Context: an optimization exercise on an open-source flow, tuned for small area. The choices shown serve that exercise and are no tape-out recipe. Where RTL was checked, it was by simulation tests only, not by an equivalence proof against the original. The series may have gaps, and a smaller design here may also do less where the tests do not look. The RTL of run 2 was laid out without a check of its function. Power and IR drop assume default switching activity.

run_1/util_map.png
The die is cut into 10 by 10 equal tiles; white is low, dark blue is high, 0 to 100% covered.
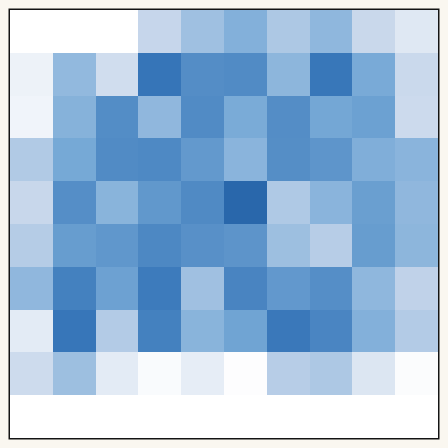
run_1/clock_wires.png
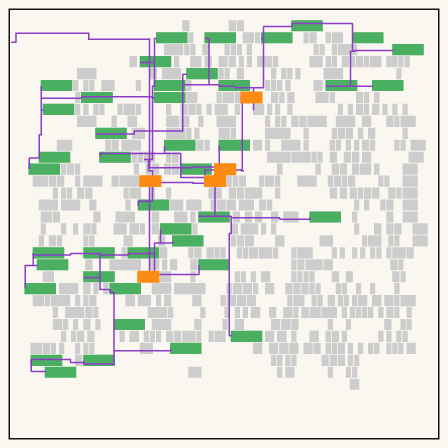
run_1/clock_nets.png
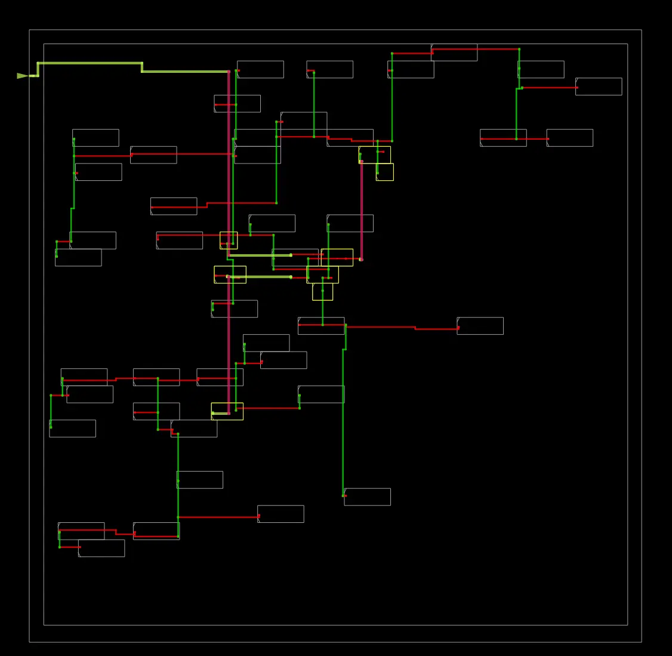
==> flow/design.v <==
`timescale 1ns / 1ps
module divFreq(clk, rst, clk_out, tick);
input clk;
input rst;
output reg clk_out;
output tick;
parameter freq = 100000000;
parameter freq_out = 30;
localparam max_count = freq/(2*freq_out);
reg [$clog2(max_count+1)-1:0] count;
assign tick = (count == max_count) && !clk_out;
always @(posedge clk) begin
	if (rst) begin
		count <= 0;
		clk_out <= 1'b0;
	end else if (count == max_count) begin
		clk_out <= ~clk_out;
		count <= 0;
	end else
		count <= count + 1'b1;
end
endmodule
`timescale 1ns / 1ps
module rom_module(clk, rst, data, enable, sel, selec);
input clk;
input rst;
input [1:0] sel;
input selec;
output [8:0] data;
output enable;
wire tick;
divFreq #(.freq(240), .freq_out(30)) d1(clk, rst, enable, tick);
reg started;
always @(posedge clk)
	if (rst) started <= 1'b0;
	else if (tick) started <= 1'b1;
reg [5:0] aA, aB;
reg [4:0] cA, cB;
wire zA = (cA == 5'd0);
wire zB = (cB == 5'd0);
always @(posedge clk) begin
	if (rst) begin
		aA <= 6'd63; cA <= 5'd0;
	end else if (tick) begin
		if (zA && aA == 6'd45) aA <= 6'd63;
		else if (cA == 5'd18) begin aA <= aA - 6'd17; cA <= 5'd0; end
		else begin aA <= aA + 1'b1; cA <= cA + 1'b1; end
	end
end
always @(posedge clk) begin
	if (rst) begin
		aB <= 6'd63; cB <= 5'd0;
	end else if (tick) begin
		if (zB && aB == 6'd39) aB <= 6'd63;
		else if (cB == 5'd18) begin aB <= aB - 6'd17; cB <= 5'd0; end
		else begin aB <= aB + 1'b1; cB <= cB + 1'b1; end
	end
end
reg [4:0] f1, f2, f3;
always @(posedge clk) begin
	if (rst) begin
		f1 <= 5'd0; f2 <= 5'd0; f3 <= 5'd0;
	end else if (tick) begin
		f1 <= (f1 == 5'd20) ? 5'd0 : f1 + 1'b1;
		f2 <= (f2 == 5'd18) ? 5'd0 : f2 + 1'b1;
		f3 <= (f3 == 5'd16) ? 5'd0 : f3 + 1'b1;
	end
end
wire nB = (sel == 2'b01);
wire [5:0] ma = nB ? aB : aA;
wire mz = nB ? zB : zA;
reg [8:0] mq;
always @* begin
	case (ma)
		6'd0: mq = 9'h038;
		6'd1: mq = 9'h00E;
		6'd2: mq = 9'h001;
		6'd11: mq = 9'h150;  
		6'd12: mq = 9'h172;  
		6'd13: mq = 9'h169;  
		6'd14: mq = 9'h16D;  
		6'd15: mq = 9'h165;  
		6'd16: mq = 9'h172;  
		6'd17: mq = 9'h16F;  
		6'd19: mq = 9'h153;  
		6'd20: mq = 9'h165;  
		6'd21: mq = 9'h167;  
		6'd22: mq = 9'h175;  
		6'd23: mq = 9'h16E;  
		6'd24: mq = 9'h164;  
		6'd25: mq = 9'h16F;  
		6'd27: mq = 9'h154;  
		6'd28: mq = 9'h165;  
		6'd29: mq = 9'h172;  
		6'd30: mq = 9'h163;  
		6'd31: mq = 9'h165;  
		6'd32: mq = 9'h172;  
		6'd33: mq = 9'h16F;  
		6'd35, 6'd36, 6'd37, 6'd38: mq = 9'h123;  
		6'd39: mq = nB ? 9'h123 : 9'h120;
		6'd47: mq = nB ? 9'h120 : 9'h000;
		6'd3, 6'd4, 6'd5, 6'd6, 6'd7, 6'd8, 6'd9, 6'd10, 6'd18, 6'd26, 6'd34,
		6'd40, 6'd41, 6'd42, 6'd43, 6'd44, 6'd45, 6'd46: mq = 9'h120;
		default: mq = 9'h000;
	endcase
end
wire [8:0] mword = mz ? ((ma == 6'd63) ? 9'h120 : 9'h001) : mq;
wire [4:0] fc = (sel == 2'b00) ? f1 : (sel == 2'b01) ? f2 : f3;
reg [8:0] fq;
always @* begin
	case (fc)
		5'd0: fq = 9'h001;
		5'd1: fq = 9'h038;
		5'd2: fq = 9'h00E;
		5'd3: fq = 9'h001;
		5'd4: fq = 9'h141;  
		5'd5: fq = 9'h172;  
		5'd6: fq = 9'h172;  
		5'd7: fq = 9'h169;  
		5'd8: fq = 9'h162;  
		5'd9: fq = 9'h161;  
		5'd10: fq = 9'h120;
		5'd11: fq = 9'h0C0;
		5'd12: fq = 9'h141;  
		5'd13: fq = 9'h162;  
		5'd14: fq = 9'h161;  
		5'd15: fq = 9'h16A;  
		5'd16: fq = 9'h16F;  
		5'd17: fq = 9'h120;
		5'd18, 5'd19, 5'd20: fq = 9'h123;  
		default: fq = 9'h000;
	endcase
end
assign data = started ? (selec ? fq : mword) : 9'h000;
endmodule
==> flow/run.sh <==
#!/bin/bash
# synth_recipe.tcl (not shown) runs the flow's synth.tcl, then flattens the netlist and writes it again
# the make line also repeats each setting of config.mk as NAME=value (left out here)
make -C /OpenROAD-flow-scripts/flow DESIGN_CONFIG=/design/flow/config.mk WORK_HOME=/design/flow/orfs CLKGATE_MAP_FILE= SYNTH_SCRIPT=/design/flow/synth_recipe.tcl finish
==> flow/config.mk <==
export PLATFORM = sky130hd
export DESIGN_NAME = rom_module
export DESIGN_NICKNAME = rom_module
export VERILOG_FILES = /design/flow/design.v
export SDC_FILE = /design/flow/constraint.sdc
export NUM_CORES = 4
export LEC_CHECK = 0
export ABC_AREA = 1
export CAP_MARGIN = 20
export CORE_MARGIN = 2
export CORE_UTILIZATION = 40
export SLEW_MARGIN = 20
==> flow/constraint.sdc <==
create_clock -name core_clock -period 8.0 [get_ports {clk}]
set_input_delay 1.6000 -clock core_clock [delete_from_list [all_inputs] [get_ports {clk}]]
set_output_delay 1.6000 -clock core_clock [all_outputs]
set_load 0.01 [all_outputs]
==> results.json, run 1 <==
{
  "outcome": "finished clean",
  "power.density_nw_per_um2": 128,
  "num-nonclk-buffers": 15,
  "leakagePower_nw": 1.79,
  "wl_met2_mm": 3.68,
  "clock_path_buffers": 2,
  "finish.instance_area_um2": 3800,
  "multi_input_area_um2": 2300,
  "port_buffers": 14,
  "grt_pass1_vias": 3181,
  "holdWs_ns": 0.455,
  "cts_resized": 0,
  "setup_ws_ns": 1.86,
  "fin_cells": 663,
  "holdBufCountCts": 0,
  "synth_top_area_cell": "dfxtp_1",
  "combPwrFrac_pct": 23.6,
  "taps": 108,
  "placed_cell_area_um2": 3700,
  "startpoint": "sel[0]",
  "largest_cell_class": "multi-input combinational cells",
  "async_reset_ff_share_pct": 0,
  "core_um2": 8590,
  "routed.top_layer": "met4",
  "cp_slowest_cell": "clkdlybuf4s50_1",
  "whs_path_depth": 1,
  "vdd_drop_max_uv": 97.6,
  "internal-power_mw": 0.320,
  "worstPathCellList": "clkdlybuf4s50_1 > nand2_4 > o221ai_2 > inv_1 > ha_1 > inv_1 > nor2_1 > nor2_1 > o21ai_0 > o211ai_1 > nand2_1 > nand2_1 > nand2_1 > nor2_1 > clkdlybuf4s50_1",
  "yosysTopAreaCellShare_pct": 24.1,
  "tns_ns": 0,
  "cts_tree": "done",
  "cp_data_required_time_ns": 6.40,
  "critPathKind": "input port to primary output",
  "cts-htree-levels": 2,
  "area_growth_pct": 8.74,
  "post_drt_wl_per_cell_um": 12.6,
  "yosys_register_bits": 42,
  "sequentialPowerShare_pct": 46.5,
  "cap_viol_max_count": 0,
  "crit_end": "data[1]",
  "rsz0062_at_grt": "no",
  "buffer_area_share_pct": 3.89,
  "dieHeight_um": 97.4,
  "fin_util_pct": 44.2,
  "yosys-top-cells-count": "nand2_1, inv_1, nor2_1",
  "power.switching_mw": 0.167,
  "track_usage_pct": 17.8,
  "tightest_slew_ns": 0.771,
  "hold_path_end": "d1.count[0]",
  "die_w_um": 97.4,
  "crit-reg2reg-launch": "d1.count[0]",
  "start_kind": "input port",
  "grt_pass1_wl_mm": 14.4,
  "crit_fanout": 19,
  "clkCellAreaFrac_pct": 2.44,
  "fin_nets": 586,
  "rows": 34,
  "yosysMostFrequentCell": "nand2_1",
  "drive_gt1_share_pct": 10.3,
  "multi_input_comb_cells": 416,
  "synth_area_um2": 3490,
  "cts_setup_buffers": 0,
  "r2r_end": "cB[3]",
  "fin_crit_ns": 6.14,
  "regToRegSetupSlack_ns": 5.23,
  "gr-total-overflow": 0,
  "clk_pin_slew_ns": 0.08,
  "ys_seq_area_share_pct": 24.1,
  "finalHoldViolations": 0,
  "p_sw_share_pct": 34.4,
  "total_power_mw": 0.487,
  "seq_area_share_pct": 22.1,
  "clock-root-buffer": "clkbuf_8",
  "drtPass1Iterations": 5,
  "synth_warnings": 2,
  "wl_met3_um": 236,
  "wirelength_mm": 8.33,
  "start_util_pct": 40.6,
  "syn_inst": 544,
  "r2r_cells": 11,
  "place_ws_ns": 1.88,
  "grt_max_degree": 24
}
Notes on util_map.png above:
densest ninth of the die: middle
fullest tile: 78%
mean over tiles: 39%
nearly empty tiles: 14%
tiles over 75% full: 1.0%

Notes on clock_wires.png above:
legend:
  clock-net drivers:
    colour: orange
    count: 5
  flip-flops:
    colour: green
    count: 42
  clock wires:
    colour: purple
    length: 631 um
flops lie: spread over the die
total clock network power: 0.146 mW
clk_skew: 0.00903 ns
Clk network pwr share: 30.0%
clock latency (worst-skew pair): 0.30 ns

Notes on clock_nets.png above:
Num CTS Buffers: 5
clock buf count: 5
Sink Count: 42
seq_cells: 42

[run 1: power by group through the flow]
stage | clock, mW | sequential (mW) | combinational [mW]
2_1_floorplan | 0 | 0.228 | 0.0909
3_5_place_dp | 0 | 0.231 | 0.114
6_report | 0.146 | 0.226 | 0.115
3_3_place_gp | 0 | 0.231 | 0.112
5_1_grt | 0.162 | 0.228 | 0.132
4_1_cts | 0.154 | 0.226 | 0.115
[run 1: cell families (layout without fill, tap and decap cells)]
kind of cell | count (synthesis) | after routing | share of synthesized area, %
and+or+nand+nor | 289 | 289 | 38.2
AOI/OAI and AO/OA | 88 | 88 | 14.6
buffers and inverters | 86 | 97 | 9.96
DFF | 42 | 42 | 24.1
adders and majority gates | 27 | 27 | 10.1
xor gates and xnor gates | 11 | 11 | 2.76
muxes | 1 | 1 | 0.287
[run 1: sequential cells by signal, indices dropped and copies added, names as in the netlist]
name        flops
started         1
aA              6
d1.clk_out      1
cA              5
cB              5
aB              6
d1.count        3
f1              5
f3              5
f2              5
[run 1: metal layers]
layer,up-vias,global-route usage [%]
met4,0,4.49
met2,63,29.3
met3,10,2.16
met5,-,0
met1,1534,24.9
li1,1785,-
==> run 2: a larger rewrite; changed files in full <==
removed: flow/run.sh
==> flow/design.v <==
`timescale 1ns / 1ps
module divFreq(clk, rst, clk_out, tick);
input clk;
input rst;
output reg clk_out;
output tick;
parameter freq = 100000000;
parameter freq_out = 30;
localparam max_count = freq/(2*freq_out);
reg [$clog2(max_count+1)-1:0] count;
assign tick = (count == max_count) && !clk_out;
always @(posedge clk) begin
	if (rst) begin
		count <= 0;
		clk_out <= 1'b0;
	end else if (count == max_count) begin
		clk_out <= ~clk_out;
		count <= 0;
	end else
		count <= count + 1'b1;
end
endmodule
`timescale 1ns / 1ps
module rom_module(clk, rst, data, enable, sel, selec);
input clk;
input rst;
input [1:0] sel;
input selec;
output [8:0] data;
output enable;
wire tick;
divFreq #(.freq(240), .freq_out(30)) d1(clk, rst, enable, tick);
reg started;
always @(posedge clk)
	if (rst) started <= 1'b0;
	else if (tick) started <= 1'b1;
reg [5:0] aA;
reg [4:0] cA;
wire zA = (cA == 5'd0);
always @(posedge clk) begin
	if (rst) begin
		aA <= 6'd63; cA <= 5'd0;
	end else if (tick) begin
		if (zA && aA == 6'd45) aA <= 6'd63;
		else if (cA == 5'd30) begin aA <= aA - 6'd17; cA <= 5'd0; end
		else begin aA <= aA + 1'b1; cA <= {cA[3:0], ~(cA[4] ^ cA[2])}; end
	end
end
reg [5:0] aB;
reg [4:0] cB;
wire zB = (cB == 5'd0);
always @(posedge clk) begin
	if (rst) begin
		aB <= 6'd63; cB <= 5'd0;
	end else if (tick) begin
		if (zB && aB == 6'd39) aB <= 6'd63;
		else if (cB == 5'd30) begin aB <= aB - 6'd17; cB <= 5'd0; end
		else begin aB <= aB + 1'b1; cB <= {cB[3:0], ~(cB[4] ^ cB[2])}; end
	end
end
wire nB = (sel == 2'b01);
wire [5:0] ma = nB ? aB : aA;
wire mz = nB ? zB : zA;
wire m0 = (ma == 6'd63);
reg [4:0] f1, f2, f3;
always @(posedge clk) begin
	if (rst) begin
		f1 <= 5'd0; f2 <= 5'd0; f3 <= 5'd0;
	end else if (tick) begin
		f1 <= (f1 == 5'd27) ? 5'd0 : {f1[3:0], ~(f1[4] ^ f1[2])};
		f2 <= (f2 == 5'd30) ? 5'd0 : {f2[3:0], ~(f2[4] ^ f2[2])};
		f3 <= (f3 == 5'd23) ? 5'd0 : {f3[3:0], ~(f3[4] ^ f3[2])};
	end
end
wire [4:0] fc = (sel == 2'b00) ? f1 : (sel == 2'b01) ? f2 : f3;
wire [5:0] ad = selec ? {1'b0, fc} : ma;
reg [8:0] q;
always @* begin
	case ({selec, ad})
		7'd64: q = 9'h001;
		7'd65: q = 9'h038;
		7'd67: q = 9'h00E;
		7'd71: q = 9'h001;
		7'd78: q = 9'h141;
		7'd92: q = 9'h172;
		7'd89: q = 9'h172;
		7'd82: q = 9'h169;
		7'd68: q = 9'h162;
		7'd72: q = 9'h161;
		7'd81: q = 9'h120;
		7'd66: q = 9'h0C0;
		7'd69: q = 9'h141;
		7'd74: q = 9'h162;
		7'd85: q = 9'h161;
		7'd75: q = 9'h16A;
		7'd87: q = 9'h16F;
		7'd79: q = 9'h120;
		7'd94: q = 9'h123;
		7'd93: q = 9'h123;
		7'd91: q = 9'h123;
		7'd0: q = 9'h038;
		7'd1: q = 9'h00E;
		7'd2: q = 9'h001;
		7'd3: q = 9'h120;
		7'd4: q = 9'h120;
		7'd5: q = 9'h120;
		7'd6: q = 9'h120;
		7'd7: q = 9'h120;
		7'd8: q = 9'h120;
		7'd9: q = 9'h120;
		7'd10: q = 9'h120;
		7'd11: q = 9'h150;
		7'd12: q = 9'h172;
		7'd13: q = 9'h169;
		7'd14: q = 9'h16D;
		7'd15: q = 9'h165;
		7'd16: q = 9'h172;
		7'd17: q = 9'h16F;
		7'd18: q = 9'h120;
		7'd19: q = 9'h153;
		7'd20: q = 9'h165;
		7'd21: q = 9'h167;
		7'd22: q = 9'h175;
		7'd23: q = 9'h16E;
		7'd24: q = 9'h164;
		7'd25: q = 9'h16F;
		7'd26: q = 9'h120;
		7'd27: q = 9'h154;
		7'd28: q = 9'h165;
		7'd29: q = 9'h172;
		7'd30: q = 9'h163;
		7'd31: q = 9'h165;
		7'd32: q = 9'h172;
		7'd33: q = 9'h16F;
		7'd34: q = 9'h120;
		7'd35: q = 9'h123;
		7'd36: q = 9'h123;
		7'd37: q = 9'h123;
		7'd38: q = 9'h123;
		7'd39: q = nB ? 9'h123 : 9'h120;
		7'd40: q = 9'h120;
		7'd41: q = 9'h120;
		7'd42: q = 9'h120;
		7'd43: q = 9'h120;
		7'd44: q = 9'h120;
		7'd45: q = 9'h120;
		7'd46: q = 9'h120;
		7'd47: q = nB ? 9'h120 : 9'h000;
		default: q = 9'h000;
	endcase
end
assign data = !started ? 9'h000 : (!selec && mz) ? (m0 ? 9'h120 : 9'h001) : q;
endmodule
==> flow/flow/run.sh <==
#!/bin/bash
# Own layout flow: the standard layout, except that synthesis maps the
# logic with a stronger area script for ABC (flow/abc_deep.script) in place
# of ORFS's abc_area.script. Everything else, including the registers and
# their names, is the standard synthesis and layout.
set -euo pipefail
W=$(pwd)
cat > "$W/own_synth.tcl" <<EOT
proc abc {args} {
  set i [lsearch -exact \$args -script]
  if {\$i >= 0} { lset args [expr {\$i + 1}] {$W/flow/abc_deep.script} }
  yosys abc {*}\$args
}
source {$W/synth_recipe.tcl}
EOT
bash "$W/standard.sh" SYNTH_SCRIPT="$W/own_synth.tcl" finish > "$W/flow_run.log" 2>&1
==> flow/flow/abc_deep.script <==
strash
&get -n
&deepsyn -J 50 -T 120
&put
dch -f
map -a
==> flow/standard.sh <==
#!/bin/bash
# synth_recipe.tcl (not shown) runs the flow's synth.tcl, then flattens the netlist and writes it again
# the make line also repeats each setting of config.mk as NAME=value (left out here)
make -C /OpenROAD-flow-scripts/flow DESIGN_CONFIG=/design/flow/config.mk WORK_HOME=/design/flow/orfs CLKGATE_MAP_FILE= SYNTH_SCRIPT=/design/flow/synth_recipe.tcl "${@:-finish}"
run_2/util_map.png
The die is cut into 8 by 8 equal tiles; white is low, dark blue is high, 0 to 100% covered.
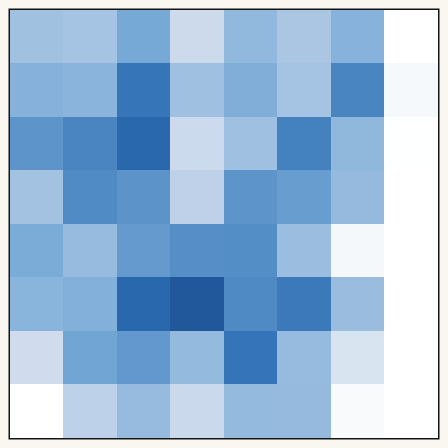
fullest tile: 84%
tiles over 75% full: 4.7%
emptiest ninth of the die: bottom right
nearly empty tiles: 13%
mean over tiles: 40%
Initial Util: 40.7%
CORE AREA: 6240 um^2
Finished Core Util: 46.4%

run_2/clock_wires.png
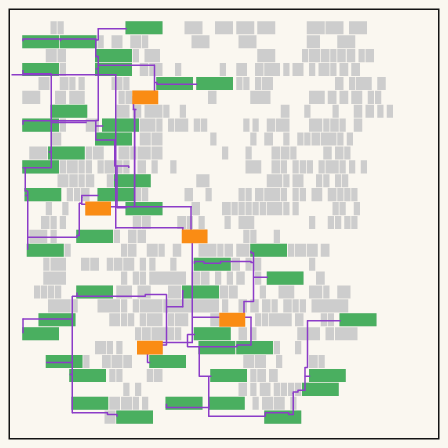
legend:
  clock-net drivers:
    colour: orange
    count: 5
  flip-flops:
    colour: green
    count: 42
  clock wires:
    colour: purple
    length: 563 um
routed clock nets: 6
Clk network pwr share: 31.3%
clk_skew: 0.0103 ns
total clock network power: 0.169 mW

run_2/m2.png
Scale bar: 20 um. Cells faint in the background.
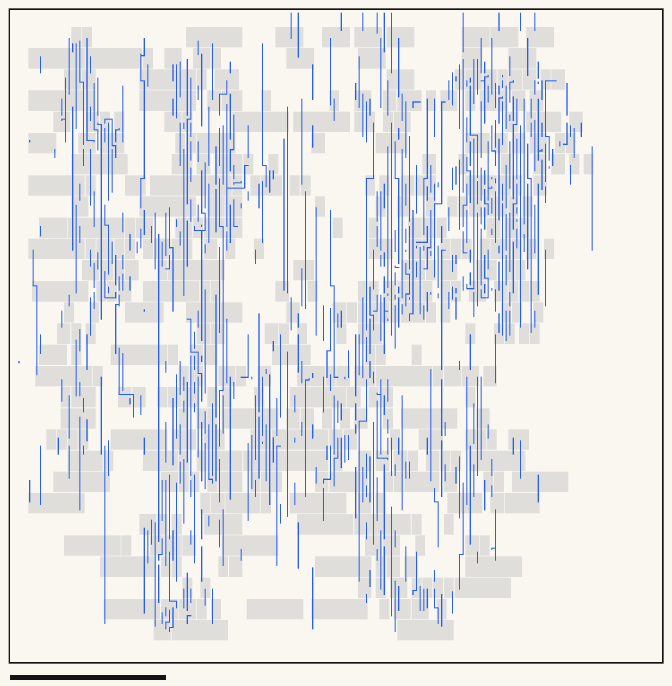
main direction: vertical
share of all routed wire: 46%
M2 GR Usage: 32.1%
vias after detailed routing: 2616
Routed WL: 6.41 mm

==> run 2 against run 1 <==
  * Clock skew grew 0.0012 ns
  * First-iteration DRC count up 16%
  * Flip-flop and latch count is the same
  * Critical path depth up 4
  * Synthesized cell count shrank 31%
  * Sequential share of layout area is 6.9 points higher
  * Setup slack got worse by 1.2 ns
  * Largest power group unchanged
  * Maximum frequency decreased by 16%
  * Non-clock buffer count is the same
  * Critical endpoint is now data[6]
  * Wire length is 23% lower
==> results.json, run 2 <==
{
  "clock_path_buffers": 2,
  "antennaDiodeCount": 0,
  "grt_pass1_vias": 2597,
  "r2r_end": "cB[4]",
  "tightest_slew_ns": 0.602,
  "place_ws_ns": 0.726,
  "setup_violations": 0,
  "cp_slowest_cell": "clkdlybuf4s50_1",
  "synth_warnings": 2,
  "async_reset_ff_share_pct": 0,
  "power.density_nw_per_um2": 186,
  "cts_inserted_buffers": 5,
  "r2r_cells": 10,
  "power-top-group": "registers",
  "outcome": "finished clean",
  "ys_seq_area_share_pct": 33.1,
  "cts_setup_buffers": 0,
  "ys.flop_type": "dfxtp_1",
  "synth_simple_gate_area_share_pct": 20.8,
  "yosys-top-cells-count": "clkinv_1, nor2_1, dfxtp_1",
  "vdd_drop_max_uv": 94.7,
  "antenna_found_initial": 0,
  "max_freq_mhz": 136,
  "grt_pass1_wl_mm": 11.4,
  "critPathKind": "input port to primary output",
  "cts_tree": "done",
  "synth_area_um2": 2540,
  "synth_top_family_by_area": "compound AO/OA/AOI/OAI gates",
  "drtPass1Iterations": 5,
  "fin_cells": 477,
  "finalCritPeriodShare_pct": 91.8,
  "viasPerCell": 5.48,
  "fin_nets": 414,
  "yosysMostFrequentCell": "clkinv_1",
  "start_kind": "input port",
  "synth.area.top_cells": "dfxtp_1, clkinv_1, nor2_1",
  "syn_inst": 377,
  "drcViolationCount": 0,
  "hold_path_end": "d1.count[0]",
  "holdBufCountCts": 0,
  "slew_headroom_pct": 59.5,
  "cts_resized": 0,
  "rsz0062_at_grt": "no",
  "holdWs_ns": 0.457,
  "crit_path_frequent_cell": "clkinv_1",
  "cp_data_required_time_ns": 6.40,
  "synth_compound_area_share_pct": 26.5,
  "crit-reg2reg-launch": "d1.count[0]",
  "crit_buf_inv": 7,
  "track_usage_pct": 19.8,
  "layout_commonest_cell": "clkinv_1",
  "p_sw_share_pct": 32.7,
  "grt_max_degree": 24,
  "powerComb_mw": 0.140,
  "ioPinCount": 15,
  "port_buffers": 14,
  "synthAdderAreaFrac_pct": 5.51,
  "path_depth": 19,
  "clk_pin_slew_ns": 0.08,
  "drt_iter0_markers": 182,
  "setup_ws_ns": 0.658,
  "worst_setup_path_end_kind": "primary output",
  "maxSlewViolCount": 0,
  "cap_viol_max_count": 0,
  "dieHeight_um": 83.7,
  "yosysTopAreaCellShare_pct": 33.1,
  "cts-htree-levels": 2,
  "top_regs": "aA x6, aB x6",
  "fin_crit_ns": 7.34,
  "clock-sinks": 42,
  "synth_cell_types": 33,
  "sequentialPowerShare_pct": 42.7,
  "power_sequential_mw": 0.231,
  "crit_end": "data[6]",
  "synth_top_area_cell": "dfxtp_1",
  "clk-insertion-delay-late_ns": 0.30,
  "clock-root-buffer": "clkbuf_8",
  "synth_area_per_cell_um2": 6.74,
  "synth.mux.area_fraction_pct": 0,
  "max_stage_delay_ns": 0.56,
  "crit_family": "buffers and inverters",
  "whs_path_depth": 1,
  "die-area_um2": 7010,
  "yosys_register_bits": 42,
  "hold_path_startpoint": "d1.count[0]",
  "hpwlAfterDp_mm": 5.16,
  "gp_congestion": 0.956,
  "gr-total-overflow": 0,
  "drive_gt1_share_pct": 3.25,
  "min_path_type": "flop to flop",
  "worstPathCellList": "clkdlybuf4s50_1 > clkinv_1 > nand2_1 > clkinv_1 > nand2_1 > o22ai_1 > a31oi_1 > clkinv_1 > nor2_1 > nor2_1 > clkinv_1 > o21ai_0 > a32oi_1 > clkinv_1 > a221oi_1 > nand2_1 > nor4_1 > a31oi_1 > clkdlybuf4s50_1",
  "critPathArrivalTime_ns": 5.74,
  "die_w_um": 83.7,
  "synth-xor-area-share_pct": 1.72,
  "post_drt_wl_per_cell_um": 13.4,
  "tns_ns": 0,
  "startpoint": "sel[1]",
  "regToRegSetupSlack_ns": 5.55,
  "internal-power_mw": 0.364,
  "power.switching_mw": 0.177,
  "combPwrFrac_pct": 26.0,
  "leakagePower_nw": 0.986,
  "synth_fp_nets": 392,
  "synth_edf_count": 0,
  "crit_fanout": 8,
  "finalHoldViolations": 0,
  "rows": 29,
  "dp.cells": 469,
  "area_growth_pct": 13.9
}
## run 2: cell types whose count changed after synthesis, sizes merged, moves of 17 or more
cell and change:
nand3 -29, nand2 -103, ha -17, o22ai +19
inv -74, clkinv +84
## run 2: area by class of cell
type                       count  area [um^2]
fill                         675         3340
multi-input combinational    251         1390
sequential                    42          841
inverter                      84          315
timing repair buffer          15          148
tap                           77         96.3
clock buffer                   6         72.6
clock inverter                 2         37.5
## run 2: per-layer routing
layer / share of wire [%] / vias to the layer above / track usage, %
met5: 0 / - / 0
met4: 1.5 / 0 / 8.36
met3: 4.3 / 12 / 2.87
met2: 46 / 82 / 32.1
met1: 48 / 1185 / 26.2
li1: - / 1337 / -
## run 2: stage by stage
step / cell area, um^2 / power [mW]
2_1_floorplan: 2540 / 0.339
3_3_place_gp: 2790 / 0.376
3_5_place_dp: 2790 / 0.374
4_1_cts: 2900 / 0.545
5_1_grt: 2900 / 0.576
6_report: 2900 / 0.540
## run 2: cell families after synthesis
group	Yosys count
AND/OR/NAND/NOR	126
AO/OA/AOI/OAI	110
buffers and inverters	84
flip-flops	42
adder cells (fa/ha/maj)	10
XOR/XNOR	5
--- run 3 (changed files replaced; the others as in run 2) ---
removed: flow/flow/abc_deep.script
==> flow/design.v <==
`timescale 1ns / 1ps
module divFreq(clk, rst, clk_out, tick);
input clk;
input rst;
output reg clk_out;
output tick;
parameter freq = 100000000;
parameter freq_out = 30;
localparam max_count = freq/(2*freq_out);
reg [$clog2(max_count+1)-1:0] count;
assign tick = (count == max_count) && !clk_out;
always @(posedge clk) begin
	if (rst) begin
		count <= 0;
		clk_out <= 1'b0;
	end else if (count == max_count) begin
		clk_out <= ~clk_out;
		count <= 0;
	end else
		count <= count + 1'b1;
end
endmodule
`timescale 1ns / 1ps
module rom_module(clk, rst, data, enable, sel, selec);
input clk;
input rst;
input [1:0] sel;
input selec;
output [8:0] data;
output enable;
wire tick;
divFreq #(.freq(240), .freq_out(30)) d1(clk, rst, enable, tick);
reg started;
always @(posedge clk)
	if (rst) started <= 1'b0;
	else if (tick) started <= 1'b1;
reg [5:0] aA;
reg [4:0] cA;
wire zA = (cA == 5'd0);
always @(posedge clk) begin
	if (rst) begin
		aA <= 6'd0; cA <= 5'd0;
	end else if (tick) begin
		if (zA) begin
			if (aA == 6'd46) aA <= 6'd0;
			else cA <= 5'd1;
		end else if (cA == 5'd30) begin
			aA <= aA - 6'd16; cA <= 5'd0;
		end else begin
			aA <= aA + 1'b1; cA <= {cA[3:0], ~(cA[4] ^ cA[2])};
		end
	end
end
reg [5:0] aB;
reg [4:0] cB;
wire zB = (cB == 5'd0);
always @(posedge clk) begin
	if (rst) begin
		aB <= 6'd0; cB <= 5'd0;
	end else if (tick) begin
		if (zB) begin
			if (aB == 6'd40) aB <= 6'd0;
			else cB <= 5'd1;
		end else if (cB == 5'd30) begin
			aB <= aB - 6'd16; cB <= 5'd0;
		end else begin
			aB <= aB + 1'b1; cB <= {cB[3:0], ~(cB[4] ^ cB[2])};
		end
	end
end
wire nB = (sel == 2'b01);
wire [5:0] ma = nB ? aB : aA;
wire mz = nB ? zB : zA;
wire m0 = (ma == 6'd0);
reg [8:0] mq;
always @* begin
	case (ma)
		6'd0: mq = 9'h038;
		6'd1: mq = 9'h00E;
		6'd2: mq = 9'h001;
		6'd3: mq = 9'h120;
		6'd4: mq = 9'h120;
		6'd5: mq = 9'h120;
		6'd6: mq = 9'h120;
		6'd7: mq = 9'h120;
		6'd8: mq = 9'h120;
		6'd9: mq = 9'h120;
		6'd10: mq = 9'h120;
		6'd11: mq = 9'h150;
		6'd12: mq = 9'h172;
		6'd13: mq = 9'h169;
		6'd14: mq = 9'h16D;
		6'd15: mq = 9'h165;
		6'd16: mq = 9'h172;
		6'd17: mq = 9'h16F;
		6'd18: mq = 9'h120;
		6'd19: mq = 9'h153;
		6'd20: mq = 9'h165;
		6'd21: mq = 9'h167;
		6'd22: mq = 9'h175;
		6'd23: mq = 9'h16E;
		6'd24: mq = 9'h164;
		6'd25: mq = 9'h16F;
		6'd26: mq = 9'h120;
		6'd27: mq = 9'h154;
		6'd28: mq = 9'h165;
		6'd29: mq = 9'h172;
		6'd30: mq = 9'h163;
		6'd31: mq = 9'h165;
		6'd32: mq = 9'h172;
		6'd33: mq = 9'h16F;
		6'd34: mq = 9'h120;
		6'd35: mq = 9'h123;
		6'd36: mq = 9'h123;
		6'd37: mq = 9'h123;
		6'd38: mq = 9'h123;
		6'd39: mq = nB ? 9'h123 : 9'h120;
		6'd40: mq = 9'h120;
		6'd41: mq = 9'h120;
		6'd42: mq = 9'h120;
		6'd43: mq = 9'h120;
		6'd44: mq = 9'h120;
		6'd45: mq = 9'h120;
		6'd46: mq = 9'h120;
		6'd47: mq = nB ? 9'h120 : 9'h000;
		default: mq = 9'h000;
	endcase
end
wire [8:0] mword = mz ? (m0 ? 9'h120 : 9'h001) : mq;
reg [4:0] f1, f2, f3;
always @(posedge clk) begin
	if (rst) begin
		f1 <= 5'd0; f2 <= 5'd0; f3 <= 5'd0;
	end else if (tick) begin
		f1 <= (f1 == 5'd27) ? 5'd0 : {f1[3:0], ~(f1[4] ^ f1[2])};
		f2 <= (f2 == 5'd30) ? 5'd0 : {f2[3:0], ~(f2[4] ^ f2[2])};
		f3 <= (f3 == 5'd23) ? 5'd0 : {f3[3:0], ~(f3[4] ^ f3[2])};
	end
end
wire [4:0] fc = (sel == 2'b00) ? f1 : (sel == 2'b01) ? f2 : f3;
reg [8:0] fq;
always @* begin
	case (fc)
		5'd0: fq = 9'h001;
		5'd1: fq = 9'h038;
		5'd3: fq = 9'h00E;
		5'd7: fq = 9'h001;
		5'd14: fq = 9'h141;
		5'd28: fq = 9'h172;
		5'd25: fq = 9'h172;
		5'd18: fq = 9'h169;
		5'd4: fq = 9'h162;
		5'd8: fq = 9'h161;
		5'd17: fq = 9'h120;
		5'd2: fq = 9'h0C0;
		5'd5: fq = 9'h141;
		5'd10: fq = 9'h162;
		5'd21: fq = 9'h161;
		5'd11: fq = 9'h16A;
		5'd23: fq = 9'h16F;
		5'd15: fq = 9'h120;
		5'd30: fq = 9'h123;
		5'd29: fq = 9'h123;
		5'd27: fq = 9'h123;
		default: fq = 9'h000;
	endcase
end
assign data = started ? (selec ? fq : mword) : 9'h000;
endmodule
==> flow/flow/run.sh <==
#!/bin/bash
# Own layout flow: the standard layout (standard.sh) with three changes:
#  - synthesis maps the logic with a stronger area script for ABC
#    (flow/abc_area.script) in place of ORFS's abc_area.script;
#  - synthesis leaves half/full adders to ABC instead of extracting them
#    into fixed adder cells first;
#  - the port buffers are the smallest buffer, sky130_fd_sc_hd__buf_1.
# Registers, their names and cells come from the standard synthesis; the
# rest of the layout is the standard flow. Each tool's full output is in
# orfs/logs/ and the whole run's output in flow_run.log.
set -euo pipefail
W=$(pwd)
cat > "$W/own_synth.tcl" <<EOT
proc abc {args} {
  set i [lsearch -exact \$args -script]
  if {\$i >= 0} { lset args [expr {\$i + 1}] {$W/flow/abc_area.script} }
  yosys abc {*}\$args
}
proc extract_fa {args} {}
source {$W/synth_recipe.tcl}
EOT
bash "$W/standard.sh" SYNTH_SCRIPT="$W/own_synth.tcl" \
  BUFFER_PORTS_ARGS="-buffer_cell sky130_fd_sc_hd__buf_1" finish > "$W/flow_run.log" 2>&1
==> flow/flow/abc_area.script <==
strash
&get -n
&deepsyn -J 50 -T 120
&dch -f
&nf -p -R 1000 -F 8 -C 32
&put
run_3/m2.png
Scale bar: 20 um. Cells faint in the background.
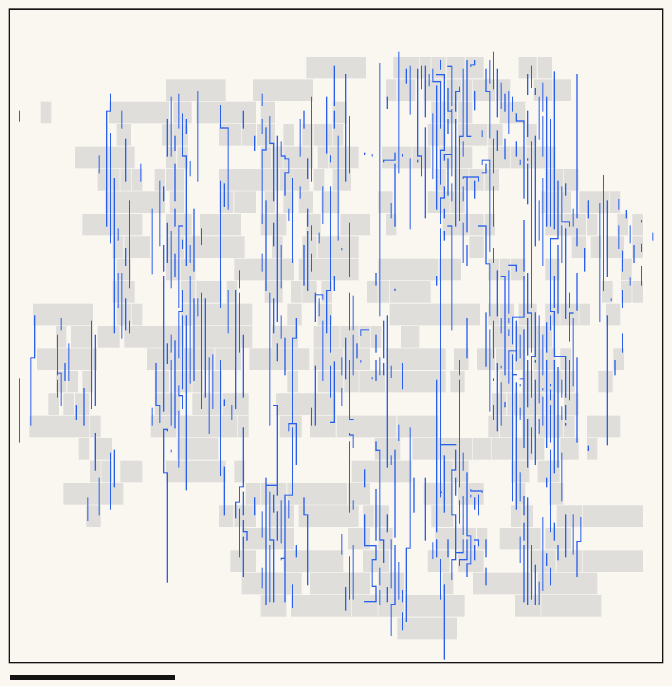
wire length on this layer: 2420 um
longest straight run: 32.5 um
share of all routed wire: 45%
main direction: vertical
vias after detailed routing: 2171
M2 GR Usage: 29.5%
Routed WL: 5.37 mm

run_3/clock_wires.png
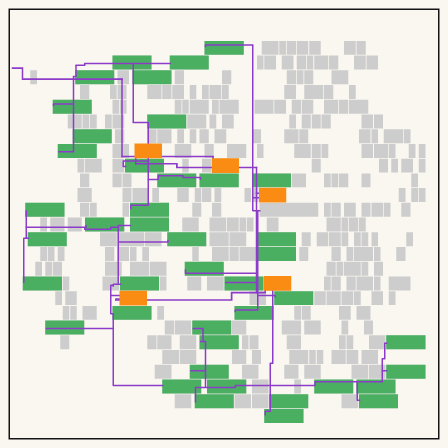
legend:
  clock wires:
    colour: purple
    length: 522 um
  clock-net drivers:
    colour: orange
    count: 5
  flip-flops:
    colour: green
    count: 42
routed clock nets: 6

run_3/port_trees.png
Scale bar: 20 um.
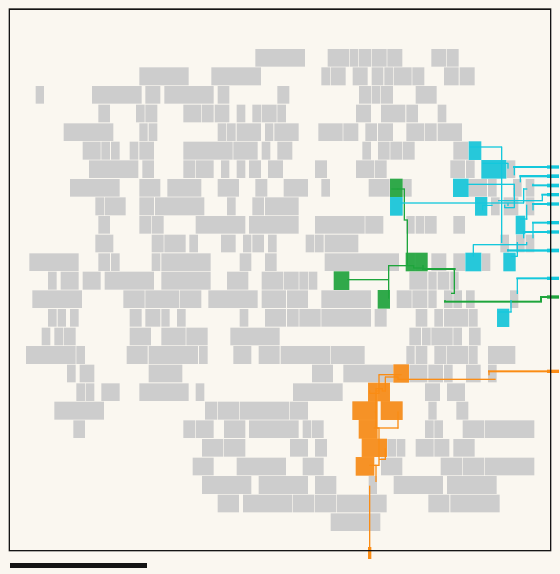
legend:
  selec:
    colour: green
    direction: input
    end_cells: 5
    buffers: 1
    wire: 54.9 um
  sel:
    colour: orange
    direction: input
    end_cells: 8
    buffers: 2
    wire: 70.3 um
  data:
    colour: cyan
    direction: output
    end_cells: 9
    buffers: 9
    wire: 122 um

==> run 3 against run 2 <==
  * Clock power hardly changed
  * Sequential share of layout area is 4.2 points higher
  * Non-clock buffer count is 2 higher
  * Hold slack better by 0.0044 ns
  * Clock skew is 0.0075 ns lower
  * Critical path depth is 4 lower
  * Setup slack better by 0.93 ns
  * Wire length is 16% lower
  * Largest power group unchanged
==> results.json, run 3 <==
{
  "ys.flop_type": "dfxtp_1",
  "yosys-top-cells-count": "dfxtp_1, nor2_1, nand2_1",
  "grt_pass1_wl_mm": 9.20,
  "power-top-group": "registers",
  "dp.cells": 371,
  "clock-sinks": 42,
  "max_stage_delay_ns": 0.72,
  "startpoint": "sel[1]",
  "whs_path_depth": 1,
  "holdBufCountCts": 0,
  "synth.area.top_cells": "dfxtp_1, a22o_1, nor2_1",
  "sequentialPowerShare_pct": 47.4,
  "die_w_um": 79.1,
  "clockPowerShare_pct": 32.9,
  "syn_inst": 282,
  "start_kind": "input port",
  "cp_slowest_cell": "o21ai_0",
  "crit_buf_inv": 3,
  "wl_met2_mm": 2.42,
  "wl_met1_mm": 2.66,
  "finalCritPeriodShare_pct": 80.1,
  "cap_viol_max_count": 0,
  "placed_cell_area_um2": 2420,
  "dieHeight_um": 79.1,
  "cts_setup_buffers": 0,
  "vdd_drop_max_uv": 135,
  "clk-insertion-delay-late_ns": 0.29,
  "internal-power_mw": 0.365,
  "gr-total-overflow": 0,
  "die-area_um2": 6250,
  "crit_end": "data[0]",
  "leakagePower_nw": 0.903,
  "r2r_end": "aA[5]",
  "total_power_mw": 0.515,
  "start_util_pct": 41.2,
  "routed.top_layer": "met4",
  "tns_ns": 0,
  "power.density_nw_per_um2": 204,
  "hold_path_startpoint": "d1.count[0]",
  "outcome": "finished clean",
  "drt_iter0_markers": 119,
  "layout_commonest_cell": "dfxtp_1",
  "ioPinCount": 15,
  "powerComb_mw": 0.101,
  "worst_setup_path_end_kind": "primary output",
  "max_freq_mhz": 156,
  "rows": 27,
  "fillCellCount": 581,
  "slew_headroom_pct": 39.1,
  "cts_inserted_buffers": 5,
  "cts_tree": "done",
  "combPwrFrac_pct": 19.7,
  "drcViolationCount": 0,
  "crit_fanout": 16,
  "grt_busiest_layer": "met2",
  "hpwlAfterDp_mm": 3.99,
  "path_depth": 15,
  "finish.instance_area_um2": 2530,
  "async_reset_ff_share_pct": 0,
  "setup_violations": 0,
  "tightest_slew_ns": 0.904,
  "ys_seq_area_share_pct": 37.3,
  "holdWs_ns": 0.462,
  "clock_path_buffers": 2,
  "min_path_type": "flop to flop",
  "critPathKind": "input port to primary output",
  "synth_edf_count": 0,
  "use_met3_pct": 4.20,
  "crit_family": "compound AO/OA/AOI/OAI gates",
  "critPathArrivalTime_ns": 4.81,
  "post_drt_wl_per_cell_um": 14.2,
  "fin_cells": 378,
  "grt_pass1_vias": 1981,
  "cts_resized": 0,
  "core_um2": 5470,
  "fin_util_pct": 46.3,
  "antenna_found_initial": 0,
  "power_sequential_mw": 0.244,
  "crit-reg2reg-launch": "d1.count[0]",
  "worstPathCellList": "buf_1 > nor2b_1 > buf_4 > o21ai_0 > nand2_1 > a21oi_1 > a311o_1 > nor4_1 > a211oi_1 > o211a_1 > nand2b_1 > nor2_1 > nor4_1 > a21oi_1 > buf_1",
  "drive_gt1_share_pct": 3.27,
  "gp_congestion": 0.890,
  "power.switching_mw": 0.151,
  "yosysTopAreaCellShare_pct": 37.3,
  "rsz0062_at_grt": "no",
  "fin_nets": 311,
  "wl_met3_um": 251,
  "place_ws_ns": 1.66,
  "finalHoldViolations": 0,
  "clk-power_mw": 0.170,
  "hold_path_end": "d1.count[0]",
  "grt_max_degree": 19,
  "synth_top_area_cell": "dfxtp_1",
  "synth_area_um2": 2250,
  "fin_crit_ns": 6.41
}
-- run 3: cell count changes after synthesis, sizes merged, moves of 13 or more --
cell / delta
a22o: +21
nand2: -13
clkinv: -77
o22ai: -22
nor2: -15
o21ai: -15
-- run 3: logic make-up (layout without fill, tap and decap cells) --
logic type	after synthesis	in the layout	share of synthesized area [%]
compound gates	93	93	28.9
xor+xnor	7	7	2.72
mux	6	6	2.72
buf+inv	7	31	1.17
flops	42	42	37.3
simple gates	127	127	27.2
-- run 3: worst register-to-register path, cell delays in order, from the launching register on --
cell and delay (ns):
dfxtp_1 0.34, nor2_1 0.14, nand2_1 0.09, or2_0 0.31, nor2_1 0.21, and3_1 0.24, nor2b_1 0.24, nand2_1 0.14
a21oi_1 0.19, xnor2_1 0.13, nor2_1 0.05
-- run 3: layout make-up --
cell class	instances	area (um^2)	share of cell area (%)
well taps	72	90.1	3.56
clock buffers	6	82.6	3.26
flip-flops and latches	42	841	33.2
repair buffers	17	75.1	2.96
inverters	7	26.3	1.04
clock inverters	1	30.0	1.19
multi-input cells	233	1390	54.8
==> run 4, diff against run 3 <==
--- a/flow/config.mk
+++ b/flow/config.mk
@@ -11,2 +11,3 @@
 export CORE_UTILIZATION = 40
+export CTS_BUF_LIST = sky130_fd_sc_hd__clkbuf_4
 export SLEW_MARGIN = 20
run_4/port_trees.png
Scale bar: 20 um.
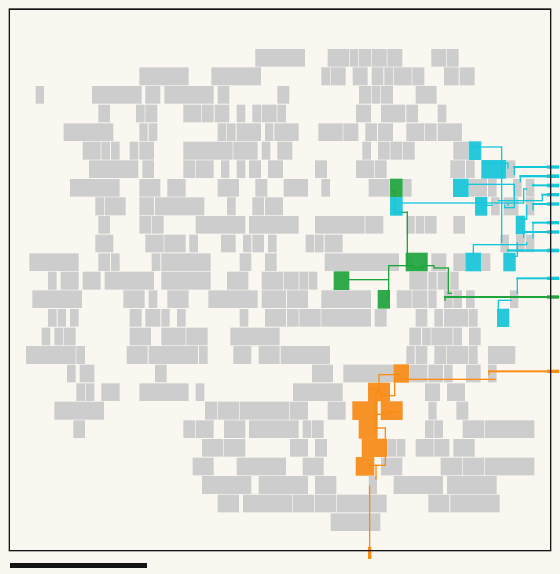
legend:
  sel:
    colour: orange
    direction: input
    end_cells: 8
    buffers: 2
    wire: 68.3 um
  selec:
    colour: green
    direction: input
    end_cells: 5
    buffers: 1
    wire: 53.3 um
  data:
    colour: cyan
    direction: output
    end_cells: 9
    buffers: 9
    wire: 122 um

run_4/clock_nets.png
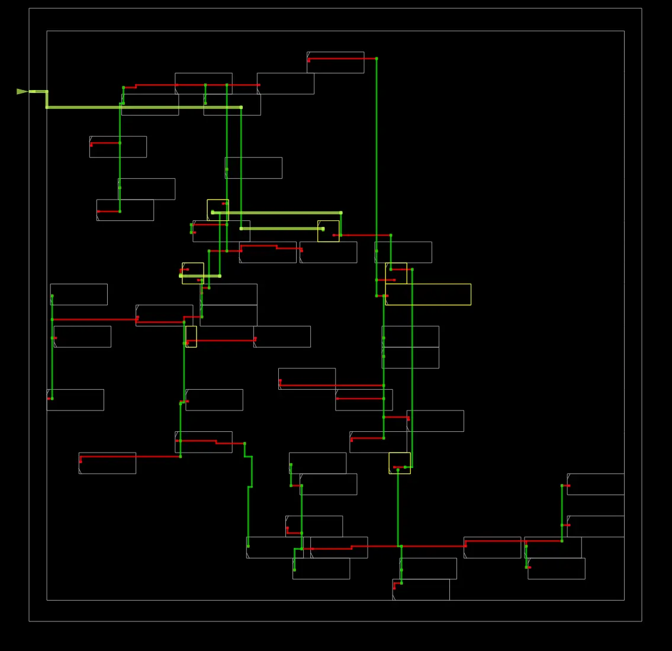
clk_skew: 0.00911 ns
total clock network power: 0.129 mW
clock latency (worst-skew pair): 0.34 ns

run_4/util_map.png
The die is cut into 8 by 8 equal tiles; white is low, dark blue is high, 0 to 100% covered.
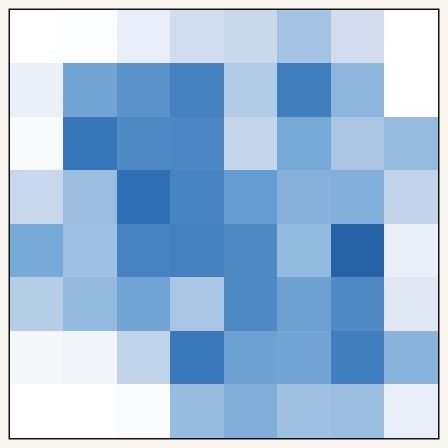
emptiest ninth of the die: bottom left
densest ninth of the die: middle
nearly empty tiles: 9.4%
Initial Util: 41.2%
CORE AREA: 5470 um^2

==> run 4 against run 3 <==
  * Area after synthesis unchanged
  * Non-clock buffer count is the same
  * Via count about the same
  * Hold slack better by 0.011 ns
  * Critical path type unchanged
  * Critical endpoint unchanged
  * Largest cell class unchanged
==> results.json, run 4 <==
{
  "synth_top_family_by_area": "compound AO/OA/AOI/OAI gates",
  "top_regs": "aA x6, aB x6",
  "area_growth_pct": 10.5,
  "cap_viol_max_count": 0,
  "synth_compound_area_share_pct": 28.9,
  "drtPass1Iterations": 5,
  "finalHoldViolations": 0,
  "hold_path_end": "d1.count[0]",
  "crit-reg2reg-launch": "d1.count[0]",
  "syn_inst": 282,
  "cp_data_required_time_ns": 6.40,
  "hpwlAfterDp_mm": 3.99,
  "wirelength_mm": 5.37,
  "layout_commonest_cell": "dfxtp_1",
  "yosysMostFrequentCell": "dfxtp_1",
  "critPathKind": "input port to primary output",
  "outcome": "finished clean",
  "r2r_cells": 10,
  "start_kind": "input port",
  "synth_simple_gate_area_share_pct": 27.2,
  "ioPinCount": 15,
  "power.density_nw_per_um2": 191,
  "vias": 2172,
  "synth_fp_nets": 287,
  "clock-root-buffer": "clkbuf_4",
  "fin_nets": 311,
  "r2r_end": "aA[5]",
  "cts_tree": "done",
  "synth.area.top_cells": "dfxtp_1, a22o_1, nor2_1",
  "crit_fanout": 16,
  "cts_setup_buffers": 0,
  "dieHeight_um": 79.1,
  "min_path_type": "flop to flop",
  "yosys_register_bits": 42,
  "antenna_found_initial": 0,
  "grt_pass1_wl_mm": 9.11,
  "slew_headroom_pct": 40.3,
  "viasPerCell": 5.75,
  "port_buffers": 14,
  "yosys-top-cells-count": "dfxtp_1, nor2_1, nand2_1",
  "synth_area_um2": 2250,
  "grt_max_degree": 19,
  "setup_violations": 0,
  "vdd_drop_max_uv": 128,
  "fin_crit_ns": 6.39,
  "cts_resized": 0,
  "holdWs_ns": 0.473,
  "synth_cell_types": 46,
  "fillCellCount": 592,
  "placed_cell_area_um2": 2420,
  "rsz0062_at_grt": "no",
  "fin_cells": 378,
  "ys_seq_area_share_pct": 37.3,
  "fin_util_pct": 45.5,
  "tns_ns": 0,
  "async_reset_ff_share_pct": 0,
  "regArea_um2": 841,
  "cts-htree-levels": 2,
  "cts_inserted_buffers": 5,
  "max_freq_mhz": 156,
  "regToRegSetupSlack_ns": 5.80,
  "grt_pass1_vias": 1975,
  "leakagePower_nw": 0.885,
  "dp.cells": 371,
  "ys.flop_type": "dfxtp_1",
  "clock-sinks": 42,
  "synth_top_area_cell": "dfxtp_1",
  "post_drt_wl_per_cell_um": 14.2,
  "clock_path_buffers": 2,
  "tightest_slew_ns": 0.886,
  "synth.mux.area_fraction_pct": 2.72,
  "place_ws_ns": 1.66,
  "drive_gt1_share_pct": 2.94,
  "yosysTopAreaCellShare_pct": 37.3,
  "synth-xor-area-share_pct": 2.72,
  "antennaDiodeCount": 0,
  "gp_congestion": 0.890,
  "drcViolationCount": 0,
  "maxSlewViolCount": 0,
  "setup_ws_ns": 1.61,
  "gr-total-overflow": 0,
  "crit_end": "data[0]",
  "total_power_mw": 0.475,
  "finish.instance_area_um2": 2490,
  "hold_path_startpoint": "d1.count[0]"
}
[run 4: cell counts after synthesis]
No cell type changed its count.
[run 4: worst max-delay path: stages]
cell and delay (ns):
buf_1 0.23, nor2b_1 0.08, buf_4 0.20, o21ai_0 0.71
nand2_1 0.27, a21oi_1 0.20, a311o_1 0.20, nor4_1 0.08
a211oi_1 0.32, o211a_1 0.22, nand2b_1 0.12, nor2_1 0.05
nor4_1 0.26, a21oi_1 0.08, buf_1 0.14
[run 4: routing by layer]
metal / track usage (%) / part of all wire (%) / up-vias
met4: 4.14 / 0 / 0
li1: - / - / 1110
met1: 24.7 / 50 / 1019
met3: 3.18 / 3.8 / 0
met5: 0 / 0 / -
met2: 29.6 / 46 / 43
[run 4: report_power, final]
part	switching, mW	total, mW	internal, mW	leakage, nW
Clock	0.0657	0.129	0.0633	0.0387
Sequential	0.0169	0.244	0.228	0.339
Combinational	0.0643	0.102	0.0373	0.507
[run 4: cell type report]
cell class	instances	area share [%]
clock buffers	5	1.51
clock inverters	2	1.36
inverters	7	1.05
multi-input cells	233	55.7
flip-flops and latches	42	33.8
well taps	72	3.62
repair buffers	17	3.01
==> run 5, diff against run 4 <==
--- a/flow/flow/run.sh
+++ b/flow/flow/run.sh
@@ -6,3 +6,4 @@
 #    into fixed adder cells first;
-#  - the port buffers are the smallest buffer, sky130_fd_sc_hd__buf_1.
+#  - the port buffers are the smallest buffer, sky130_fd_sc_hd__buf_1;
+#  - clock tree synthesis adds no dummy loads to balance the tree.
 # Registers, their names and cells come from the standard synthesis; the
@@ -22,2 +23,3 @@
 bash "$W/standard.sh" SYNTH_SCRIPT="$W/own_synth.tcl" \
-  BUFFER_PORTS_ARGS="-buffer_cell sky130_fd_sc_hd__buf_1" finish > "$W/flow_run.log" 2>&1
+  BUFFER_PORTS_ARGS="-buffer_cell sky130_fd_sc_hd__buf_1" \
+  CTS_ARGS="-sink_clustering_enable -repair_clock_nets -dont_use_dummy_load" finish > "$W/flow_run.log" 2>&1
--- a/flow/config.mk
+++ b/flow/config.mk
@@ -11,3 +11,2 @@
 export CORE_UTILIZATION = 40
-export CTS_BUF_LIST = sky130_fd_sc_hd__clkbuf_4
 export SLEW_MARGIN = 20
run_5/clock_wires.png
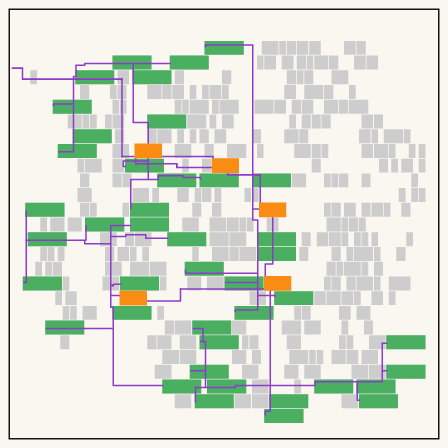
legend:
  clock-net drivers:
    colour: orange
    count: 5
  clock wires:
    colour: purple
    length: 524 um
  flip-flops:
    colour: green
    count: 42
routed clock nets: 6
clock latency (worst-skew pair): 0.29 ns
Clk network pwr share: 25.9%

run_5/port_trees.png
Scale bar: 20 um.
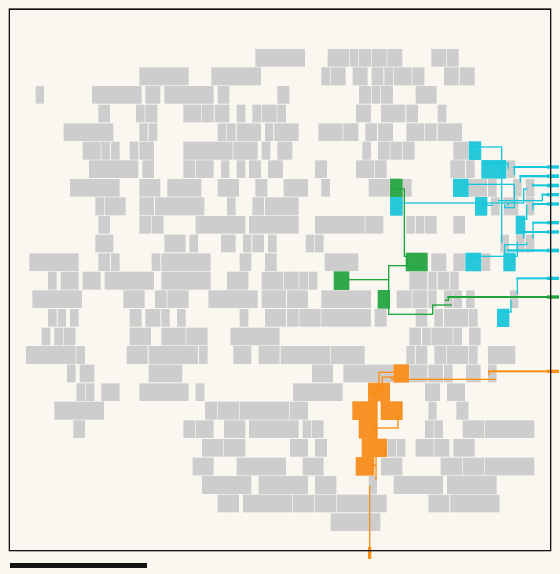
legend:
  sel:
    colour: orange
    direction: input
    end_cells: 8
    buffers: 2
    wire: 70.1 um
  data:
    colour: cyan
    direction: output
    end_cells: 9
    buffers: 9
    wire: 122 um
  selec:
    colour: green
    direction: input
    end_cells: 5
    buffers: 1
    wire: 58.4 um
Buffers on Ports: 14
I/O pin count: 15

run_5/m2.png
Scale bar: 20 um. Cells faint in the background.
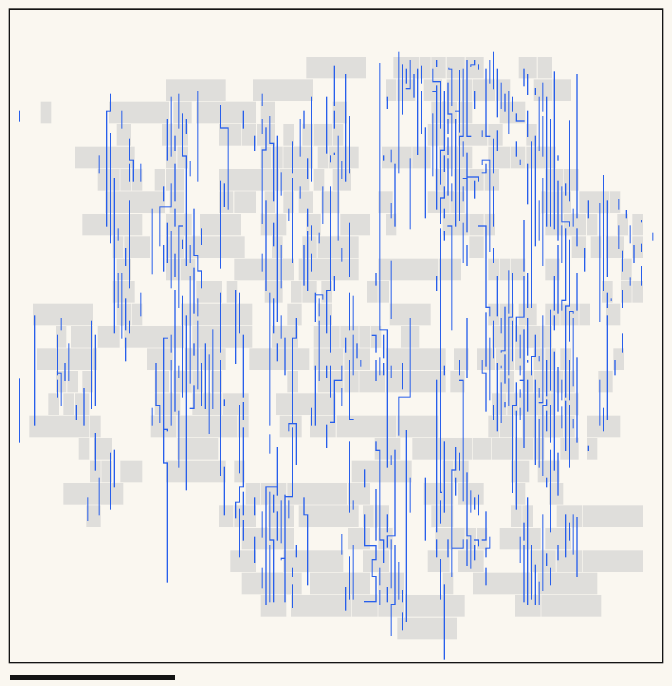
longest straight run: 32.3 um
nets with wire on the layer: 262
share of all routed wire: 45%
main direction: vertical

==> run 5 against run 4 <==
  * Critical path depth is the same
  * Register-to-register slack gained 0.03 ns
  * First-iteration DRC count grew 8.5%
  * Final cell count shrank 0.53%
  * Highest routed layer is now met4
==> results.json, run 5 <==
{
  "syn_inst": 282,
  "vias": 2169,
  "yosysTopAreaCellShare_pct": 37.3,
  "area_growth_pct": 10.4,
  "min_path_type": "flop to flop",
  "drtPass1Iterations": 4,
  "finalCritPeriodShare_pct": 80.0,
  "combPwrFrac_pct": 21.7,
  "clock_path_buffers": 2,
  "top_regs": "aA x6, aB x6",
  "synth_edf_count": 0,
  "fin_crit_ns": 6.40,
  "cp_slowest_cell": "o21ai_0",
  "leakagePower_nw": 0.882,
  "p_sw_share_pct": 31.2,
  "die_w_um": 79.1,
  "synth_cell_types": 46,
  "rows": 27,
  "grt_pass1_vias": 1978,
  "drcViolationCount": 0,
  "drt_iter0_markers": 115,
  "yosys-top-cells-count": "dfxtp_1, nor2_1, nand2_1",
  "async_reset_ff_share_pct": 0,
  "crit_family": "compound AO/OA/AOI/OAI gates",
  "wirelength_mm": 5.37,
  "synth_warnings": 2,
  "cts_resized": 0,
  "ys.flop_type": "dfxtp_1",
  "worstPathCellList": "buf_1 > nor2b_1 > buf_4 > o21ai_0 > nand2_1 > a21oi_1 > a311o_1 > nor4_1 > a211oi_1 > o211a_1 > nand2b_1 > nor2_1 > nor4_1 > a21oi_1 > buf_1",
  "hpwlAfterDp_mm": 3.99,
  "powerComb_mw": 0.101,
  "rsz0062_at_grt": "no",
  "sequentialPowerShare_pct": 52.4,
  "fillCellCount": 588,
  "synth.area.top_cells": "dfxtp_1, a22o_1, nor2_1",
  "fin_cells": 376,
  "power.switching_mw": 0.145,
  "cts_setup_buffers": 0,
  "cts_tree": "done",
  "gr-total-overflow": 0,
  "start_kind": "input port",
  "skew_ns": 0.0104,
  "track_usage_pct": 18.1,
  "dp.cells": 371,
  "tns_ns": 0,
  "setup_ws_ns": 1.60,
  "tightest_slew_ns": 0.897,
  "crit_fanout": 16,
  "holdBufCountCts": 0,
  "finish.instance_area_um2": 2490,
  "vdd_drop_max_uv": 132,
  "dieHeight_um": 79.1,
  "slew_headroom_pct": 39.6,
  "synth_area_per_cell_um2": 8.00,
  "cts-htree-levels": 2,
  "place_ws_ns": 1.66,
  "setup_violations": 0,
  "power-top-group": "registers",
  "finalHoldViolations": 0,
  "outcome": "finished clean",
  "layout_commonest_cell": "dfxtp_1",
  "antennaDiodeCount": 0,
  "drive_gt1_share_pct": 2.63,
  "total_power_mw": 0.466,
  "gp_congestion": 0.890,
  "critPathArrivalTime_ns": 4.80,
  "antenna_found_initial": 0,
  "ys_seq_area_share_pct": 37.3,
  "power.density_nw_per_um2": 187,
  "internal-power_mw": 0.321,
  "clk-power_mw": 0.121
}
run 5: cell counts after synthesis:
Identical to the previous run, type by type.
run 5: kinds of logic after synthesis:
kind of cell	Yosys count	synth area share [%]
muxes	6	2.72
DFF	42	37.3
AOI/OAI and AO/OA	93	28.9
xor gates and xnor gates	7	2.72
buffers and inverters	7	1.17
and+or+nand+nor	127	27.2
run 5: area by class of cell:
class	count	area [um^2]	area share, %
clock buffers	5	68.8	2.77
repair buffers	17	75.1	3.02
multi-input cells	233	1390	55.8
well taps	72	90.1	3.62
inverters	7	26.3	1.06
flip-flops and latches	42	841	33.8
run 5: final timing paths:
check	from	endpoint	slack, ns	cells after the start
worst max-delay path	sel[1]	data[0]	1.60	15
worst min-delay path	d1.count[0]	d1.count[0]	0.46	1
worst max register to register	d1.count[0]	aA[5]	5.83	10
worst min register to register	d1.count[0]	d1.count[0]	0.46	1
run 5: per-layer routing:
metal  GRT usage (%)  vias to the layer above  wire (um)
li1                -                     1108          -
met5               0                        -          0
met1            25.1                     1005       2680
met2            29.2                       52       2430
met3            4.20                        4        242
met4            3.10                        0         19
==> run 6, diff against run 5 <==
--- a/flow/config.mk
+++ b/flow/config.mk
@@ -11,2 +11,3 @@
 export CORE_UTILIZATION = 40
+export GPL_TIMING_DRIVEN = 0
 export SLEW_MARGIN = 20
run_6/m2.png
Scale bar: 20 um. Cells faint in the background.
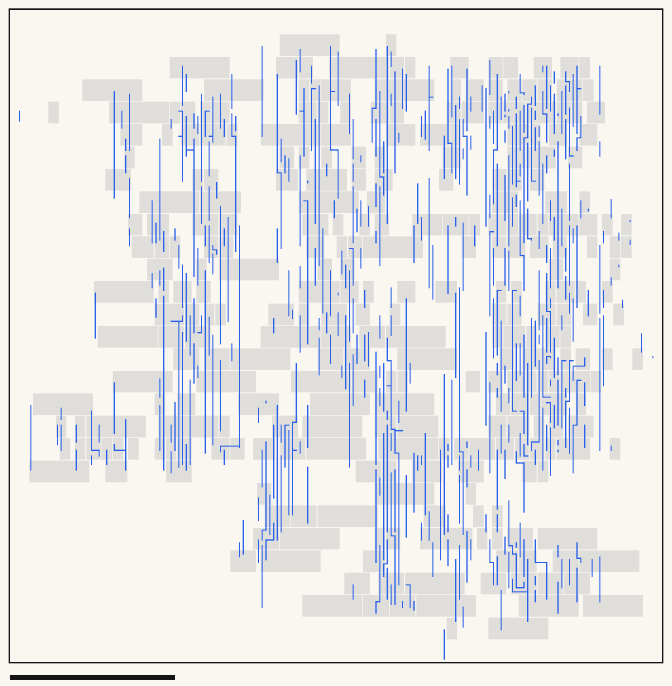
nets with wire on the layer: 254
share of all routed wire: 44%
longest straight run: 26.9 um
vias after detailed routing: 2149
M2 GR Usage: 28.1%

run_6/port_trees.png
Scale bar: 20 um.
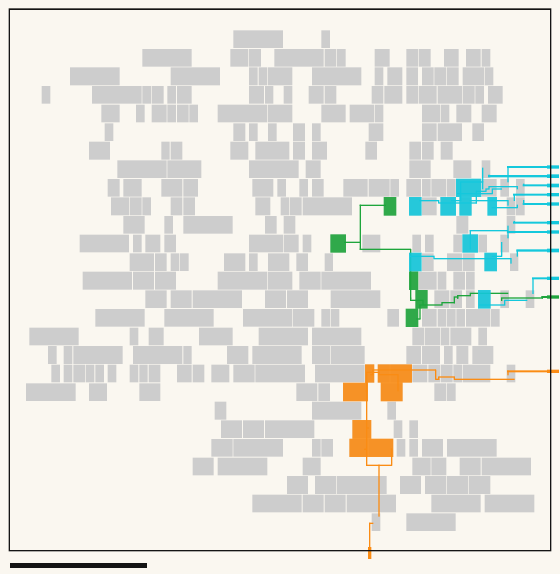
legend:
  data:
    colour: cyan
    direction: output
    end_cells: 9
    buffers: 9
    wire: 132 um
  selec:
    colour: green
    direction: input
    end_cells: 5
    buffers: 1
    wire: 54.4 um
  sel:
    colour: orange
    direction: input
    end_cells: 8
    buffers: 2
    wire: 68.8 um

run_6/util_map.png
The die is cut into 8 by 8 equal tiles; white is low, dark blue is high, 0 to 100% covered.
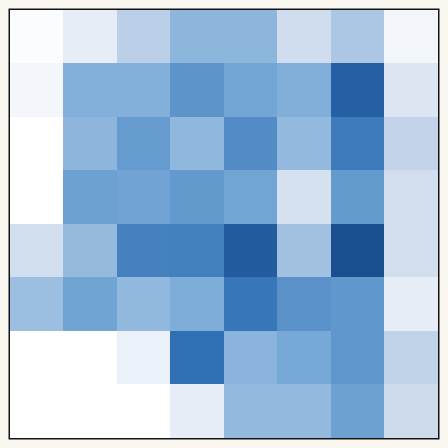
tiles over 75% full: 4.7%
fullest tile: 88%
densest ninth of the die: middle
Finished Core Util: 45.2%

==> run 6 against run 5 <==
  * Maximum frequency decreased by 5.2%
  * Cell area decreased by 0.70%
  * Critical path depth fell by 1
  * Non-clock buffer count fell by 3
  * Clock power about the same
  * Via count decreased by 0.92%
  * First-iteration DRC count decreased by 20%
  * Setup slack got worse by 0.35 ns
  * Synthesized cell count did not move
  * Area after synthesis unchanged
  * Count of clock-buffer cells in the layout is the same
  * Sequential power is essentially flat
  * Highest routed layer unchanged
==> results.json, run 6 <==
{
  "cts-htree-levels": 2,
  "place_ws_ns": 0.935,
  "grt_pass1_vias": 1943,
  "cts_setup_buffers": 0,
  "clock-sinks": 42,
  "cts_tree": "done",
  "critPathArrivalTime_ns": 5.16,
  "holdWs_ns": 0.472,
  "clk-insertion-delay-late_ns": 0.30,
  "yosysTopAreaCellShare_pct": 37.3,
  "tns_ns": 0,
  "cp_data_required_time_ns": 6.40,
  "whs_path_depth": 1,
  "synth_top_family_by_area": "compound AO/OA/AOI/OAI gates",
  "gp_congestion": 0.905,
  "post_drt_wl_per_cell_um": 13.8,
  "ys.flop_type": "dfxtp_1",
  "gr-total-overflow": 0,
  "crit_family": "compound AO/OA/AOI/OAI gates",
  "area_growth_pct": 9.60,
  "crit_buf_inv": 2,
  "placed_cell_area_um2": 2400,
  "cap_viol_max_count": 0,
  "layout_commonest_cell": "dfxtp_1",
  "yosys-top-cells-count": "dfxtp_1, nor2_1, nand2_1",
  "maxSlewViolCount": 0,
  "critPathKind": "input port to primary output",
  "tightest_slew_ns": 0.930,
  "fin_nets": 308,
  "drcViolationCount": 0,
  "cp_slowest_cell": "mux2i_1",
  "antennaDiodeCount": 0,
  "hpwlAfterDp_mm": 3.79,
  "slew_headroom_pct": 37.4,
  "dp.cells": 368,
  "max_stage_delay_ns": 0.78,
  "finalHoldViolations": 0,
  "start_util_pct": 41.2,
  "top_regs": "aA x6, aB x6",
  "clock-root-buffer": "clkbuf_8",
  "synth_fp_nets": 287,
  "start_kind": "input port",
  "dieHeight_um": 79.1,
  "rows": 27,
  "setup_ws_ns": 1.24,
  "ys_seq_area_share_pct": 37.3,
  "multi_input_area_um2": 1390,
  "setup_violations": 0,
  "power.density_nw_per_um2": 188,
  "core_um2": 5470,
  "synth_area_um2": 2250,
  "synth_cell_types": 46,
  "path_depth": 14,
  "async_reset_ff_share_pct": 0,
  "clock_path_buffers": 2,
  "drive_gt1_share_pct": 2.33,
  "viasPerCell": 5.76,
  "grt_max_degree": 23,
  "outcome": "finished clean",
  "regArea_um2": 841,
  "max_freq_mhz": 148,
  "track_usage_pct": 17.4,
  "synthAdderAreaFrac_pct": 0,
  "syn_inst": 282,
  "clk_pin_slew_ns": 0.07,
  "skew_ns": 0.0252
}
-- run 6: cell counts after synthesis --
No cell type changed its count.
-- run 6: area by class of cell --
cell class	instances	share of cell area, %
Timing Repair Buffer	14	2.13
Clock buffer	5	2.78
Tap cell	72	3.65
Multi-Input combinational cell	233	56.4
Sequential cell	42	34.0
Inverter	7	1.06
-- run 6: path summary, 6_finish.rpt --
kind / to / start
hold reg to reg: d1.count[0] / d1.count[0]
setup / recovery: data[0] / sel[1]
hold / removal: d1.count[0] / d1.count[0]
setup reg to reg: aB[5] / d1.count[0]
-- run 6: metal layers --
layer	global-route usage, %	part of all wire (%)	vias up
met5	0	0	-
met4	3.97	0.82	0
li1	-	-	1107
met1	24.0	51	992
met3	3.30	3.9	5
met2	28.1	44	45
-- run 6: logic make-up after synthesis --
family / after synthesis
buffers and inverters: 7
and+or+nand+nor: 127
DFF: 42
AOI/OAI and AO/OA: 93
xor gates and xnor gates: 7
muxes: 6
-- run 6: power by group --
part	internal (mW)	total [mW]	switching [mW]
clock network	0.0563	0.123	0.0663
registers	0.228	0.245	0.0171
logic	0.0345	0.0975	0.0630
==> run 7, diff against run 6 <==
--- a/flow/config.mk
+++ b/flow/config.mk
@@ -8,3 +8,3 @@
 export ABC_AREA = 1
-export CAP_MARGIN = 20
+export CAP_MARGIN = 0
 export CORE_MARGIN = 2
@@ -12,2 +12,2 @@
 export GPL_TIMING_DRIVEN = 0
-export SLEW_MARGIN = 20
+export SLEW_MARGIN = 0
run_7/port_trees.png
Scale bar: 20 um.
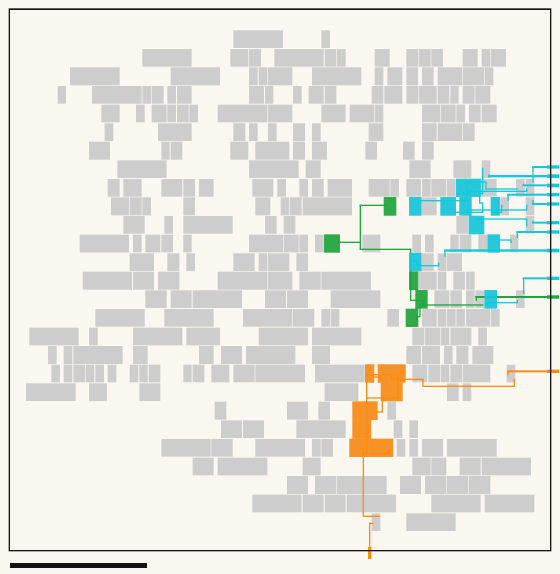
legend:
  data:
    colour: cyan
    direction: output
    end_cells: 9
    buffers: 9
    wire: 128 um
  selec:
    colour: green
    direction: input
    end_cells: 5
    buffers: 1
    wire: 53.4 um
  sel:
    colour: orange
    direction: input
    end_cells: 8
    buffers: 2
    wire: 75.6 um

run_7/util_map.png
The die is cut into 8 by 8 equal tiles; white is low, dark blue is high, 0 to 100% covered.
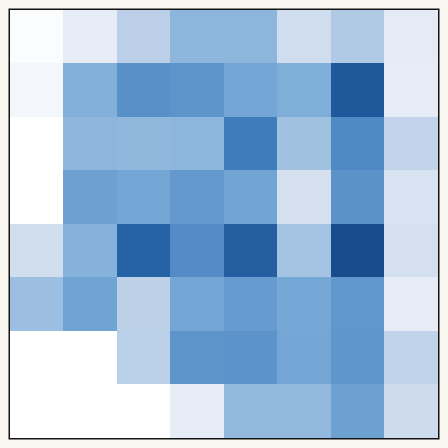
tiles over 75% full: 6.2%
mean over tiles: 38%
nearly empty tiles: 13%
densest ninth of the die: middle
emptiest ninth of the die: bottom left
fullest tile: 89%

run_7/m2.png
Scale bar: 20 um. Cells faint in the background.
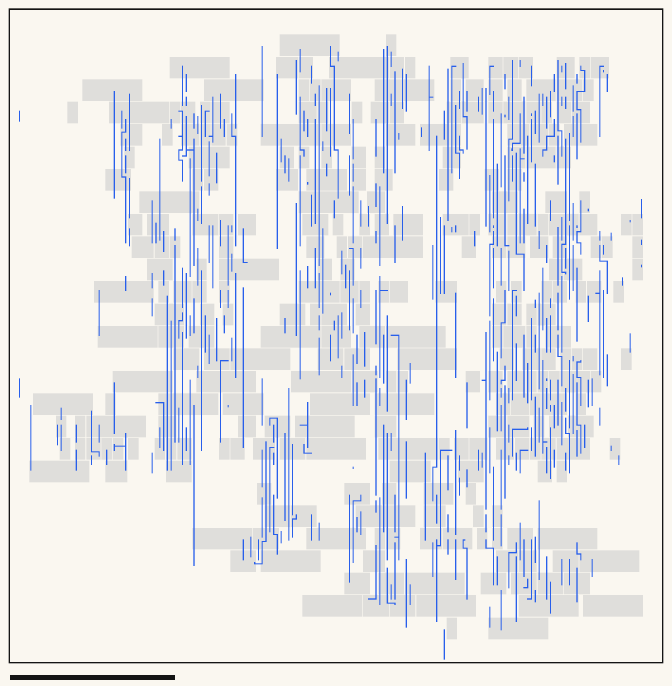
main direction: vertical
longest straight run: 40.1 um
wire length on this layer: 2310 um

==> run 7 against run 6 <==
  * Still clean
  * Core utilization about the same
  * Area after synthesis unchanged
  * Non-clock buffer count unchanged
  * Power up 0.19%
  * Hold slack worse by 0.0012 ns
  * Maximum frequency down 4.3%
  * Critical path depth unchanged
  * Sequential share of layout area about the same
  * Clock power about the same
  * Count of clock-buffer cells in the layout unchanged
  * Cell area down 0.10%
==> results.json, run 7 <==
{
  "rsz0062_at_grt": "no",
  "synth_area_per_cell_um2": 8.00,
  "area_growth_pct": 9.49,
  "synth_area_um2": 2250,
  "fin_cells": 373,
  "grt_pass1_vias": 1917,
  "vdd_drop_max_uv": 109,
  "start_kind": "input port",
  "rows": 27,
  "worst_setup_path_end_kind": "primary output",
  "track_usage_pct": 17.5,
  "fin_nets": 308,
  "clkCellAreaFrac_pct": 2.79,
  "cts_setup_buffers": 0,
  "die-area_um2": 6250,
  "cts_tree": "done",
  "critPathArrivalTime_ns": 5.46,
  "r2r_cells": 10,
  "core_um2": 5470,
  "p_sw_share_pct": 31.6,
  "yosysTopAreaCellShare_pct": 37.3,
  "layout_commonest_cell": "dfxtp_1",
  "leakagePower_nw": 0.867,
  "critPathKind": "input port to primary output",
  "synth-xor-area-share_pct": 2.72,
  "multi_input_area_share_pct": 56.3,
  "ys_seq_area_share_pct": 37.3,
  "antenna_found_initial": 0,
  "n_sequential_cell": 42,
  "min_path_type": "flop to flop",
  "clk_pin_slew_ns": 0.07,
  "cts-htree-levels": 2,
  "whs_path_depth": 1,
  "drtPass1Iterations": 5,
  "synth.mux.area_fraction_pct": 2.72,
  "holdWs_ns": 0.471,
  "drcViolationCount": 0,
  "synth_compound_area_share_pct": 28.9,
  "num-nonclk-buffers": 14,
  "async_reset_ff_share_pct": 0,
  "synth_fp_nets": 287,
  "dp.cells": 368,
  "clk-power_mw": 0.123,
  "cap_viol_max_count": 0,
  "powerComb_mw": 0.0979,
  "viasPerCell": 5.69,
  "synth_top_area_cell": "dfxtp_1",
  "yosys_register_bits": 42,
  "synthAdderAreaFrac_pct": 0,
  "synth_simple_gate_area_share_pct": 27.2,
  "regArea_um2": 841,
  "tightest_slew_ns": 1.17,
  "synth_warnings": 2,
  "power-top-group": "registers",
  "ioPinCount": 15,
  "vias": 2123,
  "buffer_area_share_pct": 2.13,
  "largest_cell_class": "multi-input combinational cells",
  "post_drt_wl_per_cell_um": 13.9,
  "start_util_pct": 41.2,
  "outcome": "finished clean",
  "clk-insertion-delay-late_ns": 0.30,
  "finalHoldViolations": 0,
  "port_buffers": 14,
  "cts_resized": 0,
  "finalCritPeriodShare_pct": 88.3,
  "drt_iter0_markers": 110,
  "fillCellCount": 583,
  "place_ws_ns": 0.947,
  "fin_util_pct": 45.1,
  "top_regs": "aA x6, aB x6",
  "clockPowerShare_pct": 26.4,
  "setup_ws_ns": 0.936,
  "wirelength_mm": 5.20,
  "synth_cell_types": 46,
  "sequentialPowerShare_pct": 52.5,
  "tns_ns": 0,
  "gr-total-overflow": 0,
  "yosys-top-cells-count": "dfxtp_1, nor2_1, nand2_1",
  "grt_max_degree": 23,
  "dieHeight_um": 79.1,
  "power.density_nw_per_um2": 189,
  "clock_path_buffers": 2,
  "die_w_um": 79.1,
  "synth.area.top_cells": "dfxtp_1, a22o_1, nor2_1",
  "synth_top_family_by_area": "compound AO/OA/AOI/OAI gates",
  "hpwlAfterDp_mm": 3.80,
  "num-clock-buffers": 5,
  "power_sequential_mw": 0.245,
  "yosysMostFrequentCell": "dfxtp_1",
  "seq_area_share_pct": 34.1,
  "antennaDiodeCount": 0
}
-- run 7: cell counts after synthesis --
Identical to the previous run, type by type.
-- run 7: per-stage QoR --
step | power (mW) | area [um^2]
floorplan | 0.319 | 2250
global route | 0.495 | 2470
detailed placement | 0.347 | 2400
finish | 0.466 | 2470
CTS | 0.469 | 2470
global placement | 0.346 | 2400
-- run 7: final timing paths --
kind,from,to,slack [ns]
max,sel[1],data[0],0.94
min reg2reg,d1.count[0],d1.count[0],0.47
min,d1.count[0],d1.count[0],0.47
max reg2reg,d1.count[0],aB[5],5.37
-- run 7: critical path, stage by stage --
cell and delay, ns:
buf_1 0.16, nor2b_1 0.93, mux2i_1 0.78, o21ai_0 0.29, a21oi_1 0.20, a311o_1 0.21, nor4_1 0.07, a211oi_1 0.31
o211a_1 0.22, nand2b_1 0.13, nor2_1 0.06, nor4_1 0.28, a21oi_1 0.07, buf_1 0.14
-- run 7: routing by layer --
layer | wire length [um] | share of wire, % | global-route usage, % | up-vias
met4 | 50 | 0.96 | 4.14 | 0
met3 | 187 | 3.6 | 3.64 | 6
li1 | - | - | - | 1101
met5 | 0 | 0 | 0 | -
met2 | 2310 | 44 | 28.0 | 37
met1 | 2650 | 51 | 24.1 | 979
==> run 8, diff against run 7 <==
--- a/flow/flow/run.sh
+++ b/flow/flow/run.sh
@@ -24,2 +24,2 @@
   BUFFER_PORTS_ARGS="-buffer_cell sky130_fd_sc_hd__buf_1" \
-  CTS_ARGS="-sink_clustering_enable -repair_clock_nets -dont_use_dummy_load" finish > "$W/flow_run.log" 2>&1
+  CTS_ARGS="-sink_clustering_enable -repair_clock_nets -dont_use_dummy_load -buf_list sky130_fd_sc_hd__clkbuf_4 -sink_clustering_size 10" finish > "$W/flow_run.log" 2>&1
--- a/flow/config.mk
+++ b/flow/config.mk
@@ -8,6 +8,5 @@
 export ABC_AREA = 1
-export CAP_MARGIN = 0
+export CAP_MARGIN = 20
 export CORE_MARGIN = 2
 export CORE_UTILIZATION = 40
-export GPL_TIMING_DRIVEN = 0
-export SLEW_MARGIN = 0
+export SLEW_MARGIN = 20
run_8/port_trees.png
Scale bar: 20 um.
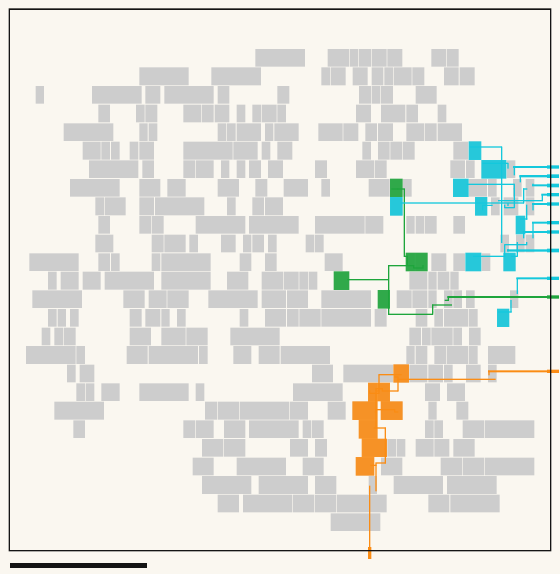
legend:
  data:
    colour: cyan
    direction: output
    end_cells: 9
    buffers: 9
    wire: 122 um
  selec:
    colour: green
    direction: input
    end_cells: 5
    buffers: 1
    wire: 58.4 um
  sel:
    colour: orange
    direction: input
    end_cells: 8
    buffers: 2
    wire: 69.3 um

run_8/clock_wires.png
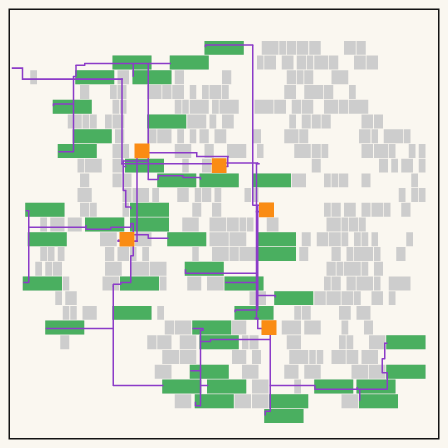
legend:
  flip-flops:
    colour: green
    count: 42
  clock wires:
    colour: purple
    length: 502 um
  clock-net drivers:
    colour: orange
    count: 5
routed clock nets: 6
total clock network power: 0.0906 mW
Clk network pwr share: 20.8%
clk_skew: 0.0181 ns
clock latency (worst-skew pair): 0.34 ns

run_8/m2.png
Scale bar: 20 um. Cells faint in the background.
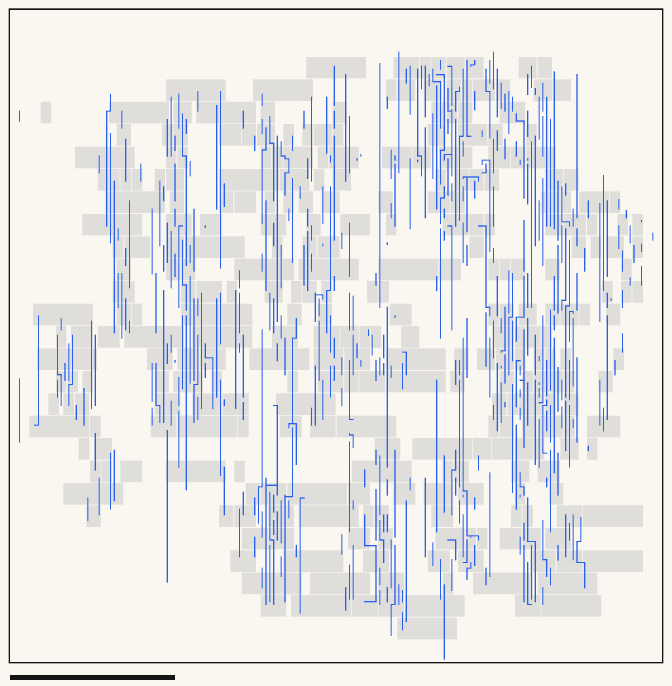
nets with wire on the layer: 263
share of all routed wire: 45%
longest straight run: 29.6 um
wire length on this layer: 2390 um
main direction: vertical
vias after detailed routing: 2176
Routed WL: 5.37 mm

==> run 8 against run 7 <==
  * Power shrank 6.3%
  * Clock skew shrank 0.0093 ns
  * Clock power shrank 26%
  * Synthesized cell count is the same
==> results.json, run 8 <==
{
  "core_um2": 5470,
  "grt_pass1_vias": 1969,
  "finish.instance_area_um2": 2460,
  "cts_inserted_buffers": 5,
  "max_freq_mhz": 156,
  "hpwlAfterDp_mm": 3.99,
  "synth_warnings": 2,
  "start_kind": "input port",
  "setup_violations": 0,
  "drtPass1Iterations": 6,
  "grt_pass1_wl_mm": 9.10,
  "grt_max_degree": 19,
  "gr-total-overflow": 0,
  "wl_met2_mm": 2.39,
  "clock_path_buffers": 2,
  "rows": 27,
  "yosys_register_bits": 42,
  "crit_fanout": 16,
  "antennaDiodeCount": 0,
  "place_ws_ns": 1.66,
  "synth_area_um2": 2250,
  "drt_iter0_markers": 92,
  "tightest_slew_ns": 0.904,
  "sequentialPowerShare_pct": 56.0,
  "internal-power_mw": 0.294,
  "critPathArrivalTime_ns": 4.81,
  "power-top-group": "registers",
  "vdd_drop_max_uv": 121,
  "fin_cells": 376,
  "placed_cell_area_um2": 2420,
  "syn_inst": 282,
  "routed.top_layer": "met4",
  "wl_met1_mm": 2.69,
  "die-area_um2": 6250,
  "leakagePower_nw": 0.869,
  "worst_setup_path_end_kind": "primary output",
  "grt_busiest_layer": "met2",
  "synth_simple_gate_area_share_pct": 27.2,
  "synth_cell_types": 46,
  "yosys-top-cells-count": "dfxtp_1, nor2_1, nand2_1",
  "outcome": "finished clean",
  "yosysMostFrequentCell": "dfxtp_1",
  "ys.flop_type": "dfxtp_1",
  "use_met3_pct": 2.84,
  "fin_util_pct": 44.9,
  "drive_gt1_share_pct": 2.63,
  "maxSlewViolCount": 0,
  "drcViolationCount": 0,
  "slew_headroom_pct": 39.1,
  "synth_top_family_by_area": "compound AO/OA/AOI/OAI gates",
  "power.density_nw_per_um2": 178,
  "gp_congestion": 0.890
}
## run 8: cell counts after synthesis
Identical to the previous run, type by type.
## run 8: area by class of cell
type	count	area, um^2
Fill cell	592	3020
Multi-Input combinational cell	233	1390
Sequential cell	42	841
Tap cell	72	90.1
Timing Repair Buffer	17	75.1
Clock buffer	5	37.5
Inverter	7	26.3
## run 8: final timing paths
| kind | end | slack (ns) | start | cells after the start |
|---|---|---|---|---|
| max reg2reg | aA[5] | 5.82 | d1.count[0] | 10 |
| min | d1.count[0] | 0.47 | d1.count[0] | 1 |
| max | data[0] | 1.59 | sel[1] | 15 |
| min reg2reg | d1.count[0] | 0.47 | d1.count[0] | 1 |
## run 8: kinds of logic after synthesis
family                 count (synthesis)
AO/OA/AOI/OAI                         93
XOR/XNOR                               7
buffers and inverters                  7
flip-flops                            42
multiplexers                           6
AND/OR/NAND/NOR                      127
## run 8: critical path: stages
cell      delay [ns]
buf_1           0.24
nor2b_1         0.08
buf_4           0.20
o21ai_0         0.72
nand2_1         0.27
a21oi_1         0.21
a311o_1         0.20
nor4_1          0.08
a211oi_1        0.32
o211a_1         0.22
nand2b_1        0.12
nor2_1          0.05
nor4_1          0.26
a21oi_1         0.08
buf_1           0.14
==> run 9, diff against run 8 <==
--- a/flow/flow/run.sh
+++ b/flow/flow/run.sh
@@ -24,2 +24,2 @@
   BUFFER_PORTS_ARGS="-buffer_cell sky130_fd_sc_hd__buf_1" \
-  CTS_ARGS="-sink_clustering_enable -repair_clock_nets -dont_use_dummy_load -buf_list sky130_fd_sc_hd__clkbuf_4 -sink_clustering_size 10" finish > "$W/flow_run.log" 2>&1
+  CTS_ARGS="-sink_clustering_enable -repair_clock_nets -dont_use_dummy_load -buf_list sky130_fd_sc_hd__clkbuf_4 -sink_clustering_size 8" finish > "$W/flow_run.log" 2>&1
run_9/util_map.png
The die is cut into 8 by 8 equal tiles; white is low, dark blue is high, 0 to 100% covered.
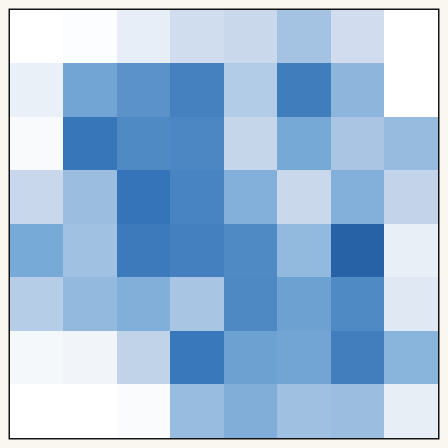
nearly empty tiles: 9.4%
densest ninth of the die: middle
fullest tile: 80%
Finished Core Util: 44.9%

run_9/clock_nets.png
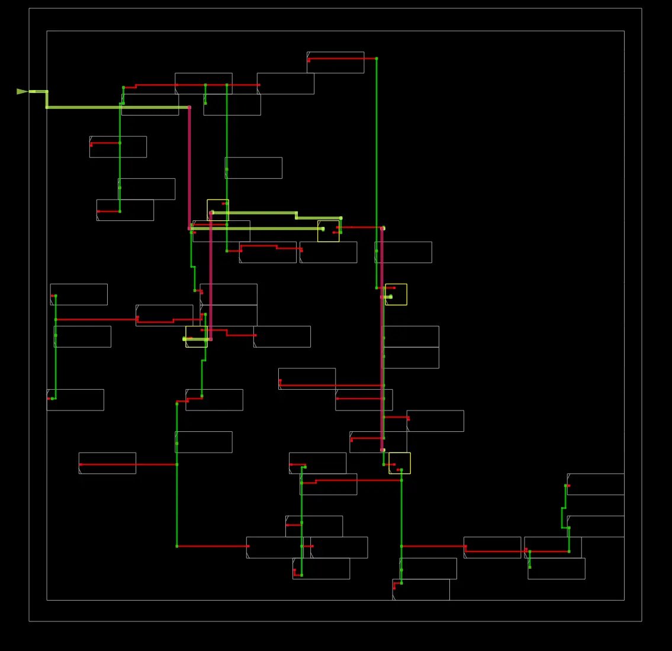

==> run 9 against run 8 <==
  * Area after synthesis unchanged
  * Highest routed layer unchanged
  * Flip-flop and latch count unchanged
  * Via count unchanged
  * Non-clock buffer count unchanged
  * Still clean on timing, DRC and antenna
  * Clock power is essentially flat
  * Clock skew unchanged
  * Combinational power barely moved
  * Register-to-register slack is essentially flat
  * Sequential share of layout area is the same
  * Power stayed put
  * Sequential power about the same
==> results.json, run 9 <==
{
  "cap_viol_max_count": 0,
  "dp.cells": 371,
  "cts-htree-levels": 2,
  "grt_max_degree": 19,
  "clock_path_buffers": 2,
  "startpoint": "sel[1]",
  "maxSlewViolCount": 0,
  "synth_top_area_cell": "dfxtp_1",
  "yosys_register_bits": 42,
  "dieHeight_um": 79.1,
  "holdWs_ns": 0.469,
  "clk-insertion-delay-late_ns": 0.34,
  "cts_tree": "done",
  "drcViolationCount": 0,
  "worstPathCellList": "buf_1 > nor2b_1 > buf_4 > o21ai_0 > nand2_1 > a21oi_1 > a311o_1 > nor4_1 > a211oi_1 > o211a_1 > nand2b_1 > nor2_1 > nor4_1 > a21oi_1 > buf_1",
  "drtPass1Iterations": 6,
  "core_um2": 5470,
  "vias": 2176,
  "start_kind": "input port",
  "syn_inst": 282,
  "area_growth_pct": 8.99,
  "placed_cell_area_um2": 2420,
  "grt_pass1_wl_mm": 9.10,
  "max_stage_delay_ns": 0.72,
  "power.switching_mw": 0.142,
  "critPathArrivalTime_ns": 4.81,
  "start_util_pct": 41.2,
  "finalCritPeriodShare_pct": 80.1,
  "yosysMostFrequentCell": "dfxtp_1",
  "crit_buf_inv": 3,
  "outcome": "finished clean",
  "finish.instance_area_um2": 2460,
  "rows": 27,
  "synth_edf_count": 0,
  "setup_ws_ns": 1.59,
  "regArea_um2": 841,
  "antenna_found_initial": 0,
  "power.density_nw_per_um2": 178,
  "holdBufCountCts": 0,
  "gr-total-overflow": 0,
  "power_sequential_mw": 0.244,
  "skew_ns": 0.0181,
  "die-area_um2": 6250,
  "ys.flop_type": "dfxtp_1",
  "clk_pin_slew_ns": 0.11,
  "rsz0062_at_grt": "no",
  "whs_path_depth": 1,
  "leakagePower_nw": 0.869,
  "grt_busiest_layer": "met2",
  "hold_path_startpoint": "d1.count[0]",
  "synth_warnings": 2,
  "multi_input_area_um2": 1390,
  "viasPerCell": 5.79,
  "synth_area_um2": 2250,
  "wirelength_mm": 5.37,
  "die_w_um": 79.1,
  "sequentialPowerShare_pct": 56.0,
  "antennaDiodeCount": 0,
  "tightest_slew_ns": 0.904,
  "synth_cell_types": 46,
  "cts_inserted_buffers": 5,
  "gp_congestion": 0.890,
  "power-top-group": "registers",
  "top_regs": "aA x6, aB x6",
  "ys_seq_area_share_pct": 37.3,
  "finalHoldViolations": 0,
  "internal-power_mw": 0.294,
  "yosysTopAreaCellShare_pct": 37.3,
  "clock-root-buffer": "clkbuf_4",
  "tns_ns": 0,
  "path_depth": 15,
  "post_drt_wl_per_cell_um": 14.3,
  "fin_crit_ns": 6.41,
  "port_buffers": 14,
  "hold_path_end": "d1.count[0]"
}
==> run 9: cell counts after synthesis <==
Identical to the previous run, type by type.
==> run 9: cell families after synthesis <==
kind of cell / share of synthesized area [%]
compound gates: 28.9
xor+xnor: 2.72
buf+inv: 1.17
flops: 37.3
mux: 2.72
simple gates: 27.2
==> run 9: final cells by class <==
type	count	share of cell area, %
Timing Repair Buffer	17	3.05
Tap cell	72	3.67
Sequential cell	42	34.2
Multi-Input combinational cell	233	56.5
Clock buffer	5	1.53
Inverter	7	1.07
==> run 9: layer usage <==
layer / part of all wire (%) / up-vias
met1: 50 / 1008
li1: - / 1108
met2: 45 / 53
met5: 0 / -
met4: 1.1 / 0
met3: 4.1 / 7
==> run 9: worst max path at each step <==
| stage | endpoint | slack, ns |
|---|---|---|
| after floorplan | data[3] | 1.94 |
| after global placement | data[0] | 1.71 |
| after detailed placement | data[0] | 1.66 |
| after CTS | data[0] | 1.64 |
| after global routing | data[0] | 1.17 |
| final | data[0] | 1.59 |
## Run 10: files that changed since run 9, shown whole
==> flow/design.v <==
`timescale 1ns / 1ps
module divFreq(clk, rst, clk_out, tick);
input clk;
input rst;
output reg clk_out;
output tick;
parameter freq = 100000000;
parameter freq_out = 30;
localparam max_count = freq/(2*freq_out);
reg [$clog2(max_count+1)-1:0] count;
assign tick = (count == max_count) && !clk_out;
always @(posedge clk) begin
	if (rst) begin
		count <= 0;
		clk_out <= 1'b0;
	end else if (count == max_count) begin
		clk_out <= ~clk_out;
		count <= 0;
	end else
		count <= count + 1'b1;
end
endmodule
`timescale 1ns / 1ps
module rom_module(clk, rst, data, enable, sel, selec);
input clk;
input rst;
input [1:0] sel;
input selec;
output [8:0] data;
output enable;
wire tick;
divFreq #(.freq(240), .freq_out(30)) d1(clk, rst, enable, tick);
reg started;
always @(posedge clk)
	if (rst) started <= 1'b0;
	else if (tick) started <= 1'b1;
reg [5:0] aA;
reg [4:0] cA;
wire zA = (cA == 5'd0);
always @(posedge clk) begin
	if (rst) begin
		aA <= 6'd21; cA <= 5'd0;
	end else if (tick) begin
		if (zA) begin
			if (aA == 6'd3) aA <= 6'd21;
			else cA <= 5'd1;
		end else if (cA == 5'd30) begin
			aA <= aA - 6'd16; cA <= 5'd0;
		end else begin
			aA <= aA + 1'b1; cA <= {cA[3:0], ~(cA[4] ^ cA[2])};
		end
	end
end
reg [5:0] aB;
reg [4:0] cB;
wire zB = (cB == 5'd0);
always @(posedge clk) begin
	if (rst) begin
		aB <= 6'd21; cB <= 5'd0;
	end else if (tick) begin
		if (zB) begin
			if (aB == 6'd61) aB <= 6'd21;
			else cB <= 5'd1;
		end else if (cB == 5'd30) begin
			aB <= aB - 6'd16; cB <= 5'd0;
		end else begin
			aB <= aB + 1'b1; cB <= {cB[3:0], ~(cB[4] ^ cB[2])};
		end
	end
end
wire nB = (sel == 2'b01);
wire [5:0] ma = nB ? aB : aA;
wire mz = nB ? zB : zA;
wire m0 = (ma == 6'd21);
reg [8:0] mq;
always @* begin
	case (ma)
		6'd21: mq = 9'h038;
		6'd22: mq = 9'h00E;
		6'd23: mq = 9'h001;
		6'd24: mq = 9'h120;
		6'd25: mq = 9'h120;
		6'd26: mq = 9'h120;
		6'd27: mq = 9'h120;
		6'd28: mq = 9'h120;
		6'd29: mq = 9'h120;
		6'd30: mq = 9'h120;
		6'd31: mq = 9'h120;
		6'd32: mq = 9'h150;
		6'd33: mq = 9'h172;
		6'd34: mq = 9'h169;
		6'd35: mq = 9'h16D;
		6'd36: mq = 9'h165;
		6'd37: mq = 9'h172;
		6'd38: mq = 9'h16F;
		6'd39: mq = 9'h120;
		6'd40: mq = 9'h153;
		6'd41: mq = 9'h165;
		6'd42: mq = 9'h167;
		6'd43: mq = 9'h175;
		6'd44: mq = 9'h16E;
		6'd45: mq = 9'h164;
		6'd46: mq = 9'h16F;
		6'd47: mq = 9'h120;
		6'd48: mq = 9'h154;
		6'd49: mq = 9'h165;
		6'd50: mq = 9'h172;
		6'd51: mq = 9'h163;
		6'd52: mq = 9'h165;
		6'd53: mq = 9'h172;
		6'd54: mq = 9'h16F;
		6'd55: mq = 9'h120;
		6'd56: mq = 9'h123;
		6'd57: mq = 9'h123;
		6'd58: mq = 9'h123;
		6'd59: mq = 9'h123;
		6'd60: mq = nB ? 9'h123 : 9'h120;
		6'd61: mq = 9'h120;
		6'd62: mq = 9'h120;
		6'd63: mq = 9'h120;
		6'd0: mq = 9'h120;
		6'd1: mq = 9'h120;
		6'd2: mq = 9'h120;
		6'd3: mq = 9'h120;
		6'd4: mq = nB ? 9'h120 : 9'h000;
		default: mq = 9'h000;
	endcase
end
wire [8:0] mword = mz ? (m0 ? 9'h120 : 9'h001) : mq;
reg [4:0] f1, f2, f3;
always @(posedge clk) begin
	if (rst) begin
		f1 <= 5'd17; f2 <= 5'd17; f3 <= 5'd17;
	end else if (tick) begin
		f1 <= (f1 == 5'd16) ? 5'd17 : {f1[3:0], ~(f1[4] ^ f1[2])};
		f2 <= (f2 == 5'd12) ? 5'd17 : {f2[3:0], ~(f2[4] ^ f2[2])};
		f3 <= (f3 == 5'd19) ? 5'd17 : {f3[3:0], ~(f3[4] ^ f3[2])};
	end
end
wire [4:0] fc = (sel == 2'b00) ? f1 : (sel == 2'b01) ? f2 : f3;
reg [8:0] fq;
always @* begin
	case (fc)
		5'd17: fq = 9'h001;
		5'd2: fq = 9'h038;
		5'd5: fq = 9'h00E;
		5'd10: fq = 9'h001;
		5'd21: fq = 9'h141;
		5'd11: fq = 9'h172;
		5'd23: fq = 9'h172;
		5'd15: fq = 9'h169;
		5'd30: fq = 9'h162;
		5'd29: fq = 9'h161;
		5'd27: fq = 9'h120;
		5'd22: fq = 9'h0C0;
		5'd13: fq = 9'h141;
		5'd26: fq = 9'h162;
		5'd20: fq = 9'h161;
		5'd9: fq = 9'h16A;
		5'd19: fq = 9'h16F;
		5'd6: fq = 9'h120;
		5'd12: fq = 9'h123;
		5'd24: fq = 9'h123;
		5'd16: fq = 9'h123;
		default: fq = 9'h000;
	endcase
end
assign data = started ? (selec ? fq : mword) : 9'h000;
endmodule
==> flow/flow/run.sh <==
#!/bin/bash
# Own layout flow: the standard layout (standard.sh) with three changes:
#  - synthesis maps the logic with a stronger area script for ABC
#    (flow/abc_area.script) in place of ORFS's abc_area.script;
#  - synthesis leaves half/full adders to ABC instead of extracting them
#    into fixed adder cells first;
#  - the port buffers are the smallest buffer, sky130_fd_sc_hd__buf_1;
#  - clock tree synthesis adds no dummy loads to balance the tree.
# Registers, their names and cells come from the standard synthesis; the
# rest of the layout is the standard flow. Each tool's full output is in
# orfs/logs/ and the whole run's output in flow_run.log.
set -euo pipefail
W=$(pwd)
cat > "$W/own_synth.tcl" <<EOT
proc abc {args} {
  set i [lsearch -exact \$args -script]
  if {\$i >= 0} { lset args [expr {\$i + 1}] {$W/flow/abc_area.script} }
  yosys abc {*}\$args
}
proc extract_fa {args} {}
source {$W/synth_recipe.tcl}
EOT
bash "$W/standard.sh" SYNTH_SCRIPT="$W/own_synth.tcl" \
  BUFFER_PORTS_ARGS="-buffer_cell sky130_fd_sc_hd__buf_1" \
  CTS_ARGS="-sink_clustering_enable -repair_clock_nets -dont_use_dummy_load" finish > "$W/flow_run.log" 2>&1
==> flow/flow/abc_area.script <==
strash
&get -n
&deepsyn -J 50 -T 1000
&put
dch -f
amap -F 4 -A 8
==> flow/config.mk <==
export PLATFORM = sky130hd
export DESIGN_NAME = rom_module
export DESIGN_NICKNAME = rom_module
export VERILOG_FILES = /design/flow/design.v
export SDC_FILE = /design/flow/constraint.sdc
export NUM_CORES = 4
export LEC_CHECK = 0
export ABC_AREA = 1
export CAP_MARGIN = 20
export CORE_MARGIN = 2
export CORE_UTILIZATION = 40
export GPL_TIMING_DRIVEN = 0
export SLEW_MARGIN = 20
run_10/clock_nets.png
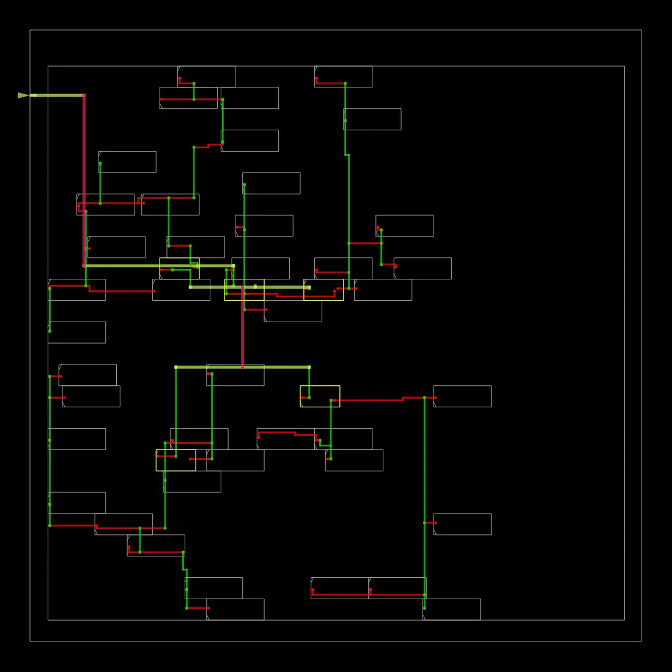
clock latency (worst-skew pair): 0.28 ns
clk_skew: 0.0118 ns

run_10/clock_wires.png
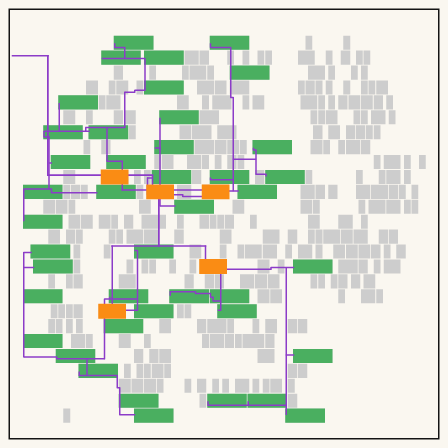
legend:
  clock wires:
    colour: purple
    length: 468 um
  clock-net drivers:
    colour: orange
    count: 5
  flip-flops:
    colour: green
    count: 42
routed clock nets: 6
total clock network power: 0.119 mW
Clk network pwr share: 23.9%

run_10/port_trees.png
Scale bar: 20 um.
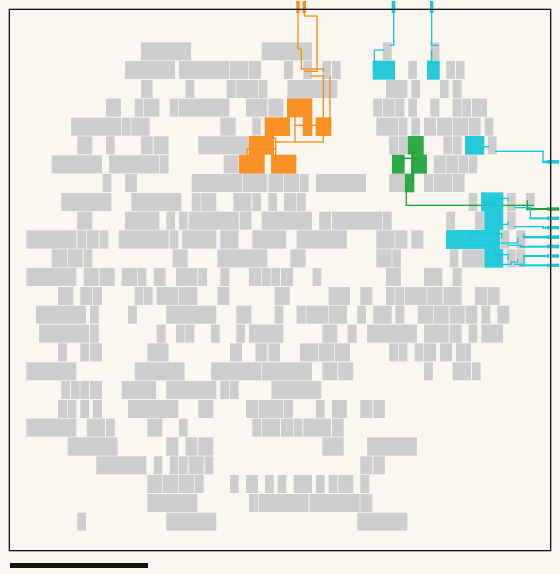
legend:
  sel:
    colour: orange
    direction: input
    end_cells: 7
    buffers: 2
    wire: 72.8 um
  selec:
    colour: green
    direction: input
    end_cells: 4
    buffers: 1
    wire: 35.2 um
  data:
    colour: cyan
    direction: output
    end_cells: 9
    buffers: 9
    wire: 87.1 um

==> run 10 against run 9 <==
  * Cell area is 2.2% lower
  * Die area is 2.6% lower
  * Via count is 2.3% higher
  * Maximum frequency is 10% lower
  * Setup slack worse by 0.71 ns
  * Final cell count is 2.7% higher
  * Register-to-register slack worse by 0.19 ns
  * Clock power is 31% higher
  * Sequential share of layout area is 0.78 points higher
  * Wire length is 4.2% lower
==> results.json, run 10 <==
{
  "internal-power_mw": 0.332,
  "clock_path_buffers": 2,
  "wl_met2_mm": 2.28,
  "synth.area.top_cells": "dfxtp_1, clkinv_1, nor2_1",
  "synth_cell_types": 37,
  "viasPerCell": 5.77,
  "wl_met3_um": 250,
  "n_sequential_cell": 42,
  "grt_util_met1_pct": 23.6,
  "regArea_um2": 841,
  "start_util_pct": 42.1,
  "synth_top_area_cell": "dfxtp_1",
  "grt_pass1_vias": 1918,
  "outcome": "finished clean",
  "area_growth_pct": 9.53,
  "synth_warnings": 2,
  "multi_input_comb_cells": 198,
  "multi_input_area_share_pct": 47.4,
  "drcViolationCount": 0,
  "synth_fp_nets": 302,
  "finalCritPeriodShare_pct": 89.1,
  "tns_ns": 0,
  "wl_met1_mm": 2.58,
  "finalHoldViolations": 0,
  "cts_tree": "done",
  "largest_cell_class": "multi-input combinational cells",
  "core_um2": 5200,
  "multi_input_area_um2": 1140,
  "layout_commonest_cell": "clkinv_1",
  "taps": 70,
  "grt_max_degree": 21,
  "fin_crit_ns": 7.12,
  "yosysMostFrequentCell": "clkinv_1",
  "drtPass1Iterations": 5,
  "sequentialPowerShare_pct": 50.1,
  "syn_inst": 297,
  "rsz0062_at_grt": "no",
  "cts-htree-levels": 2,
  "fin_util_pct": 46.2,
  "place_ws_ns": 0.967,
  "post_drt_wl_per_cell_um": 13.3,
  "clk_pin_slew_ns": 0.07,
  "seq_area_share_pct": 35.0,
  "r2r_end": "aB[5]",
  "yosys_register_bits": 42,
  "dp.cells": 381,
  "p_sw_share_pct": 33.3,
  "setup_violations": 0,
  "hpwlAfterDp_mm": 3.96,
  "clock-sinks": 42,
  "slew_headroom_pct": 43.1,
  "ys_seq_area_share_pct": 38.3,
  "async_reset_ff_share_pct": 0,
  "num-clock-buffers": 5,
  "holdWs_ns": 0.423,
  "total_power_mw": 0.497,
  "yosys-top-cells-count": "clkinv_1, nor2_1, dfxtp_1",
  "num-nonclk-inverters": 57,
  "hold_path_startpoint": "d1.count[0]",
  "hold_path_end": "d1.count[0]",
  "clock-root-buffer": "clkbuf_8",
  "startpoint": "sel[1]",
  "cts_resized": 0,
  "grt_pass1_wl_mm": 8.58,
  "cts_inserted_buffers": 5,
  "synth_area_um2": 2190,
  "fin_nets": 323,
  "routed.top_layer": "met4",
  "crit_end": "data[2]",
  "gr-total-overflow": 0,
  "power.switching_mw": 0.166,
  "max_freq_mhz": 140
}
==> run 10: changes by cell type after synthesis, sizes merged, moves of 6 or more <==
cell    before  now
clkinv       7   57
nand2       26    9
o22ai        2   25
a22o        22    0
a21oi       20   11
nor2        41   47
==> run 10: critical path: stages <==
cell and delay, ns:
buf_1 0.15, nor2b_1 0.69, clkinv_1 0.46, o22ai_1 0.47, nor2_1 0.17, nor2_1 0.21, a32oi_1 0.08, nor2_1 0.22
or2_0 0.17, o311a_1 0.23, nor4_1 0.09, nor4_1 0.50, a21oi_1 0.14, o21ai_0 0.16, buf_1 0.17
==> run 10: power by group through the flow <==
stage	clock (mW)	sequential, mW	combinational [mW]
after global placement	0	0.254	0.128
after detailed placement	0	0.254	0.128
after CTS	0.124	0.249	0.129
after floorplan	0	0.252	0.0971
final	0.119	0.249	0.129
after global routing	0.129	0.252	0.148
==> run 10: logic make-up (layout without fill, tap and decap cells) <==
family	Yosys count	after routing	synth area share, %
and+or+nand+nor	96	96	20.0
AOI/OAI and AO/OA	102	102	31.9
buffers and inverters	57	76	9.75
DFF	42	42	38.3
==> run 11, diff against run 10 <==
--- a/flow/flow/run.sh
+++ b/flow/flow/run.sh
@@ -1,3 +1,3 @@
 #!/bin/bash
-# Own layout flow: the standard layout (standard.sh) with three changes:
+# Own layout flow: the standard layout (standard.sh) with these changes:
 #  - synthesis maps the logic with a stronger area script for ABC
run_11/m2.png
Scale bar: 20 um. Cells faint in the background.
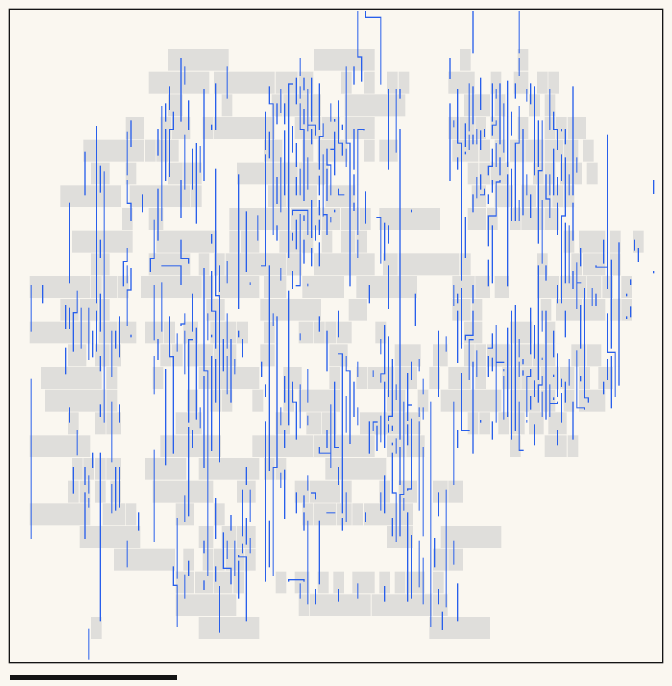
share of all routed wire: 44%
wire length on this layer: 2280 um
main direction: vertical
longest straight run: 37.1 um
vias after detailed routing: 2227
M2 GR Usage: 27.1%
Routed WL: 5.14 mm

run_11/util_map.png
The die is cut into 8 by 8 equal tiles; white is low, dark blue is high, 0 to 100% covered.
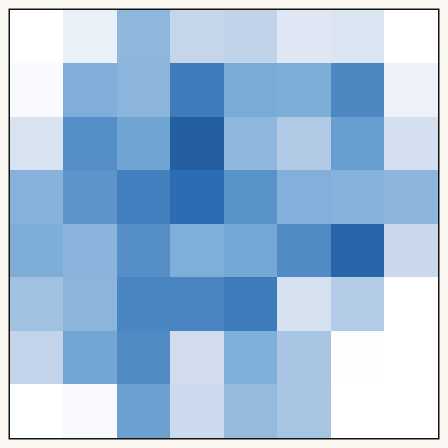
fullest tile: 81%
nearly empty tiles: 13%
emptiest ninth of the die: bottom right
tiles over 75% full: 4.7%
mean over tiles: 38%
Initial Util: 42.1%
Finished Core Util: 46.2%
CORE AREA: 5200 um^2

==> run 11 against run 10 <==
  * Final cell count unchanged
  * Still clean
  * Combinational power about the same
  * Non-clock buffer count unchanged
  * Wire length unchanged
  * Maximum frequency unchanged
  * Global-route usage unchanged
  * Hold slack unchanged
  * Area after synthesis unchanged
  * Critical path depth unchanged
==> results.json, run 11 <==
{
  "crit_fanout": 13,
  "drive_gt1_share_pct": 1.58,
  "slew_headroom_pct": 43.1,
  "layout_commonest_cell": "clkinv_1",
  "tightest_slew_ns": 0.851,
  "drtPass1Iterations": 5,
  "syn_inst": 297,
  "hpwlAfterDp_mm": 3.96,
  "setup_ws_ns": 0.875,
  "setup_violations": 0,
  "antenna_found_initial": 0,
  "power.switching_mw": 0.166,
  "synth_area_um2": 2190,
  "dieHeight_um": 78.1,
  "taps": 70,
  "power.density_nw_per_um2": 207,
  "worstPathCellList": "buf_1 > nor2b_1 > clkinv_1 > o22ai_1 > nor2_1 > nor2_1 > a32oi_1 > nor2_1 > or2_0 > o311a_1 > nor4_1 > nor4_1 > a21oi_1 > o21ai_0 > buf_1",
  "cts_setup_buffers": 0,
  "wl_met2_mm": 2.28,
  "buffer_area_share_pct": 2.19,
  "drt_iter0_markers": 139,
  "clockPowerShare_pct": 23.9,
  "fin_nets": 323,
  "num-nonclk-buffers": 14,
  "synth_area_per_cell_um2": 7.39,
  "clock-sinks": 42,
  "holdBufCountCts": 0,
  "rows": 26,
  "finalCritPeriodShare_pct": 89.1,
  "synth_cell_types": 37,
  "seq_area_share_pct": 35.0,
  "top_regs": "aA x6, aB x6",
  "combPwrFrac_pct": 26.0,
  "drcViolationCount": 0,
  "skew_ns": 0.0118,
  "n_sequential_cell": 42,
  "die_w_um": 78.1,
  "yosysMostFrequentCell": "clkinv_1",
  "largest_cell_class": "multi-input combinational cells",
  "max_freq_mhz": 140,
  "multi_input_area_um2": 1140,
  "outcome": "finished clean",
  "use_met3_pct": 2.87,
  "vdd_drop_max_uv": 122,
  "maxSlewViolCount": 0,
  "place_ws_ns": 0.967,
  "yosys_register_bits": 42,
  "multi_input_area_share_pct": 47.4,
  "synth.mux.area_fraction_pct": 0,
  "min_path_type": "flop to flop",
  "ys_seq_area_share_pct": 38.3,
  "track_usage_pct": 17.1,
  "clock_path_buffers": 2,
  "rsz0062_at_grt": "no",
  "p_sw_share_pct": 33.3,
  "synth_top_area_cell": "dfxtp_1",
  "synth_simple_gate_area_share_pct": 20.0,
  "yosysTopAreaCellShare_pct": 38.3,
  "synth_top_family_by_area": "compound AO/OA/AOI/OAI gates",
  "tns_ns": 0,
  "cts_inserted_buffers": 5,
  "regArea_um2": 841,
  "wl_met1_mm": 2.58,
  "die-area_um2": 6090,
  "crit_path_frequent_cell": "nor2_1",
  "antennaDiodeCount": 0,
  "area_growth_pct": 9.53,
  "grt_pass1_wl_mm": 8.58,
  "synthAdderAreaFrac_pct": 0,
  "viasPerCell": 5.77,
  "crit_family": "simple AND/OR/NAND/NOR gates",
  "worst_setup_path_end_kind": "primary output",
  "cts_resized": 0,
  "fillCellCount": 558,
  "cts_tree": "done",
  "leakagePower_nw": 0.755,
  "crit_buf_inv": 3,
  "ioPinCount": 15,
  "num-clock-buffers": 5,
  "routed.top_layer": "met4",
  "grt_busiest_layer": "met2",
  "finalHoldViolations": 0,
  "ys.flop_type": "dfxtp_1",
  "port_buffers": 14,
  "cp_slowest_cell": "nor2b_1",
  "cp_data_required_time_ns": 6.40
}
## run 11: cell counts in the layout (fill, tap and decap cells not counted)
Identical to the previous run, type by type.
## run 11: power groups by stage
stage / clock network [mW] / logic (mW) / registers, mW
after floorplan: 0 / 0.0971 / 0.252
after global placement: 0 / 0.128 / 0.254
after detailed placement: 0 / 0.128 / 0.254
after CTS: 0.124 / 0.129 / 0.249
after global routing: 0.129 / 0.148 / 0.252
final: 0.119 / 0.129 / 0.249
## run 11: cell families (layout without fill, tap and decap cells)
group	Yosys count	after routing
compound gates	102	102
buf+inv	57	76
flops	42	42
simple gates	96	96
## run 11: final timing paths
path | cells after the start | end | slack [ns] | start
setup / recovery | 15 | data[2] | 0.88 | sel[1]
hold / removal | 1 | d1.count[0] | 0.42 | d1.count[0]
setup reg to reg | 12 | aB[5] | 5.63 | d1.count[0]
hold reg to reg | 1 | d1.count[0] | 0.42 | d1.count[0]
## run 11: through the flow
stage	hold slack, ns	area, um^2
6_report	0.423	2400
3_3_place_gp	0.411	2330
3_5_place_dp	0.414	2330
5_1_grt	0.439	2400
4_1_cts	0.425	2400
2_1_floorplan	0.401	2190
==> run 12, diff against run 11 <==
--- a/flow/design.v
+++ b/flow/design.v
@@ -41,6 +41,6 @@
 	if (rst) begin
-		aA <= 6'd21; cA <= 5'd0;
+		aA <= 6'd12; cA <= 5'd0;
 	end else if (tick) begin
 		if (zA) begin
-			if (aA == 6'd3) aA <= 6'd21;
+			if (aA == 6'd58) aA <= 6'd12;
 			else cA <= 5'd1;
@@ -58,6 +58,6 @@
 	if (rst) begin
-		aB <= 6'd21; cB <= 5'd0;
+		aB <= 6'd12; cB <= 5'd0;
 	end else if (tick) begin
 		if (zB) begin
-			if (aB == 6'd61) aB <= 6'd21;
+			if (aB == 6'd52) aB <= 6'd12;
 			else cB <= 5'd1;
@@ -73,3 +73,3 @@
 wire mz = nB ? zB : zA;
-wire m0 = (ma == 6'd21);
+wire m0 = (ma == 6'd12);
 reg [8:0] mq;
@@ -77,50 +77,50 @@
 	case (ma)
-		6'd21: mq = 9'h038;
-		6'd22: mq = 9'h00E;
-		6'd23: mq = 9'h001;
-		6'd24: mq = 9'h120;
-		6'd25: mq = 9'h120;
-		6'd26: mq = 9'h120;
-		6'd27: mq = 9'h120;
-		6'd28: mq = 9'h120;
-		6'd29: mq = 9'h120;
+		6'd12: mq = 9'h038;
+		6'd13: mq = 9'h00E;
+		6'd14: mq = 9'h001;
+		6'd15: mq = 9'h120;
+		6'd16: mq = 9'h120;
+		6'd17: mq = 9'h120;
+		6'd18: mq = 9'h120;
+		6'd19: mq = 9'h120;
+		6'd20: mq = 9'h120;
+		6'd21: mq = 9'h120;
+		6'd22: mq = 9'h120;
+		6'd23: mq = 9'h150;
+		6'd24: mq = 9'h172;
+		6'd25: mq = 9'h169;
+		6'd26: mq = 9'h16D;
+		6'd27: mq = 9'h165;
+		6'd28: mq = 9'h172;
+		6'd29: mq = 9'h16F;
 		6'd30: mq = 9'h120;
-		6'd31: mq = 9'h120;
-		6'd32: mq = 9'h150;
-		6'd33: mq = 9'h172;
-		6'd34: mq = 9'h169;
-		6'd35: mq = 9'h16D;
-		6'd36: mq = 9'h165;
-		6'd37: mq = 9'h172;
-		6'd38: mq = 9'h16F;
-		6'd39: mq = 9'h120;
-		6'd40: mq = 9'h153;
-		6'd41: mq = 9'h165;
-		6'd42: mq = 9'h167;
-		6'd43: mq = 9'h175;
-		6'd44: mq = 9'h16E;
-		6'd45: mq = 9'h164;
-		6'd46: mq = 9'h16F;
-		6'd47: mq = 9'h120;
-		6'd48: mq = 9'h154;
-		6'd49: mq = 9'h165;
-		6'd50: mq = 9'h172;
-		6'd51: mq = 9'h163;
-		6'd52: mq = 9'h165;
-		6'd53: mq = 9'h172;
-		6'd54: mq = 9'h16F;
+		6'd31: mq = 9'h153;
+		6'd32: mq = 9'h165;
+		6'd33: mq = 9'h167;
+		6'd34: mq = 9'h175;
+		6'd35: mq = 9'h16E;
+		6'd36: mq = 9'h164;
+		6'd37: mq = 9'h16F;
+		6'd38: mq = 9'h120;
+		6'd39: mq = 9'h154;
+		6'd40: mq = 9'h165;
+		6'd41: mq = 9'h172;
+		6'd42: mq = 9'h163;
+		6'd43: mq = 9'h165;
+		6'd44: mq = 9'h172;
+		6'd45: mq = 9'h16F;
+		6'd46: mq = 9'h120;
+		6'd47: mq = 9'h123;
+		6'd48: mq = 9'h123;
+		6'd49: mq = 9'h123;
+		6'd50: mq = 9'h123;
+		6'd51: mq = nB ? 9'h123 : 9'h120;
+		6'd52: mq = 9'h120;
+		6'd53: mq = 9'h120;
+		6'd54: mq = 9'h120;
 		6'd55: mq = 9'h120;
-		6'd56: mq = 9'h123;
-		6'd57: mq = 9'h123;
-		6'd58: mq = 9'h123;
-		6'd59: mq = 9'h123;
-		6'd60: mq = nB ? 9'h123 : 9'h120;
-		6'd61: mq = 9'h120;
-		6'd62: mq = 9'h120;
-		6'd63: mq = 9'h120;
-		6'd0: mq = 9'h120;
-		6'd1: mq = 9'h120;
-		6'd2: mq = 9'h120;
-		6'd3: mq = 9'h120;
-		6'd4: mq = nB ? 9'h120 : 9'h000;
+		6'd56: mq = 9'h120;
+		6'd57: mq = 9'h120;
+		6'd58: mq = 9'h120;
+		6'd59: mq = nB ? 9'h120 : 9'h000;
 		default: mq = 9'h000;
--- a/flow/flow/run.sh
+++ b/flow/flow/run.sh
@@ -24,2 +24,2 @@
   BUFFER_PORTS_ARGS="-buffer_cell sky130_fd_sc_hd__buf_1" \
-  CTS_ARGS="-sink_clustering_enable -repair_clock_nets -dont_use_dummy_load" finish > "$W/flow_run.log" 2>&1
+  CTS_ARGS="-repair_clock_nets -dont_use_dummy_load -root_buf sky130_fd_sc_hd__clkbuf_16 -buf_list sky130_fd_sc_hd__clkbuf_16" finish > "$W/flow_run.log" 2>&1
run_12/port_trees.png
Scale bar: 20 um.
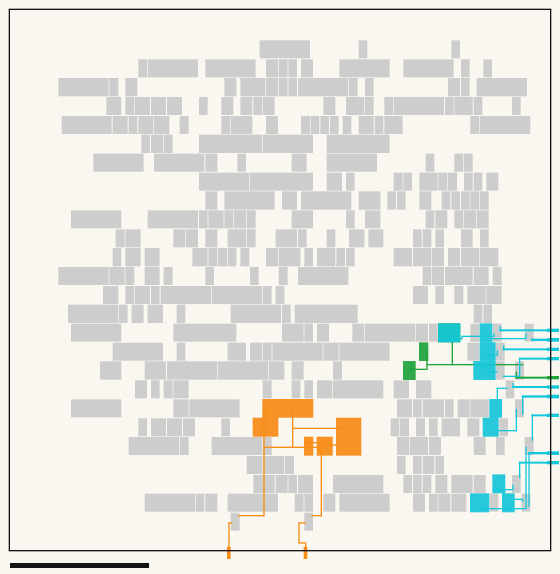
legend:
  selec:
    colour: green
    direction: input
    end_cells: 3
    buffers: 1
    wire: 29.9 um
  sel:
    colour: orange
    direction: input
    end_cells: 7
    buffers: 2
    wire: 68.0 um
  data:
    colour: cyan
    direction: output
    end_cells: 9
    buffers: 9
    wire: 108 um

run_12/clock_nets.png
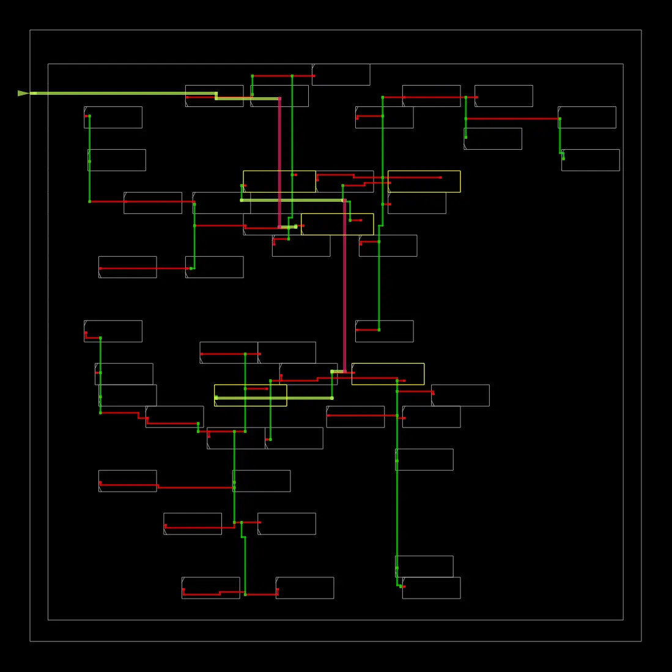
clk_skew: 0.0143 ns
total clock network power: 0.181 mW

run_12/util_map.png
The die is cut into 8 by 8 equal tiles; white is low, dark blue is high, 0 to 100% covered.
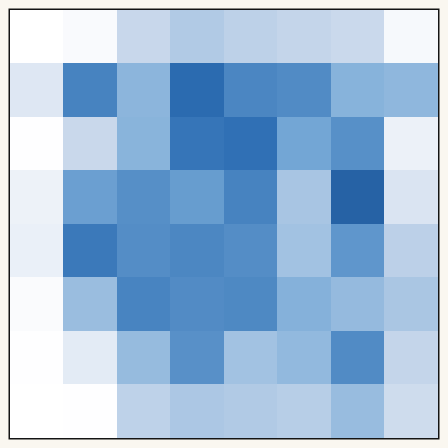
mean over tiles: 39%
fullest tile: 80%
emptiest ninth of the die: bottom left
densest ninth of the die: middle
Finished Core Util: 47.2%
CORE AREA: 5170 um^2
Initial Util: 42.1%

==> run 12 against run 11 <==
  * Power up 11%
  * Critical path type unchanged
  * Still clean
  * Synthesized cell count up 2.4%
  * Area after synthesis down 0.80%
  * Largest cell class unchanged
  * Hold slack better by 0.0084 ns
  * Sequential power up 2%
  * First-iteration DRC count down 11%
  * Die area down 0.75%
  * Flip-flop and latch count unchanged
  * Global-route usage up 0.55 points
==> results.json, run 12 <==
{
  "outcome": "finished clean",
  "crit_fanout": 13,
  "drtPass1Iterations": 4,
  "buffer_area_share_pct": 2.15,
  "multi_input_area_share_pct": 45.5,
  "wirelength_mm": 5.17,
  "die-area_um2": 6050,
  "viasPerCell": 5.46,
  "power.density_nw_per_um2": 226,
  "port_buffers": 14,
  "cts_tree": "done",
  "r2r_cells": 7,
  "whs_path_depth": 1,
  "crit_family": "compound AO/OA/AOI/OAI gates",
  "num-nonclk-inverters": 60,
  "path_depth": 16,
  "grt_pass1_vias": 1910,
  "synth_compound_area_share_pct": 32.5,
  "ioPinCount": 15,
  "clock_path_buffers": 2,
  "clkCellAreaFrac_pct": 5.13,
  "taps": 70,
  "crit_buf_inv": 3,
  "num-clock-buffers": 5,
  "fin_nets": 330,
  "holdBufCountCts": 0,
  "fin_crit_ns": 7.42,
  "ys.flop_type": "dfxtp_1",
  "top_regs": "aA x6, aB x6",
  "worst_setup_path_end_kind": "primary output",
  "rows": 26,
  "crit_path_frequent_cell": "nor2_1",
  "max_stage_delay_ns": 0.72,
  "cp_slowest_cell": "nor2b_1",
  "crit-reg2reg-launch": "d1.count[0]",
  "ys_seq_area_share_pct": 38.6,
  "drt_iter0_markers": 124,
  "tightest_slew_ns": 0.940,
  "track_usage_pct": 17.6,
  "async_reset_ff_share_pct": 0,
  "seq_area_share_pct": 34.4,
  "cts_inserted_buffers": 5,
  "cap_viol_max_count": 0,
  "dieHeight_um": 77.8,
  "worstPathCellList": "buf_1 > nor2b_1 > clkinv_1 > o22ai_1 > nor2_1 > a211oi_1 > o21ai_0 > nor2_1 > nor2_1 > o21ai_0 > o211ai_1 > nor2_1 > o22ai_1 > o2111a_1 > o41ai_1 > buf_1",
  "synth_area_per_cell_um2": 7.16,
  "multi_input_comb_cells": 202,
  "rsz0062_at_grt": "no",
  "n_sequential_cell": 42,
  "min_path_type": "flop to flop",
  "regToRegSetupSlack_ns": 5.50,
  "start_kind": "input port",
  "fillCellCount": 525,
  "tns_ns": 0,
  "yosys_register_bits": 42,
  "synth.mux.area_fraction_pct": 0,
  "crit_end": "data[0]",
  "cts-htree-levels": 2,
  "regArea_um2": 841,
  "hpwlAfterDp_mm": 3.93,
  "synth_top_area_cell": "dfxtp_1",
  "clock-root-buffer": "clkbuf_16",
  "syn_inst": 304,
  "cts_setup_buffers": 0,
  "startpoint": "sel[1]",
  "r2r_end": "f1[3]",
  "synth_cell_types": 28,
  "finalHoldViolations": 0,
  "clk_pin_slew_ns": 0.05,
  "synth_top_family_by_area": "compound AO/OA/AOI/OAI gates",
  "holdWs_ns": 0.431,
  "slew_headroom_pct": 37.4,
  "critPathArrivalTime_ns": 5.82,
  "finalCritPeriodShare_pct": 92.8,
  "antennaDiodeCount": 0,
  "vdd_drop_max_uv": 119,
  "hold_path_end": "d1.count[0]",
  "die_w_um": 77.8,
  "drcViolationCount": 0,
  "synth_area_um2": 2180,
  "hold_path_startpoint": "d1.count[0]",
  "vias": 2145,
  "synth-xor-area-share_pct": 0,
  "antenna_found_initial": 0,
  "multi_input_area_um2": 1110,
  "drive_gt1_share_pct": 1.55,
  "max_freq_mhz": 135,
  "gr-total-overflow": 0,
  "largest_cell_class": "multi-input combinational cells",
  "post_drt_wl_per_cell_um": 13.2,
  "maxSlewViolCount": 0,
  "area_growth_pct": 12.2,
  "synth_warnings": 2,
  "clock-sinks": 42,
  "synth_simple_gate_area_share_pct": 18.5,
  "layout_commonest_cell": "clkinv_1",
  "synth_fp_nets": 309,
  "grt_max_degree": 24,
  "yosysTopAreaCellShare_pct": 38.6,
  "leakagePower_nw": 0.772,
  "yosysMostFrequentCell": "clkinv_1",
  "gp_congestion": 0.912,
  "cp_data_required_time_ns": 6.40
}
run 12: cell types whose count changed after synthesis, sizes merged, moves of 4 or more:
cell    before  now
o221ai       4    0
o22ai       25   29
a22oi        7    0
nor3        11    6
nand2        9   17
o21ai       17   26
o22a         0    5
run 12: per-stage QoR:
stage	setup slack, ns	cell area [um^2]	power, mW	std cells
3_3_place_gp	0.647	2320	0.374	388
2_1_floorplan	1.56	2180	0.342	304
4_1_cts	0.671	2440	0.556	393
6_report	0.577	2440	0.552	393
5_1_grt	0.0567	2440	0.588	393
3_5_place_dp	0.692	2320	0.375	388
run 12: where the power goes:
group	internal [mW]	total, mW	switching [mW]	leakage, nW
clock	0.110	0.181	0.0707	0.0616
sequential	0.235	0.255	0.0199	0.340
combinational	0.0390	0.117	0.0776	0.370
run 12: per-layer routing:
| layer | track usage (%) | vias to the layer above | part of all wire, % |
|---|---|---|---|
| met5 | 0 | - | 0 |
| met4 | 5.18 | 0 | 0.87 |
| met3 | 3.49 | 6 | 4.1 |
| met2 | 28.5 | 48 | 44 |
| met1 | 23.7 | 943 | 51 |
| li1 | - | 1148 | - |

==> what the ideal ports hide <==
The results above use ideal ports. As a check the final layouts listed here were re-extracted and re-timed, cells and wires unchanged.
Step 1 (the two cells are an assumption about what drives the block):
set clk [get_ports {clk}]
set_driving_cell -lib_cell sky130_fd_sc_hd__clkbuf_16 $clk
set_driving_cell -lib_cell sky130_fd_sc_hd__buf_2 [delete_from_list [all_inputs] $clk]
Step 2, shift: input delay + t, output delay - t, t = (earliest + latest rising clock arrival at the registers) / 2. This alone moves slack from input paths to output paths.
Three values: ideal ports, drivers, drivers and shift; two values: the first two.
run | t, ns | setup WS [ns] | worst setup path at the end | worst slew at a driven data input, ns | cell pins on the clock port's net
run 1 | 0.323 | 1.857 / 1.803 / 1.803 | input to output | 0.05 | 1
run 2 | 0.323 | 0.658 / 0.636 / 0.636 | input to output | 0.03 | 1
run 3 | 0.314 | 1.589 / 1.565 / 1.565 | input to output | 0.03 | 1
run 4 | 0.358 | 1.609 / 1.585 / 1.585 | input to output | 0.03 | 1
run 5 | 0.306 | 1.597 / 1.572 / 1.572 | input to output | 0.03 | 1
run 6 | 0.311 | 1.243 / 1.223 / 1.223 | input to output | 0.03 | 1
run 7 | 0.314 | 0.936 / 0.916 / 0.916 | input to output | 0.03 | 1
run 8 | 0.357 | 1.590 / 1.565 / 1.565 | input to output | 0.03 | 1
run 9 | 0.357 | 1.590 / 1.565 / 1.565 | input to output | 0.03 | 1
run 10 | 0.303 | 0.875 / 0.851 / 0.851 | input to output | 0.03 | 1
run 11 | 0.303 | 0.875 / 0.851 / 0.851 | input to output | 0.03 | 1
run 12 | 0.303 | 0.577 / 0.558 / 0.558 | input to output | 0.03 | 1
After both steps setup and hold are still met in every run listed. For run 1, which loses most, drivers alone change the setup slack by -0.054 ns; drivers and shift together by -0.054 ns.
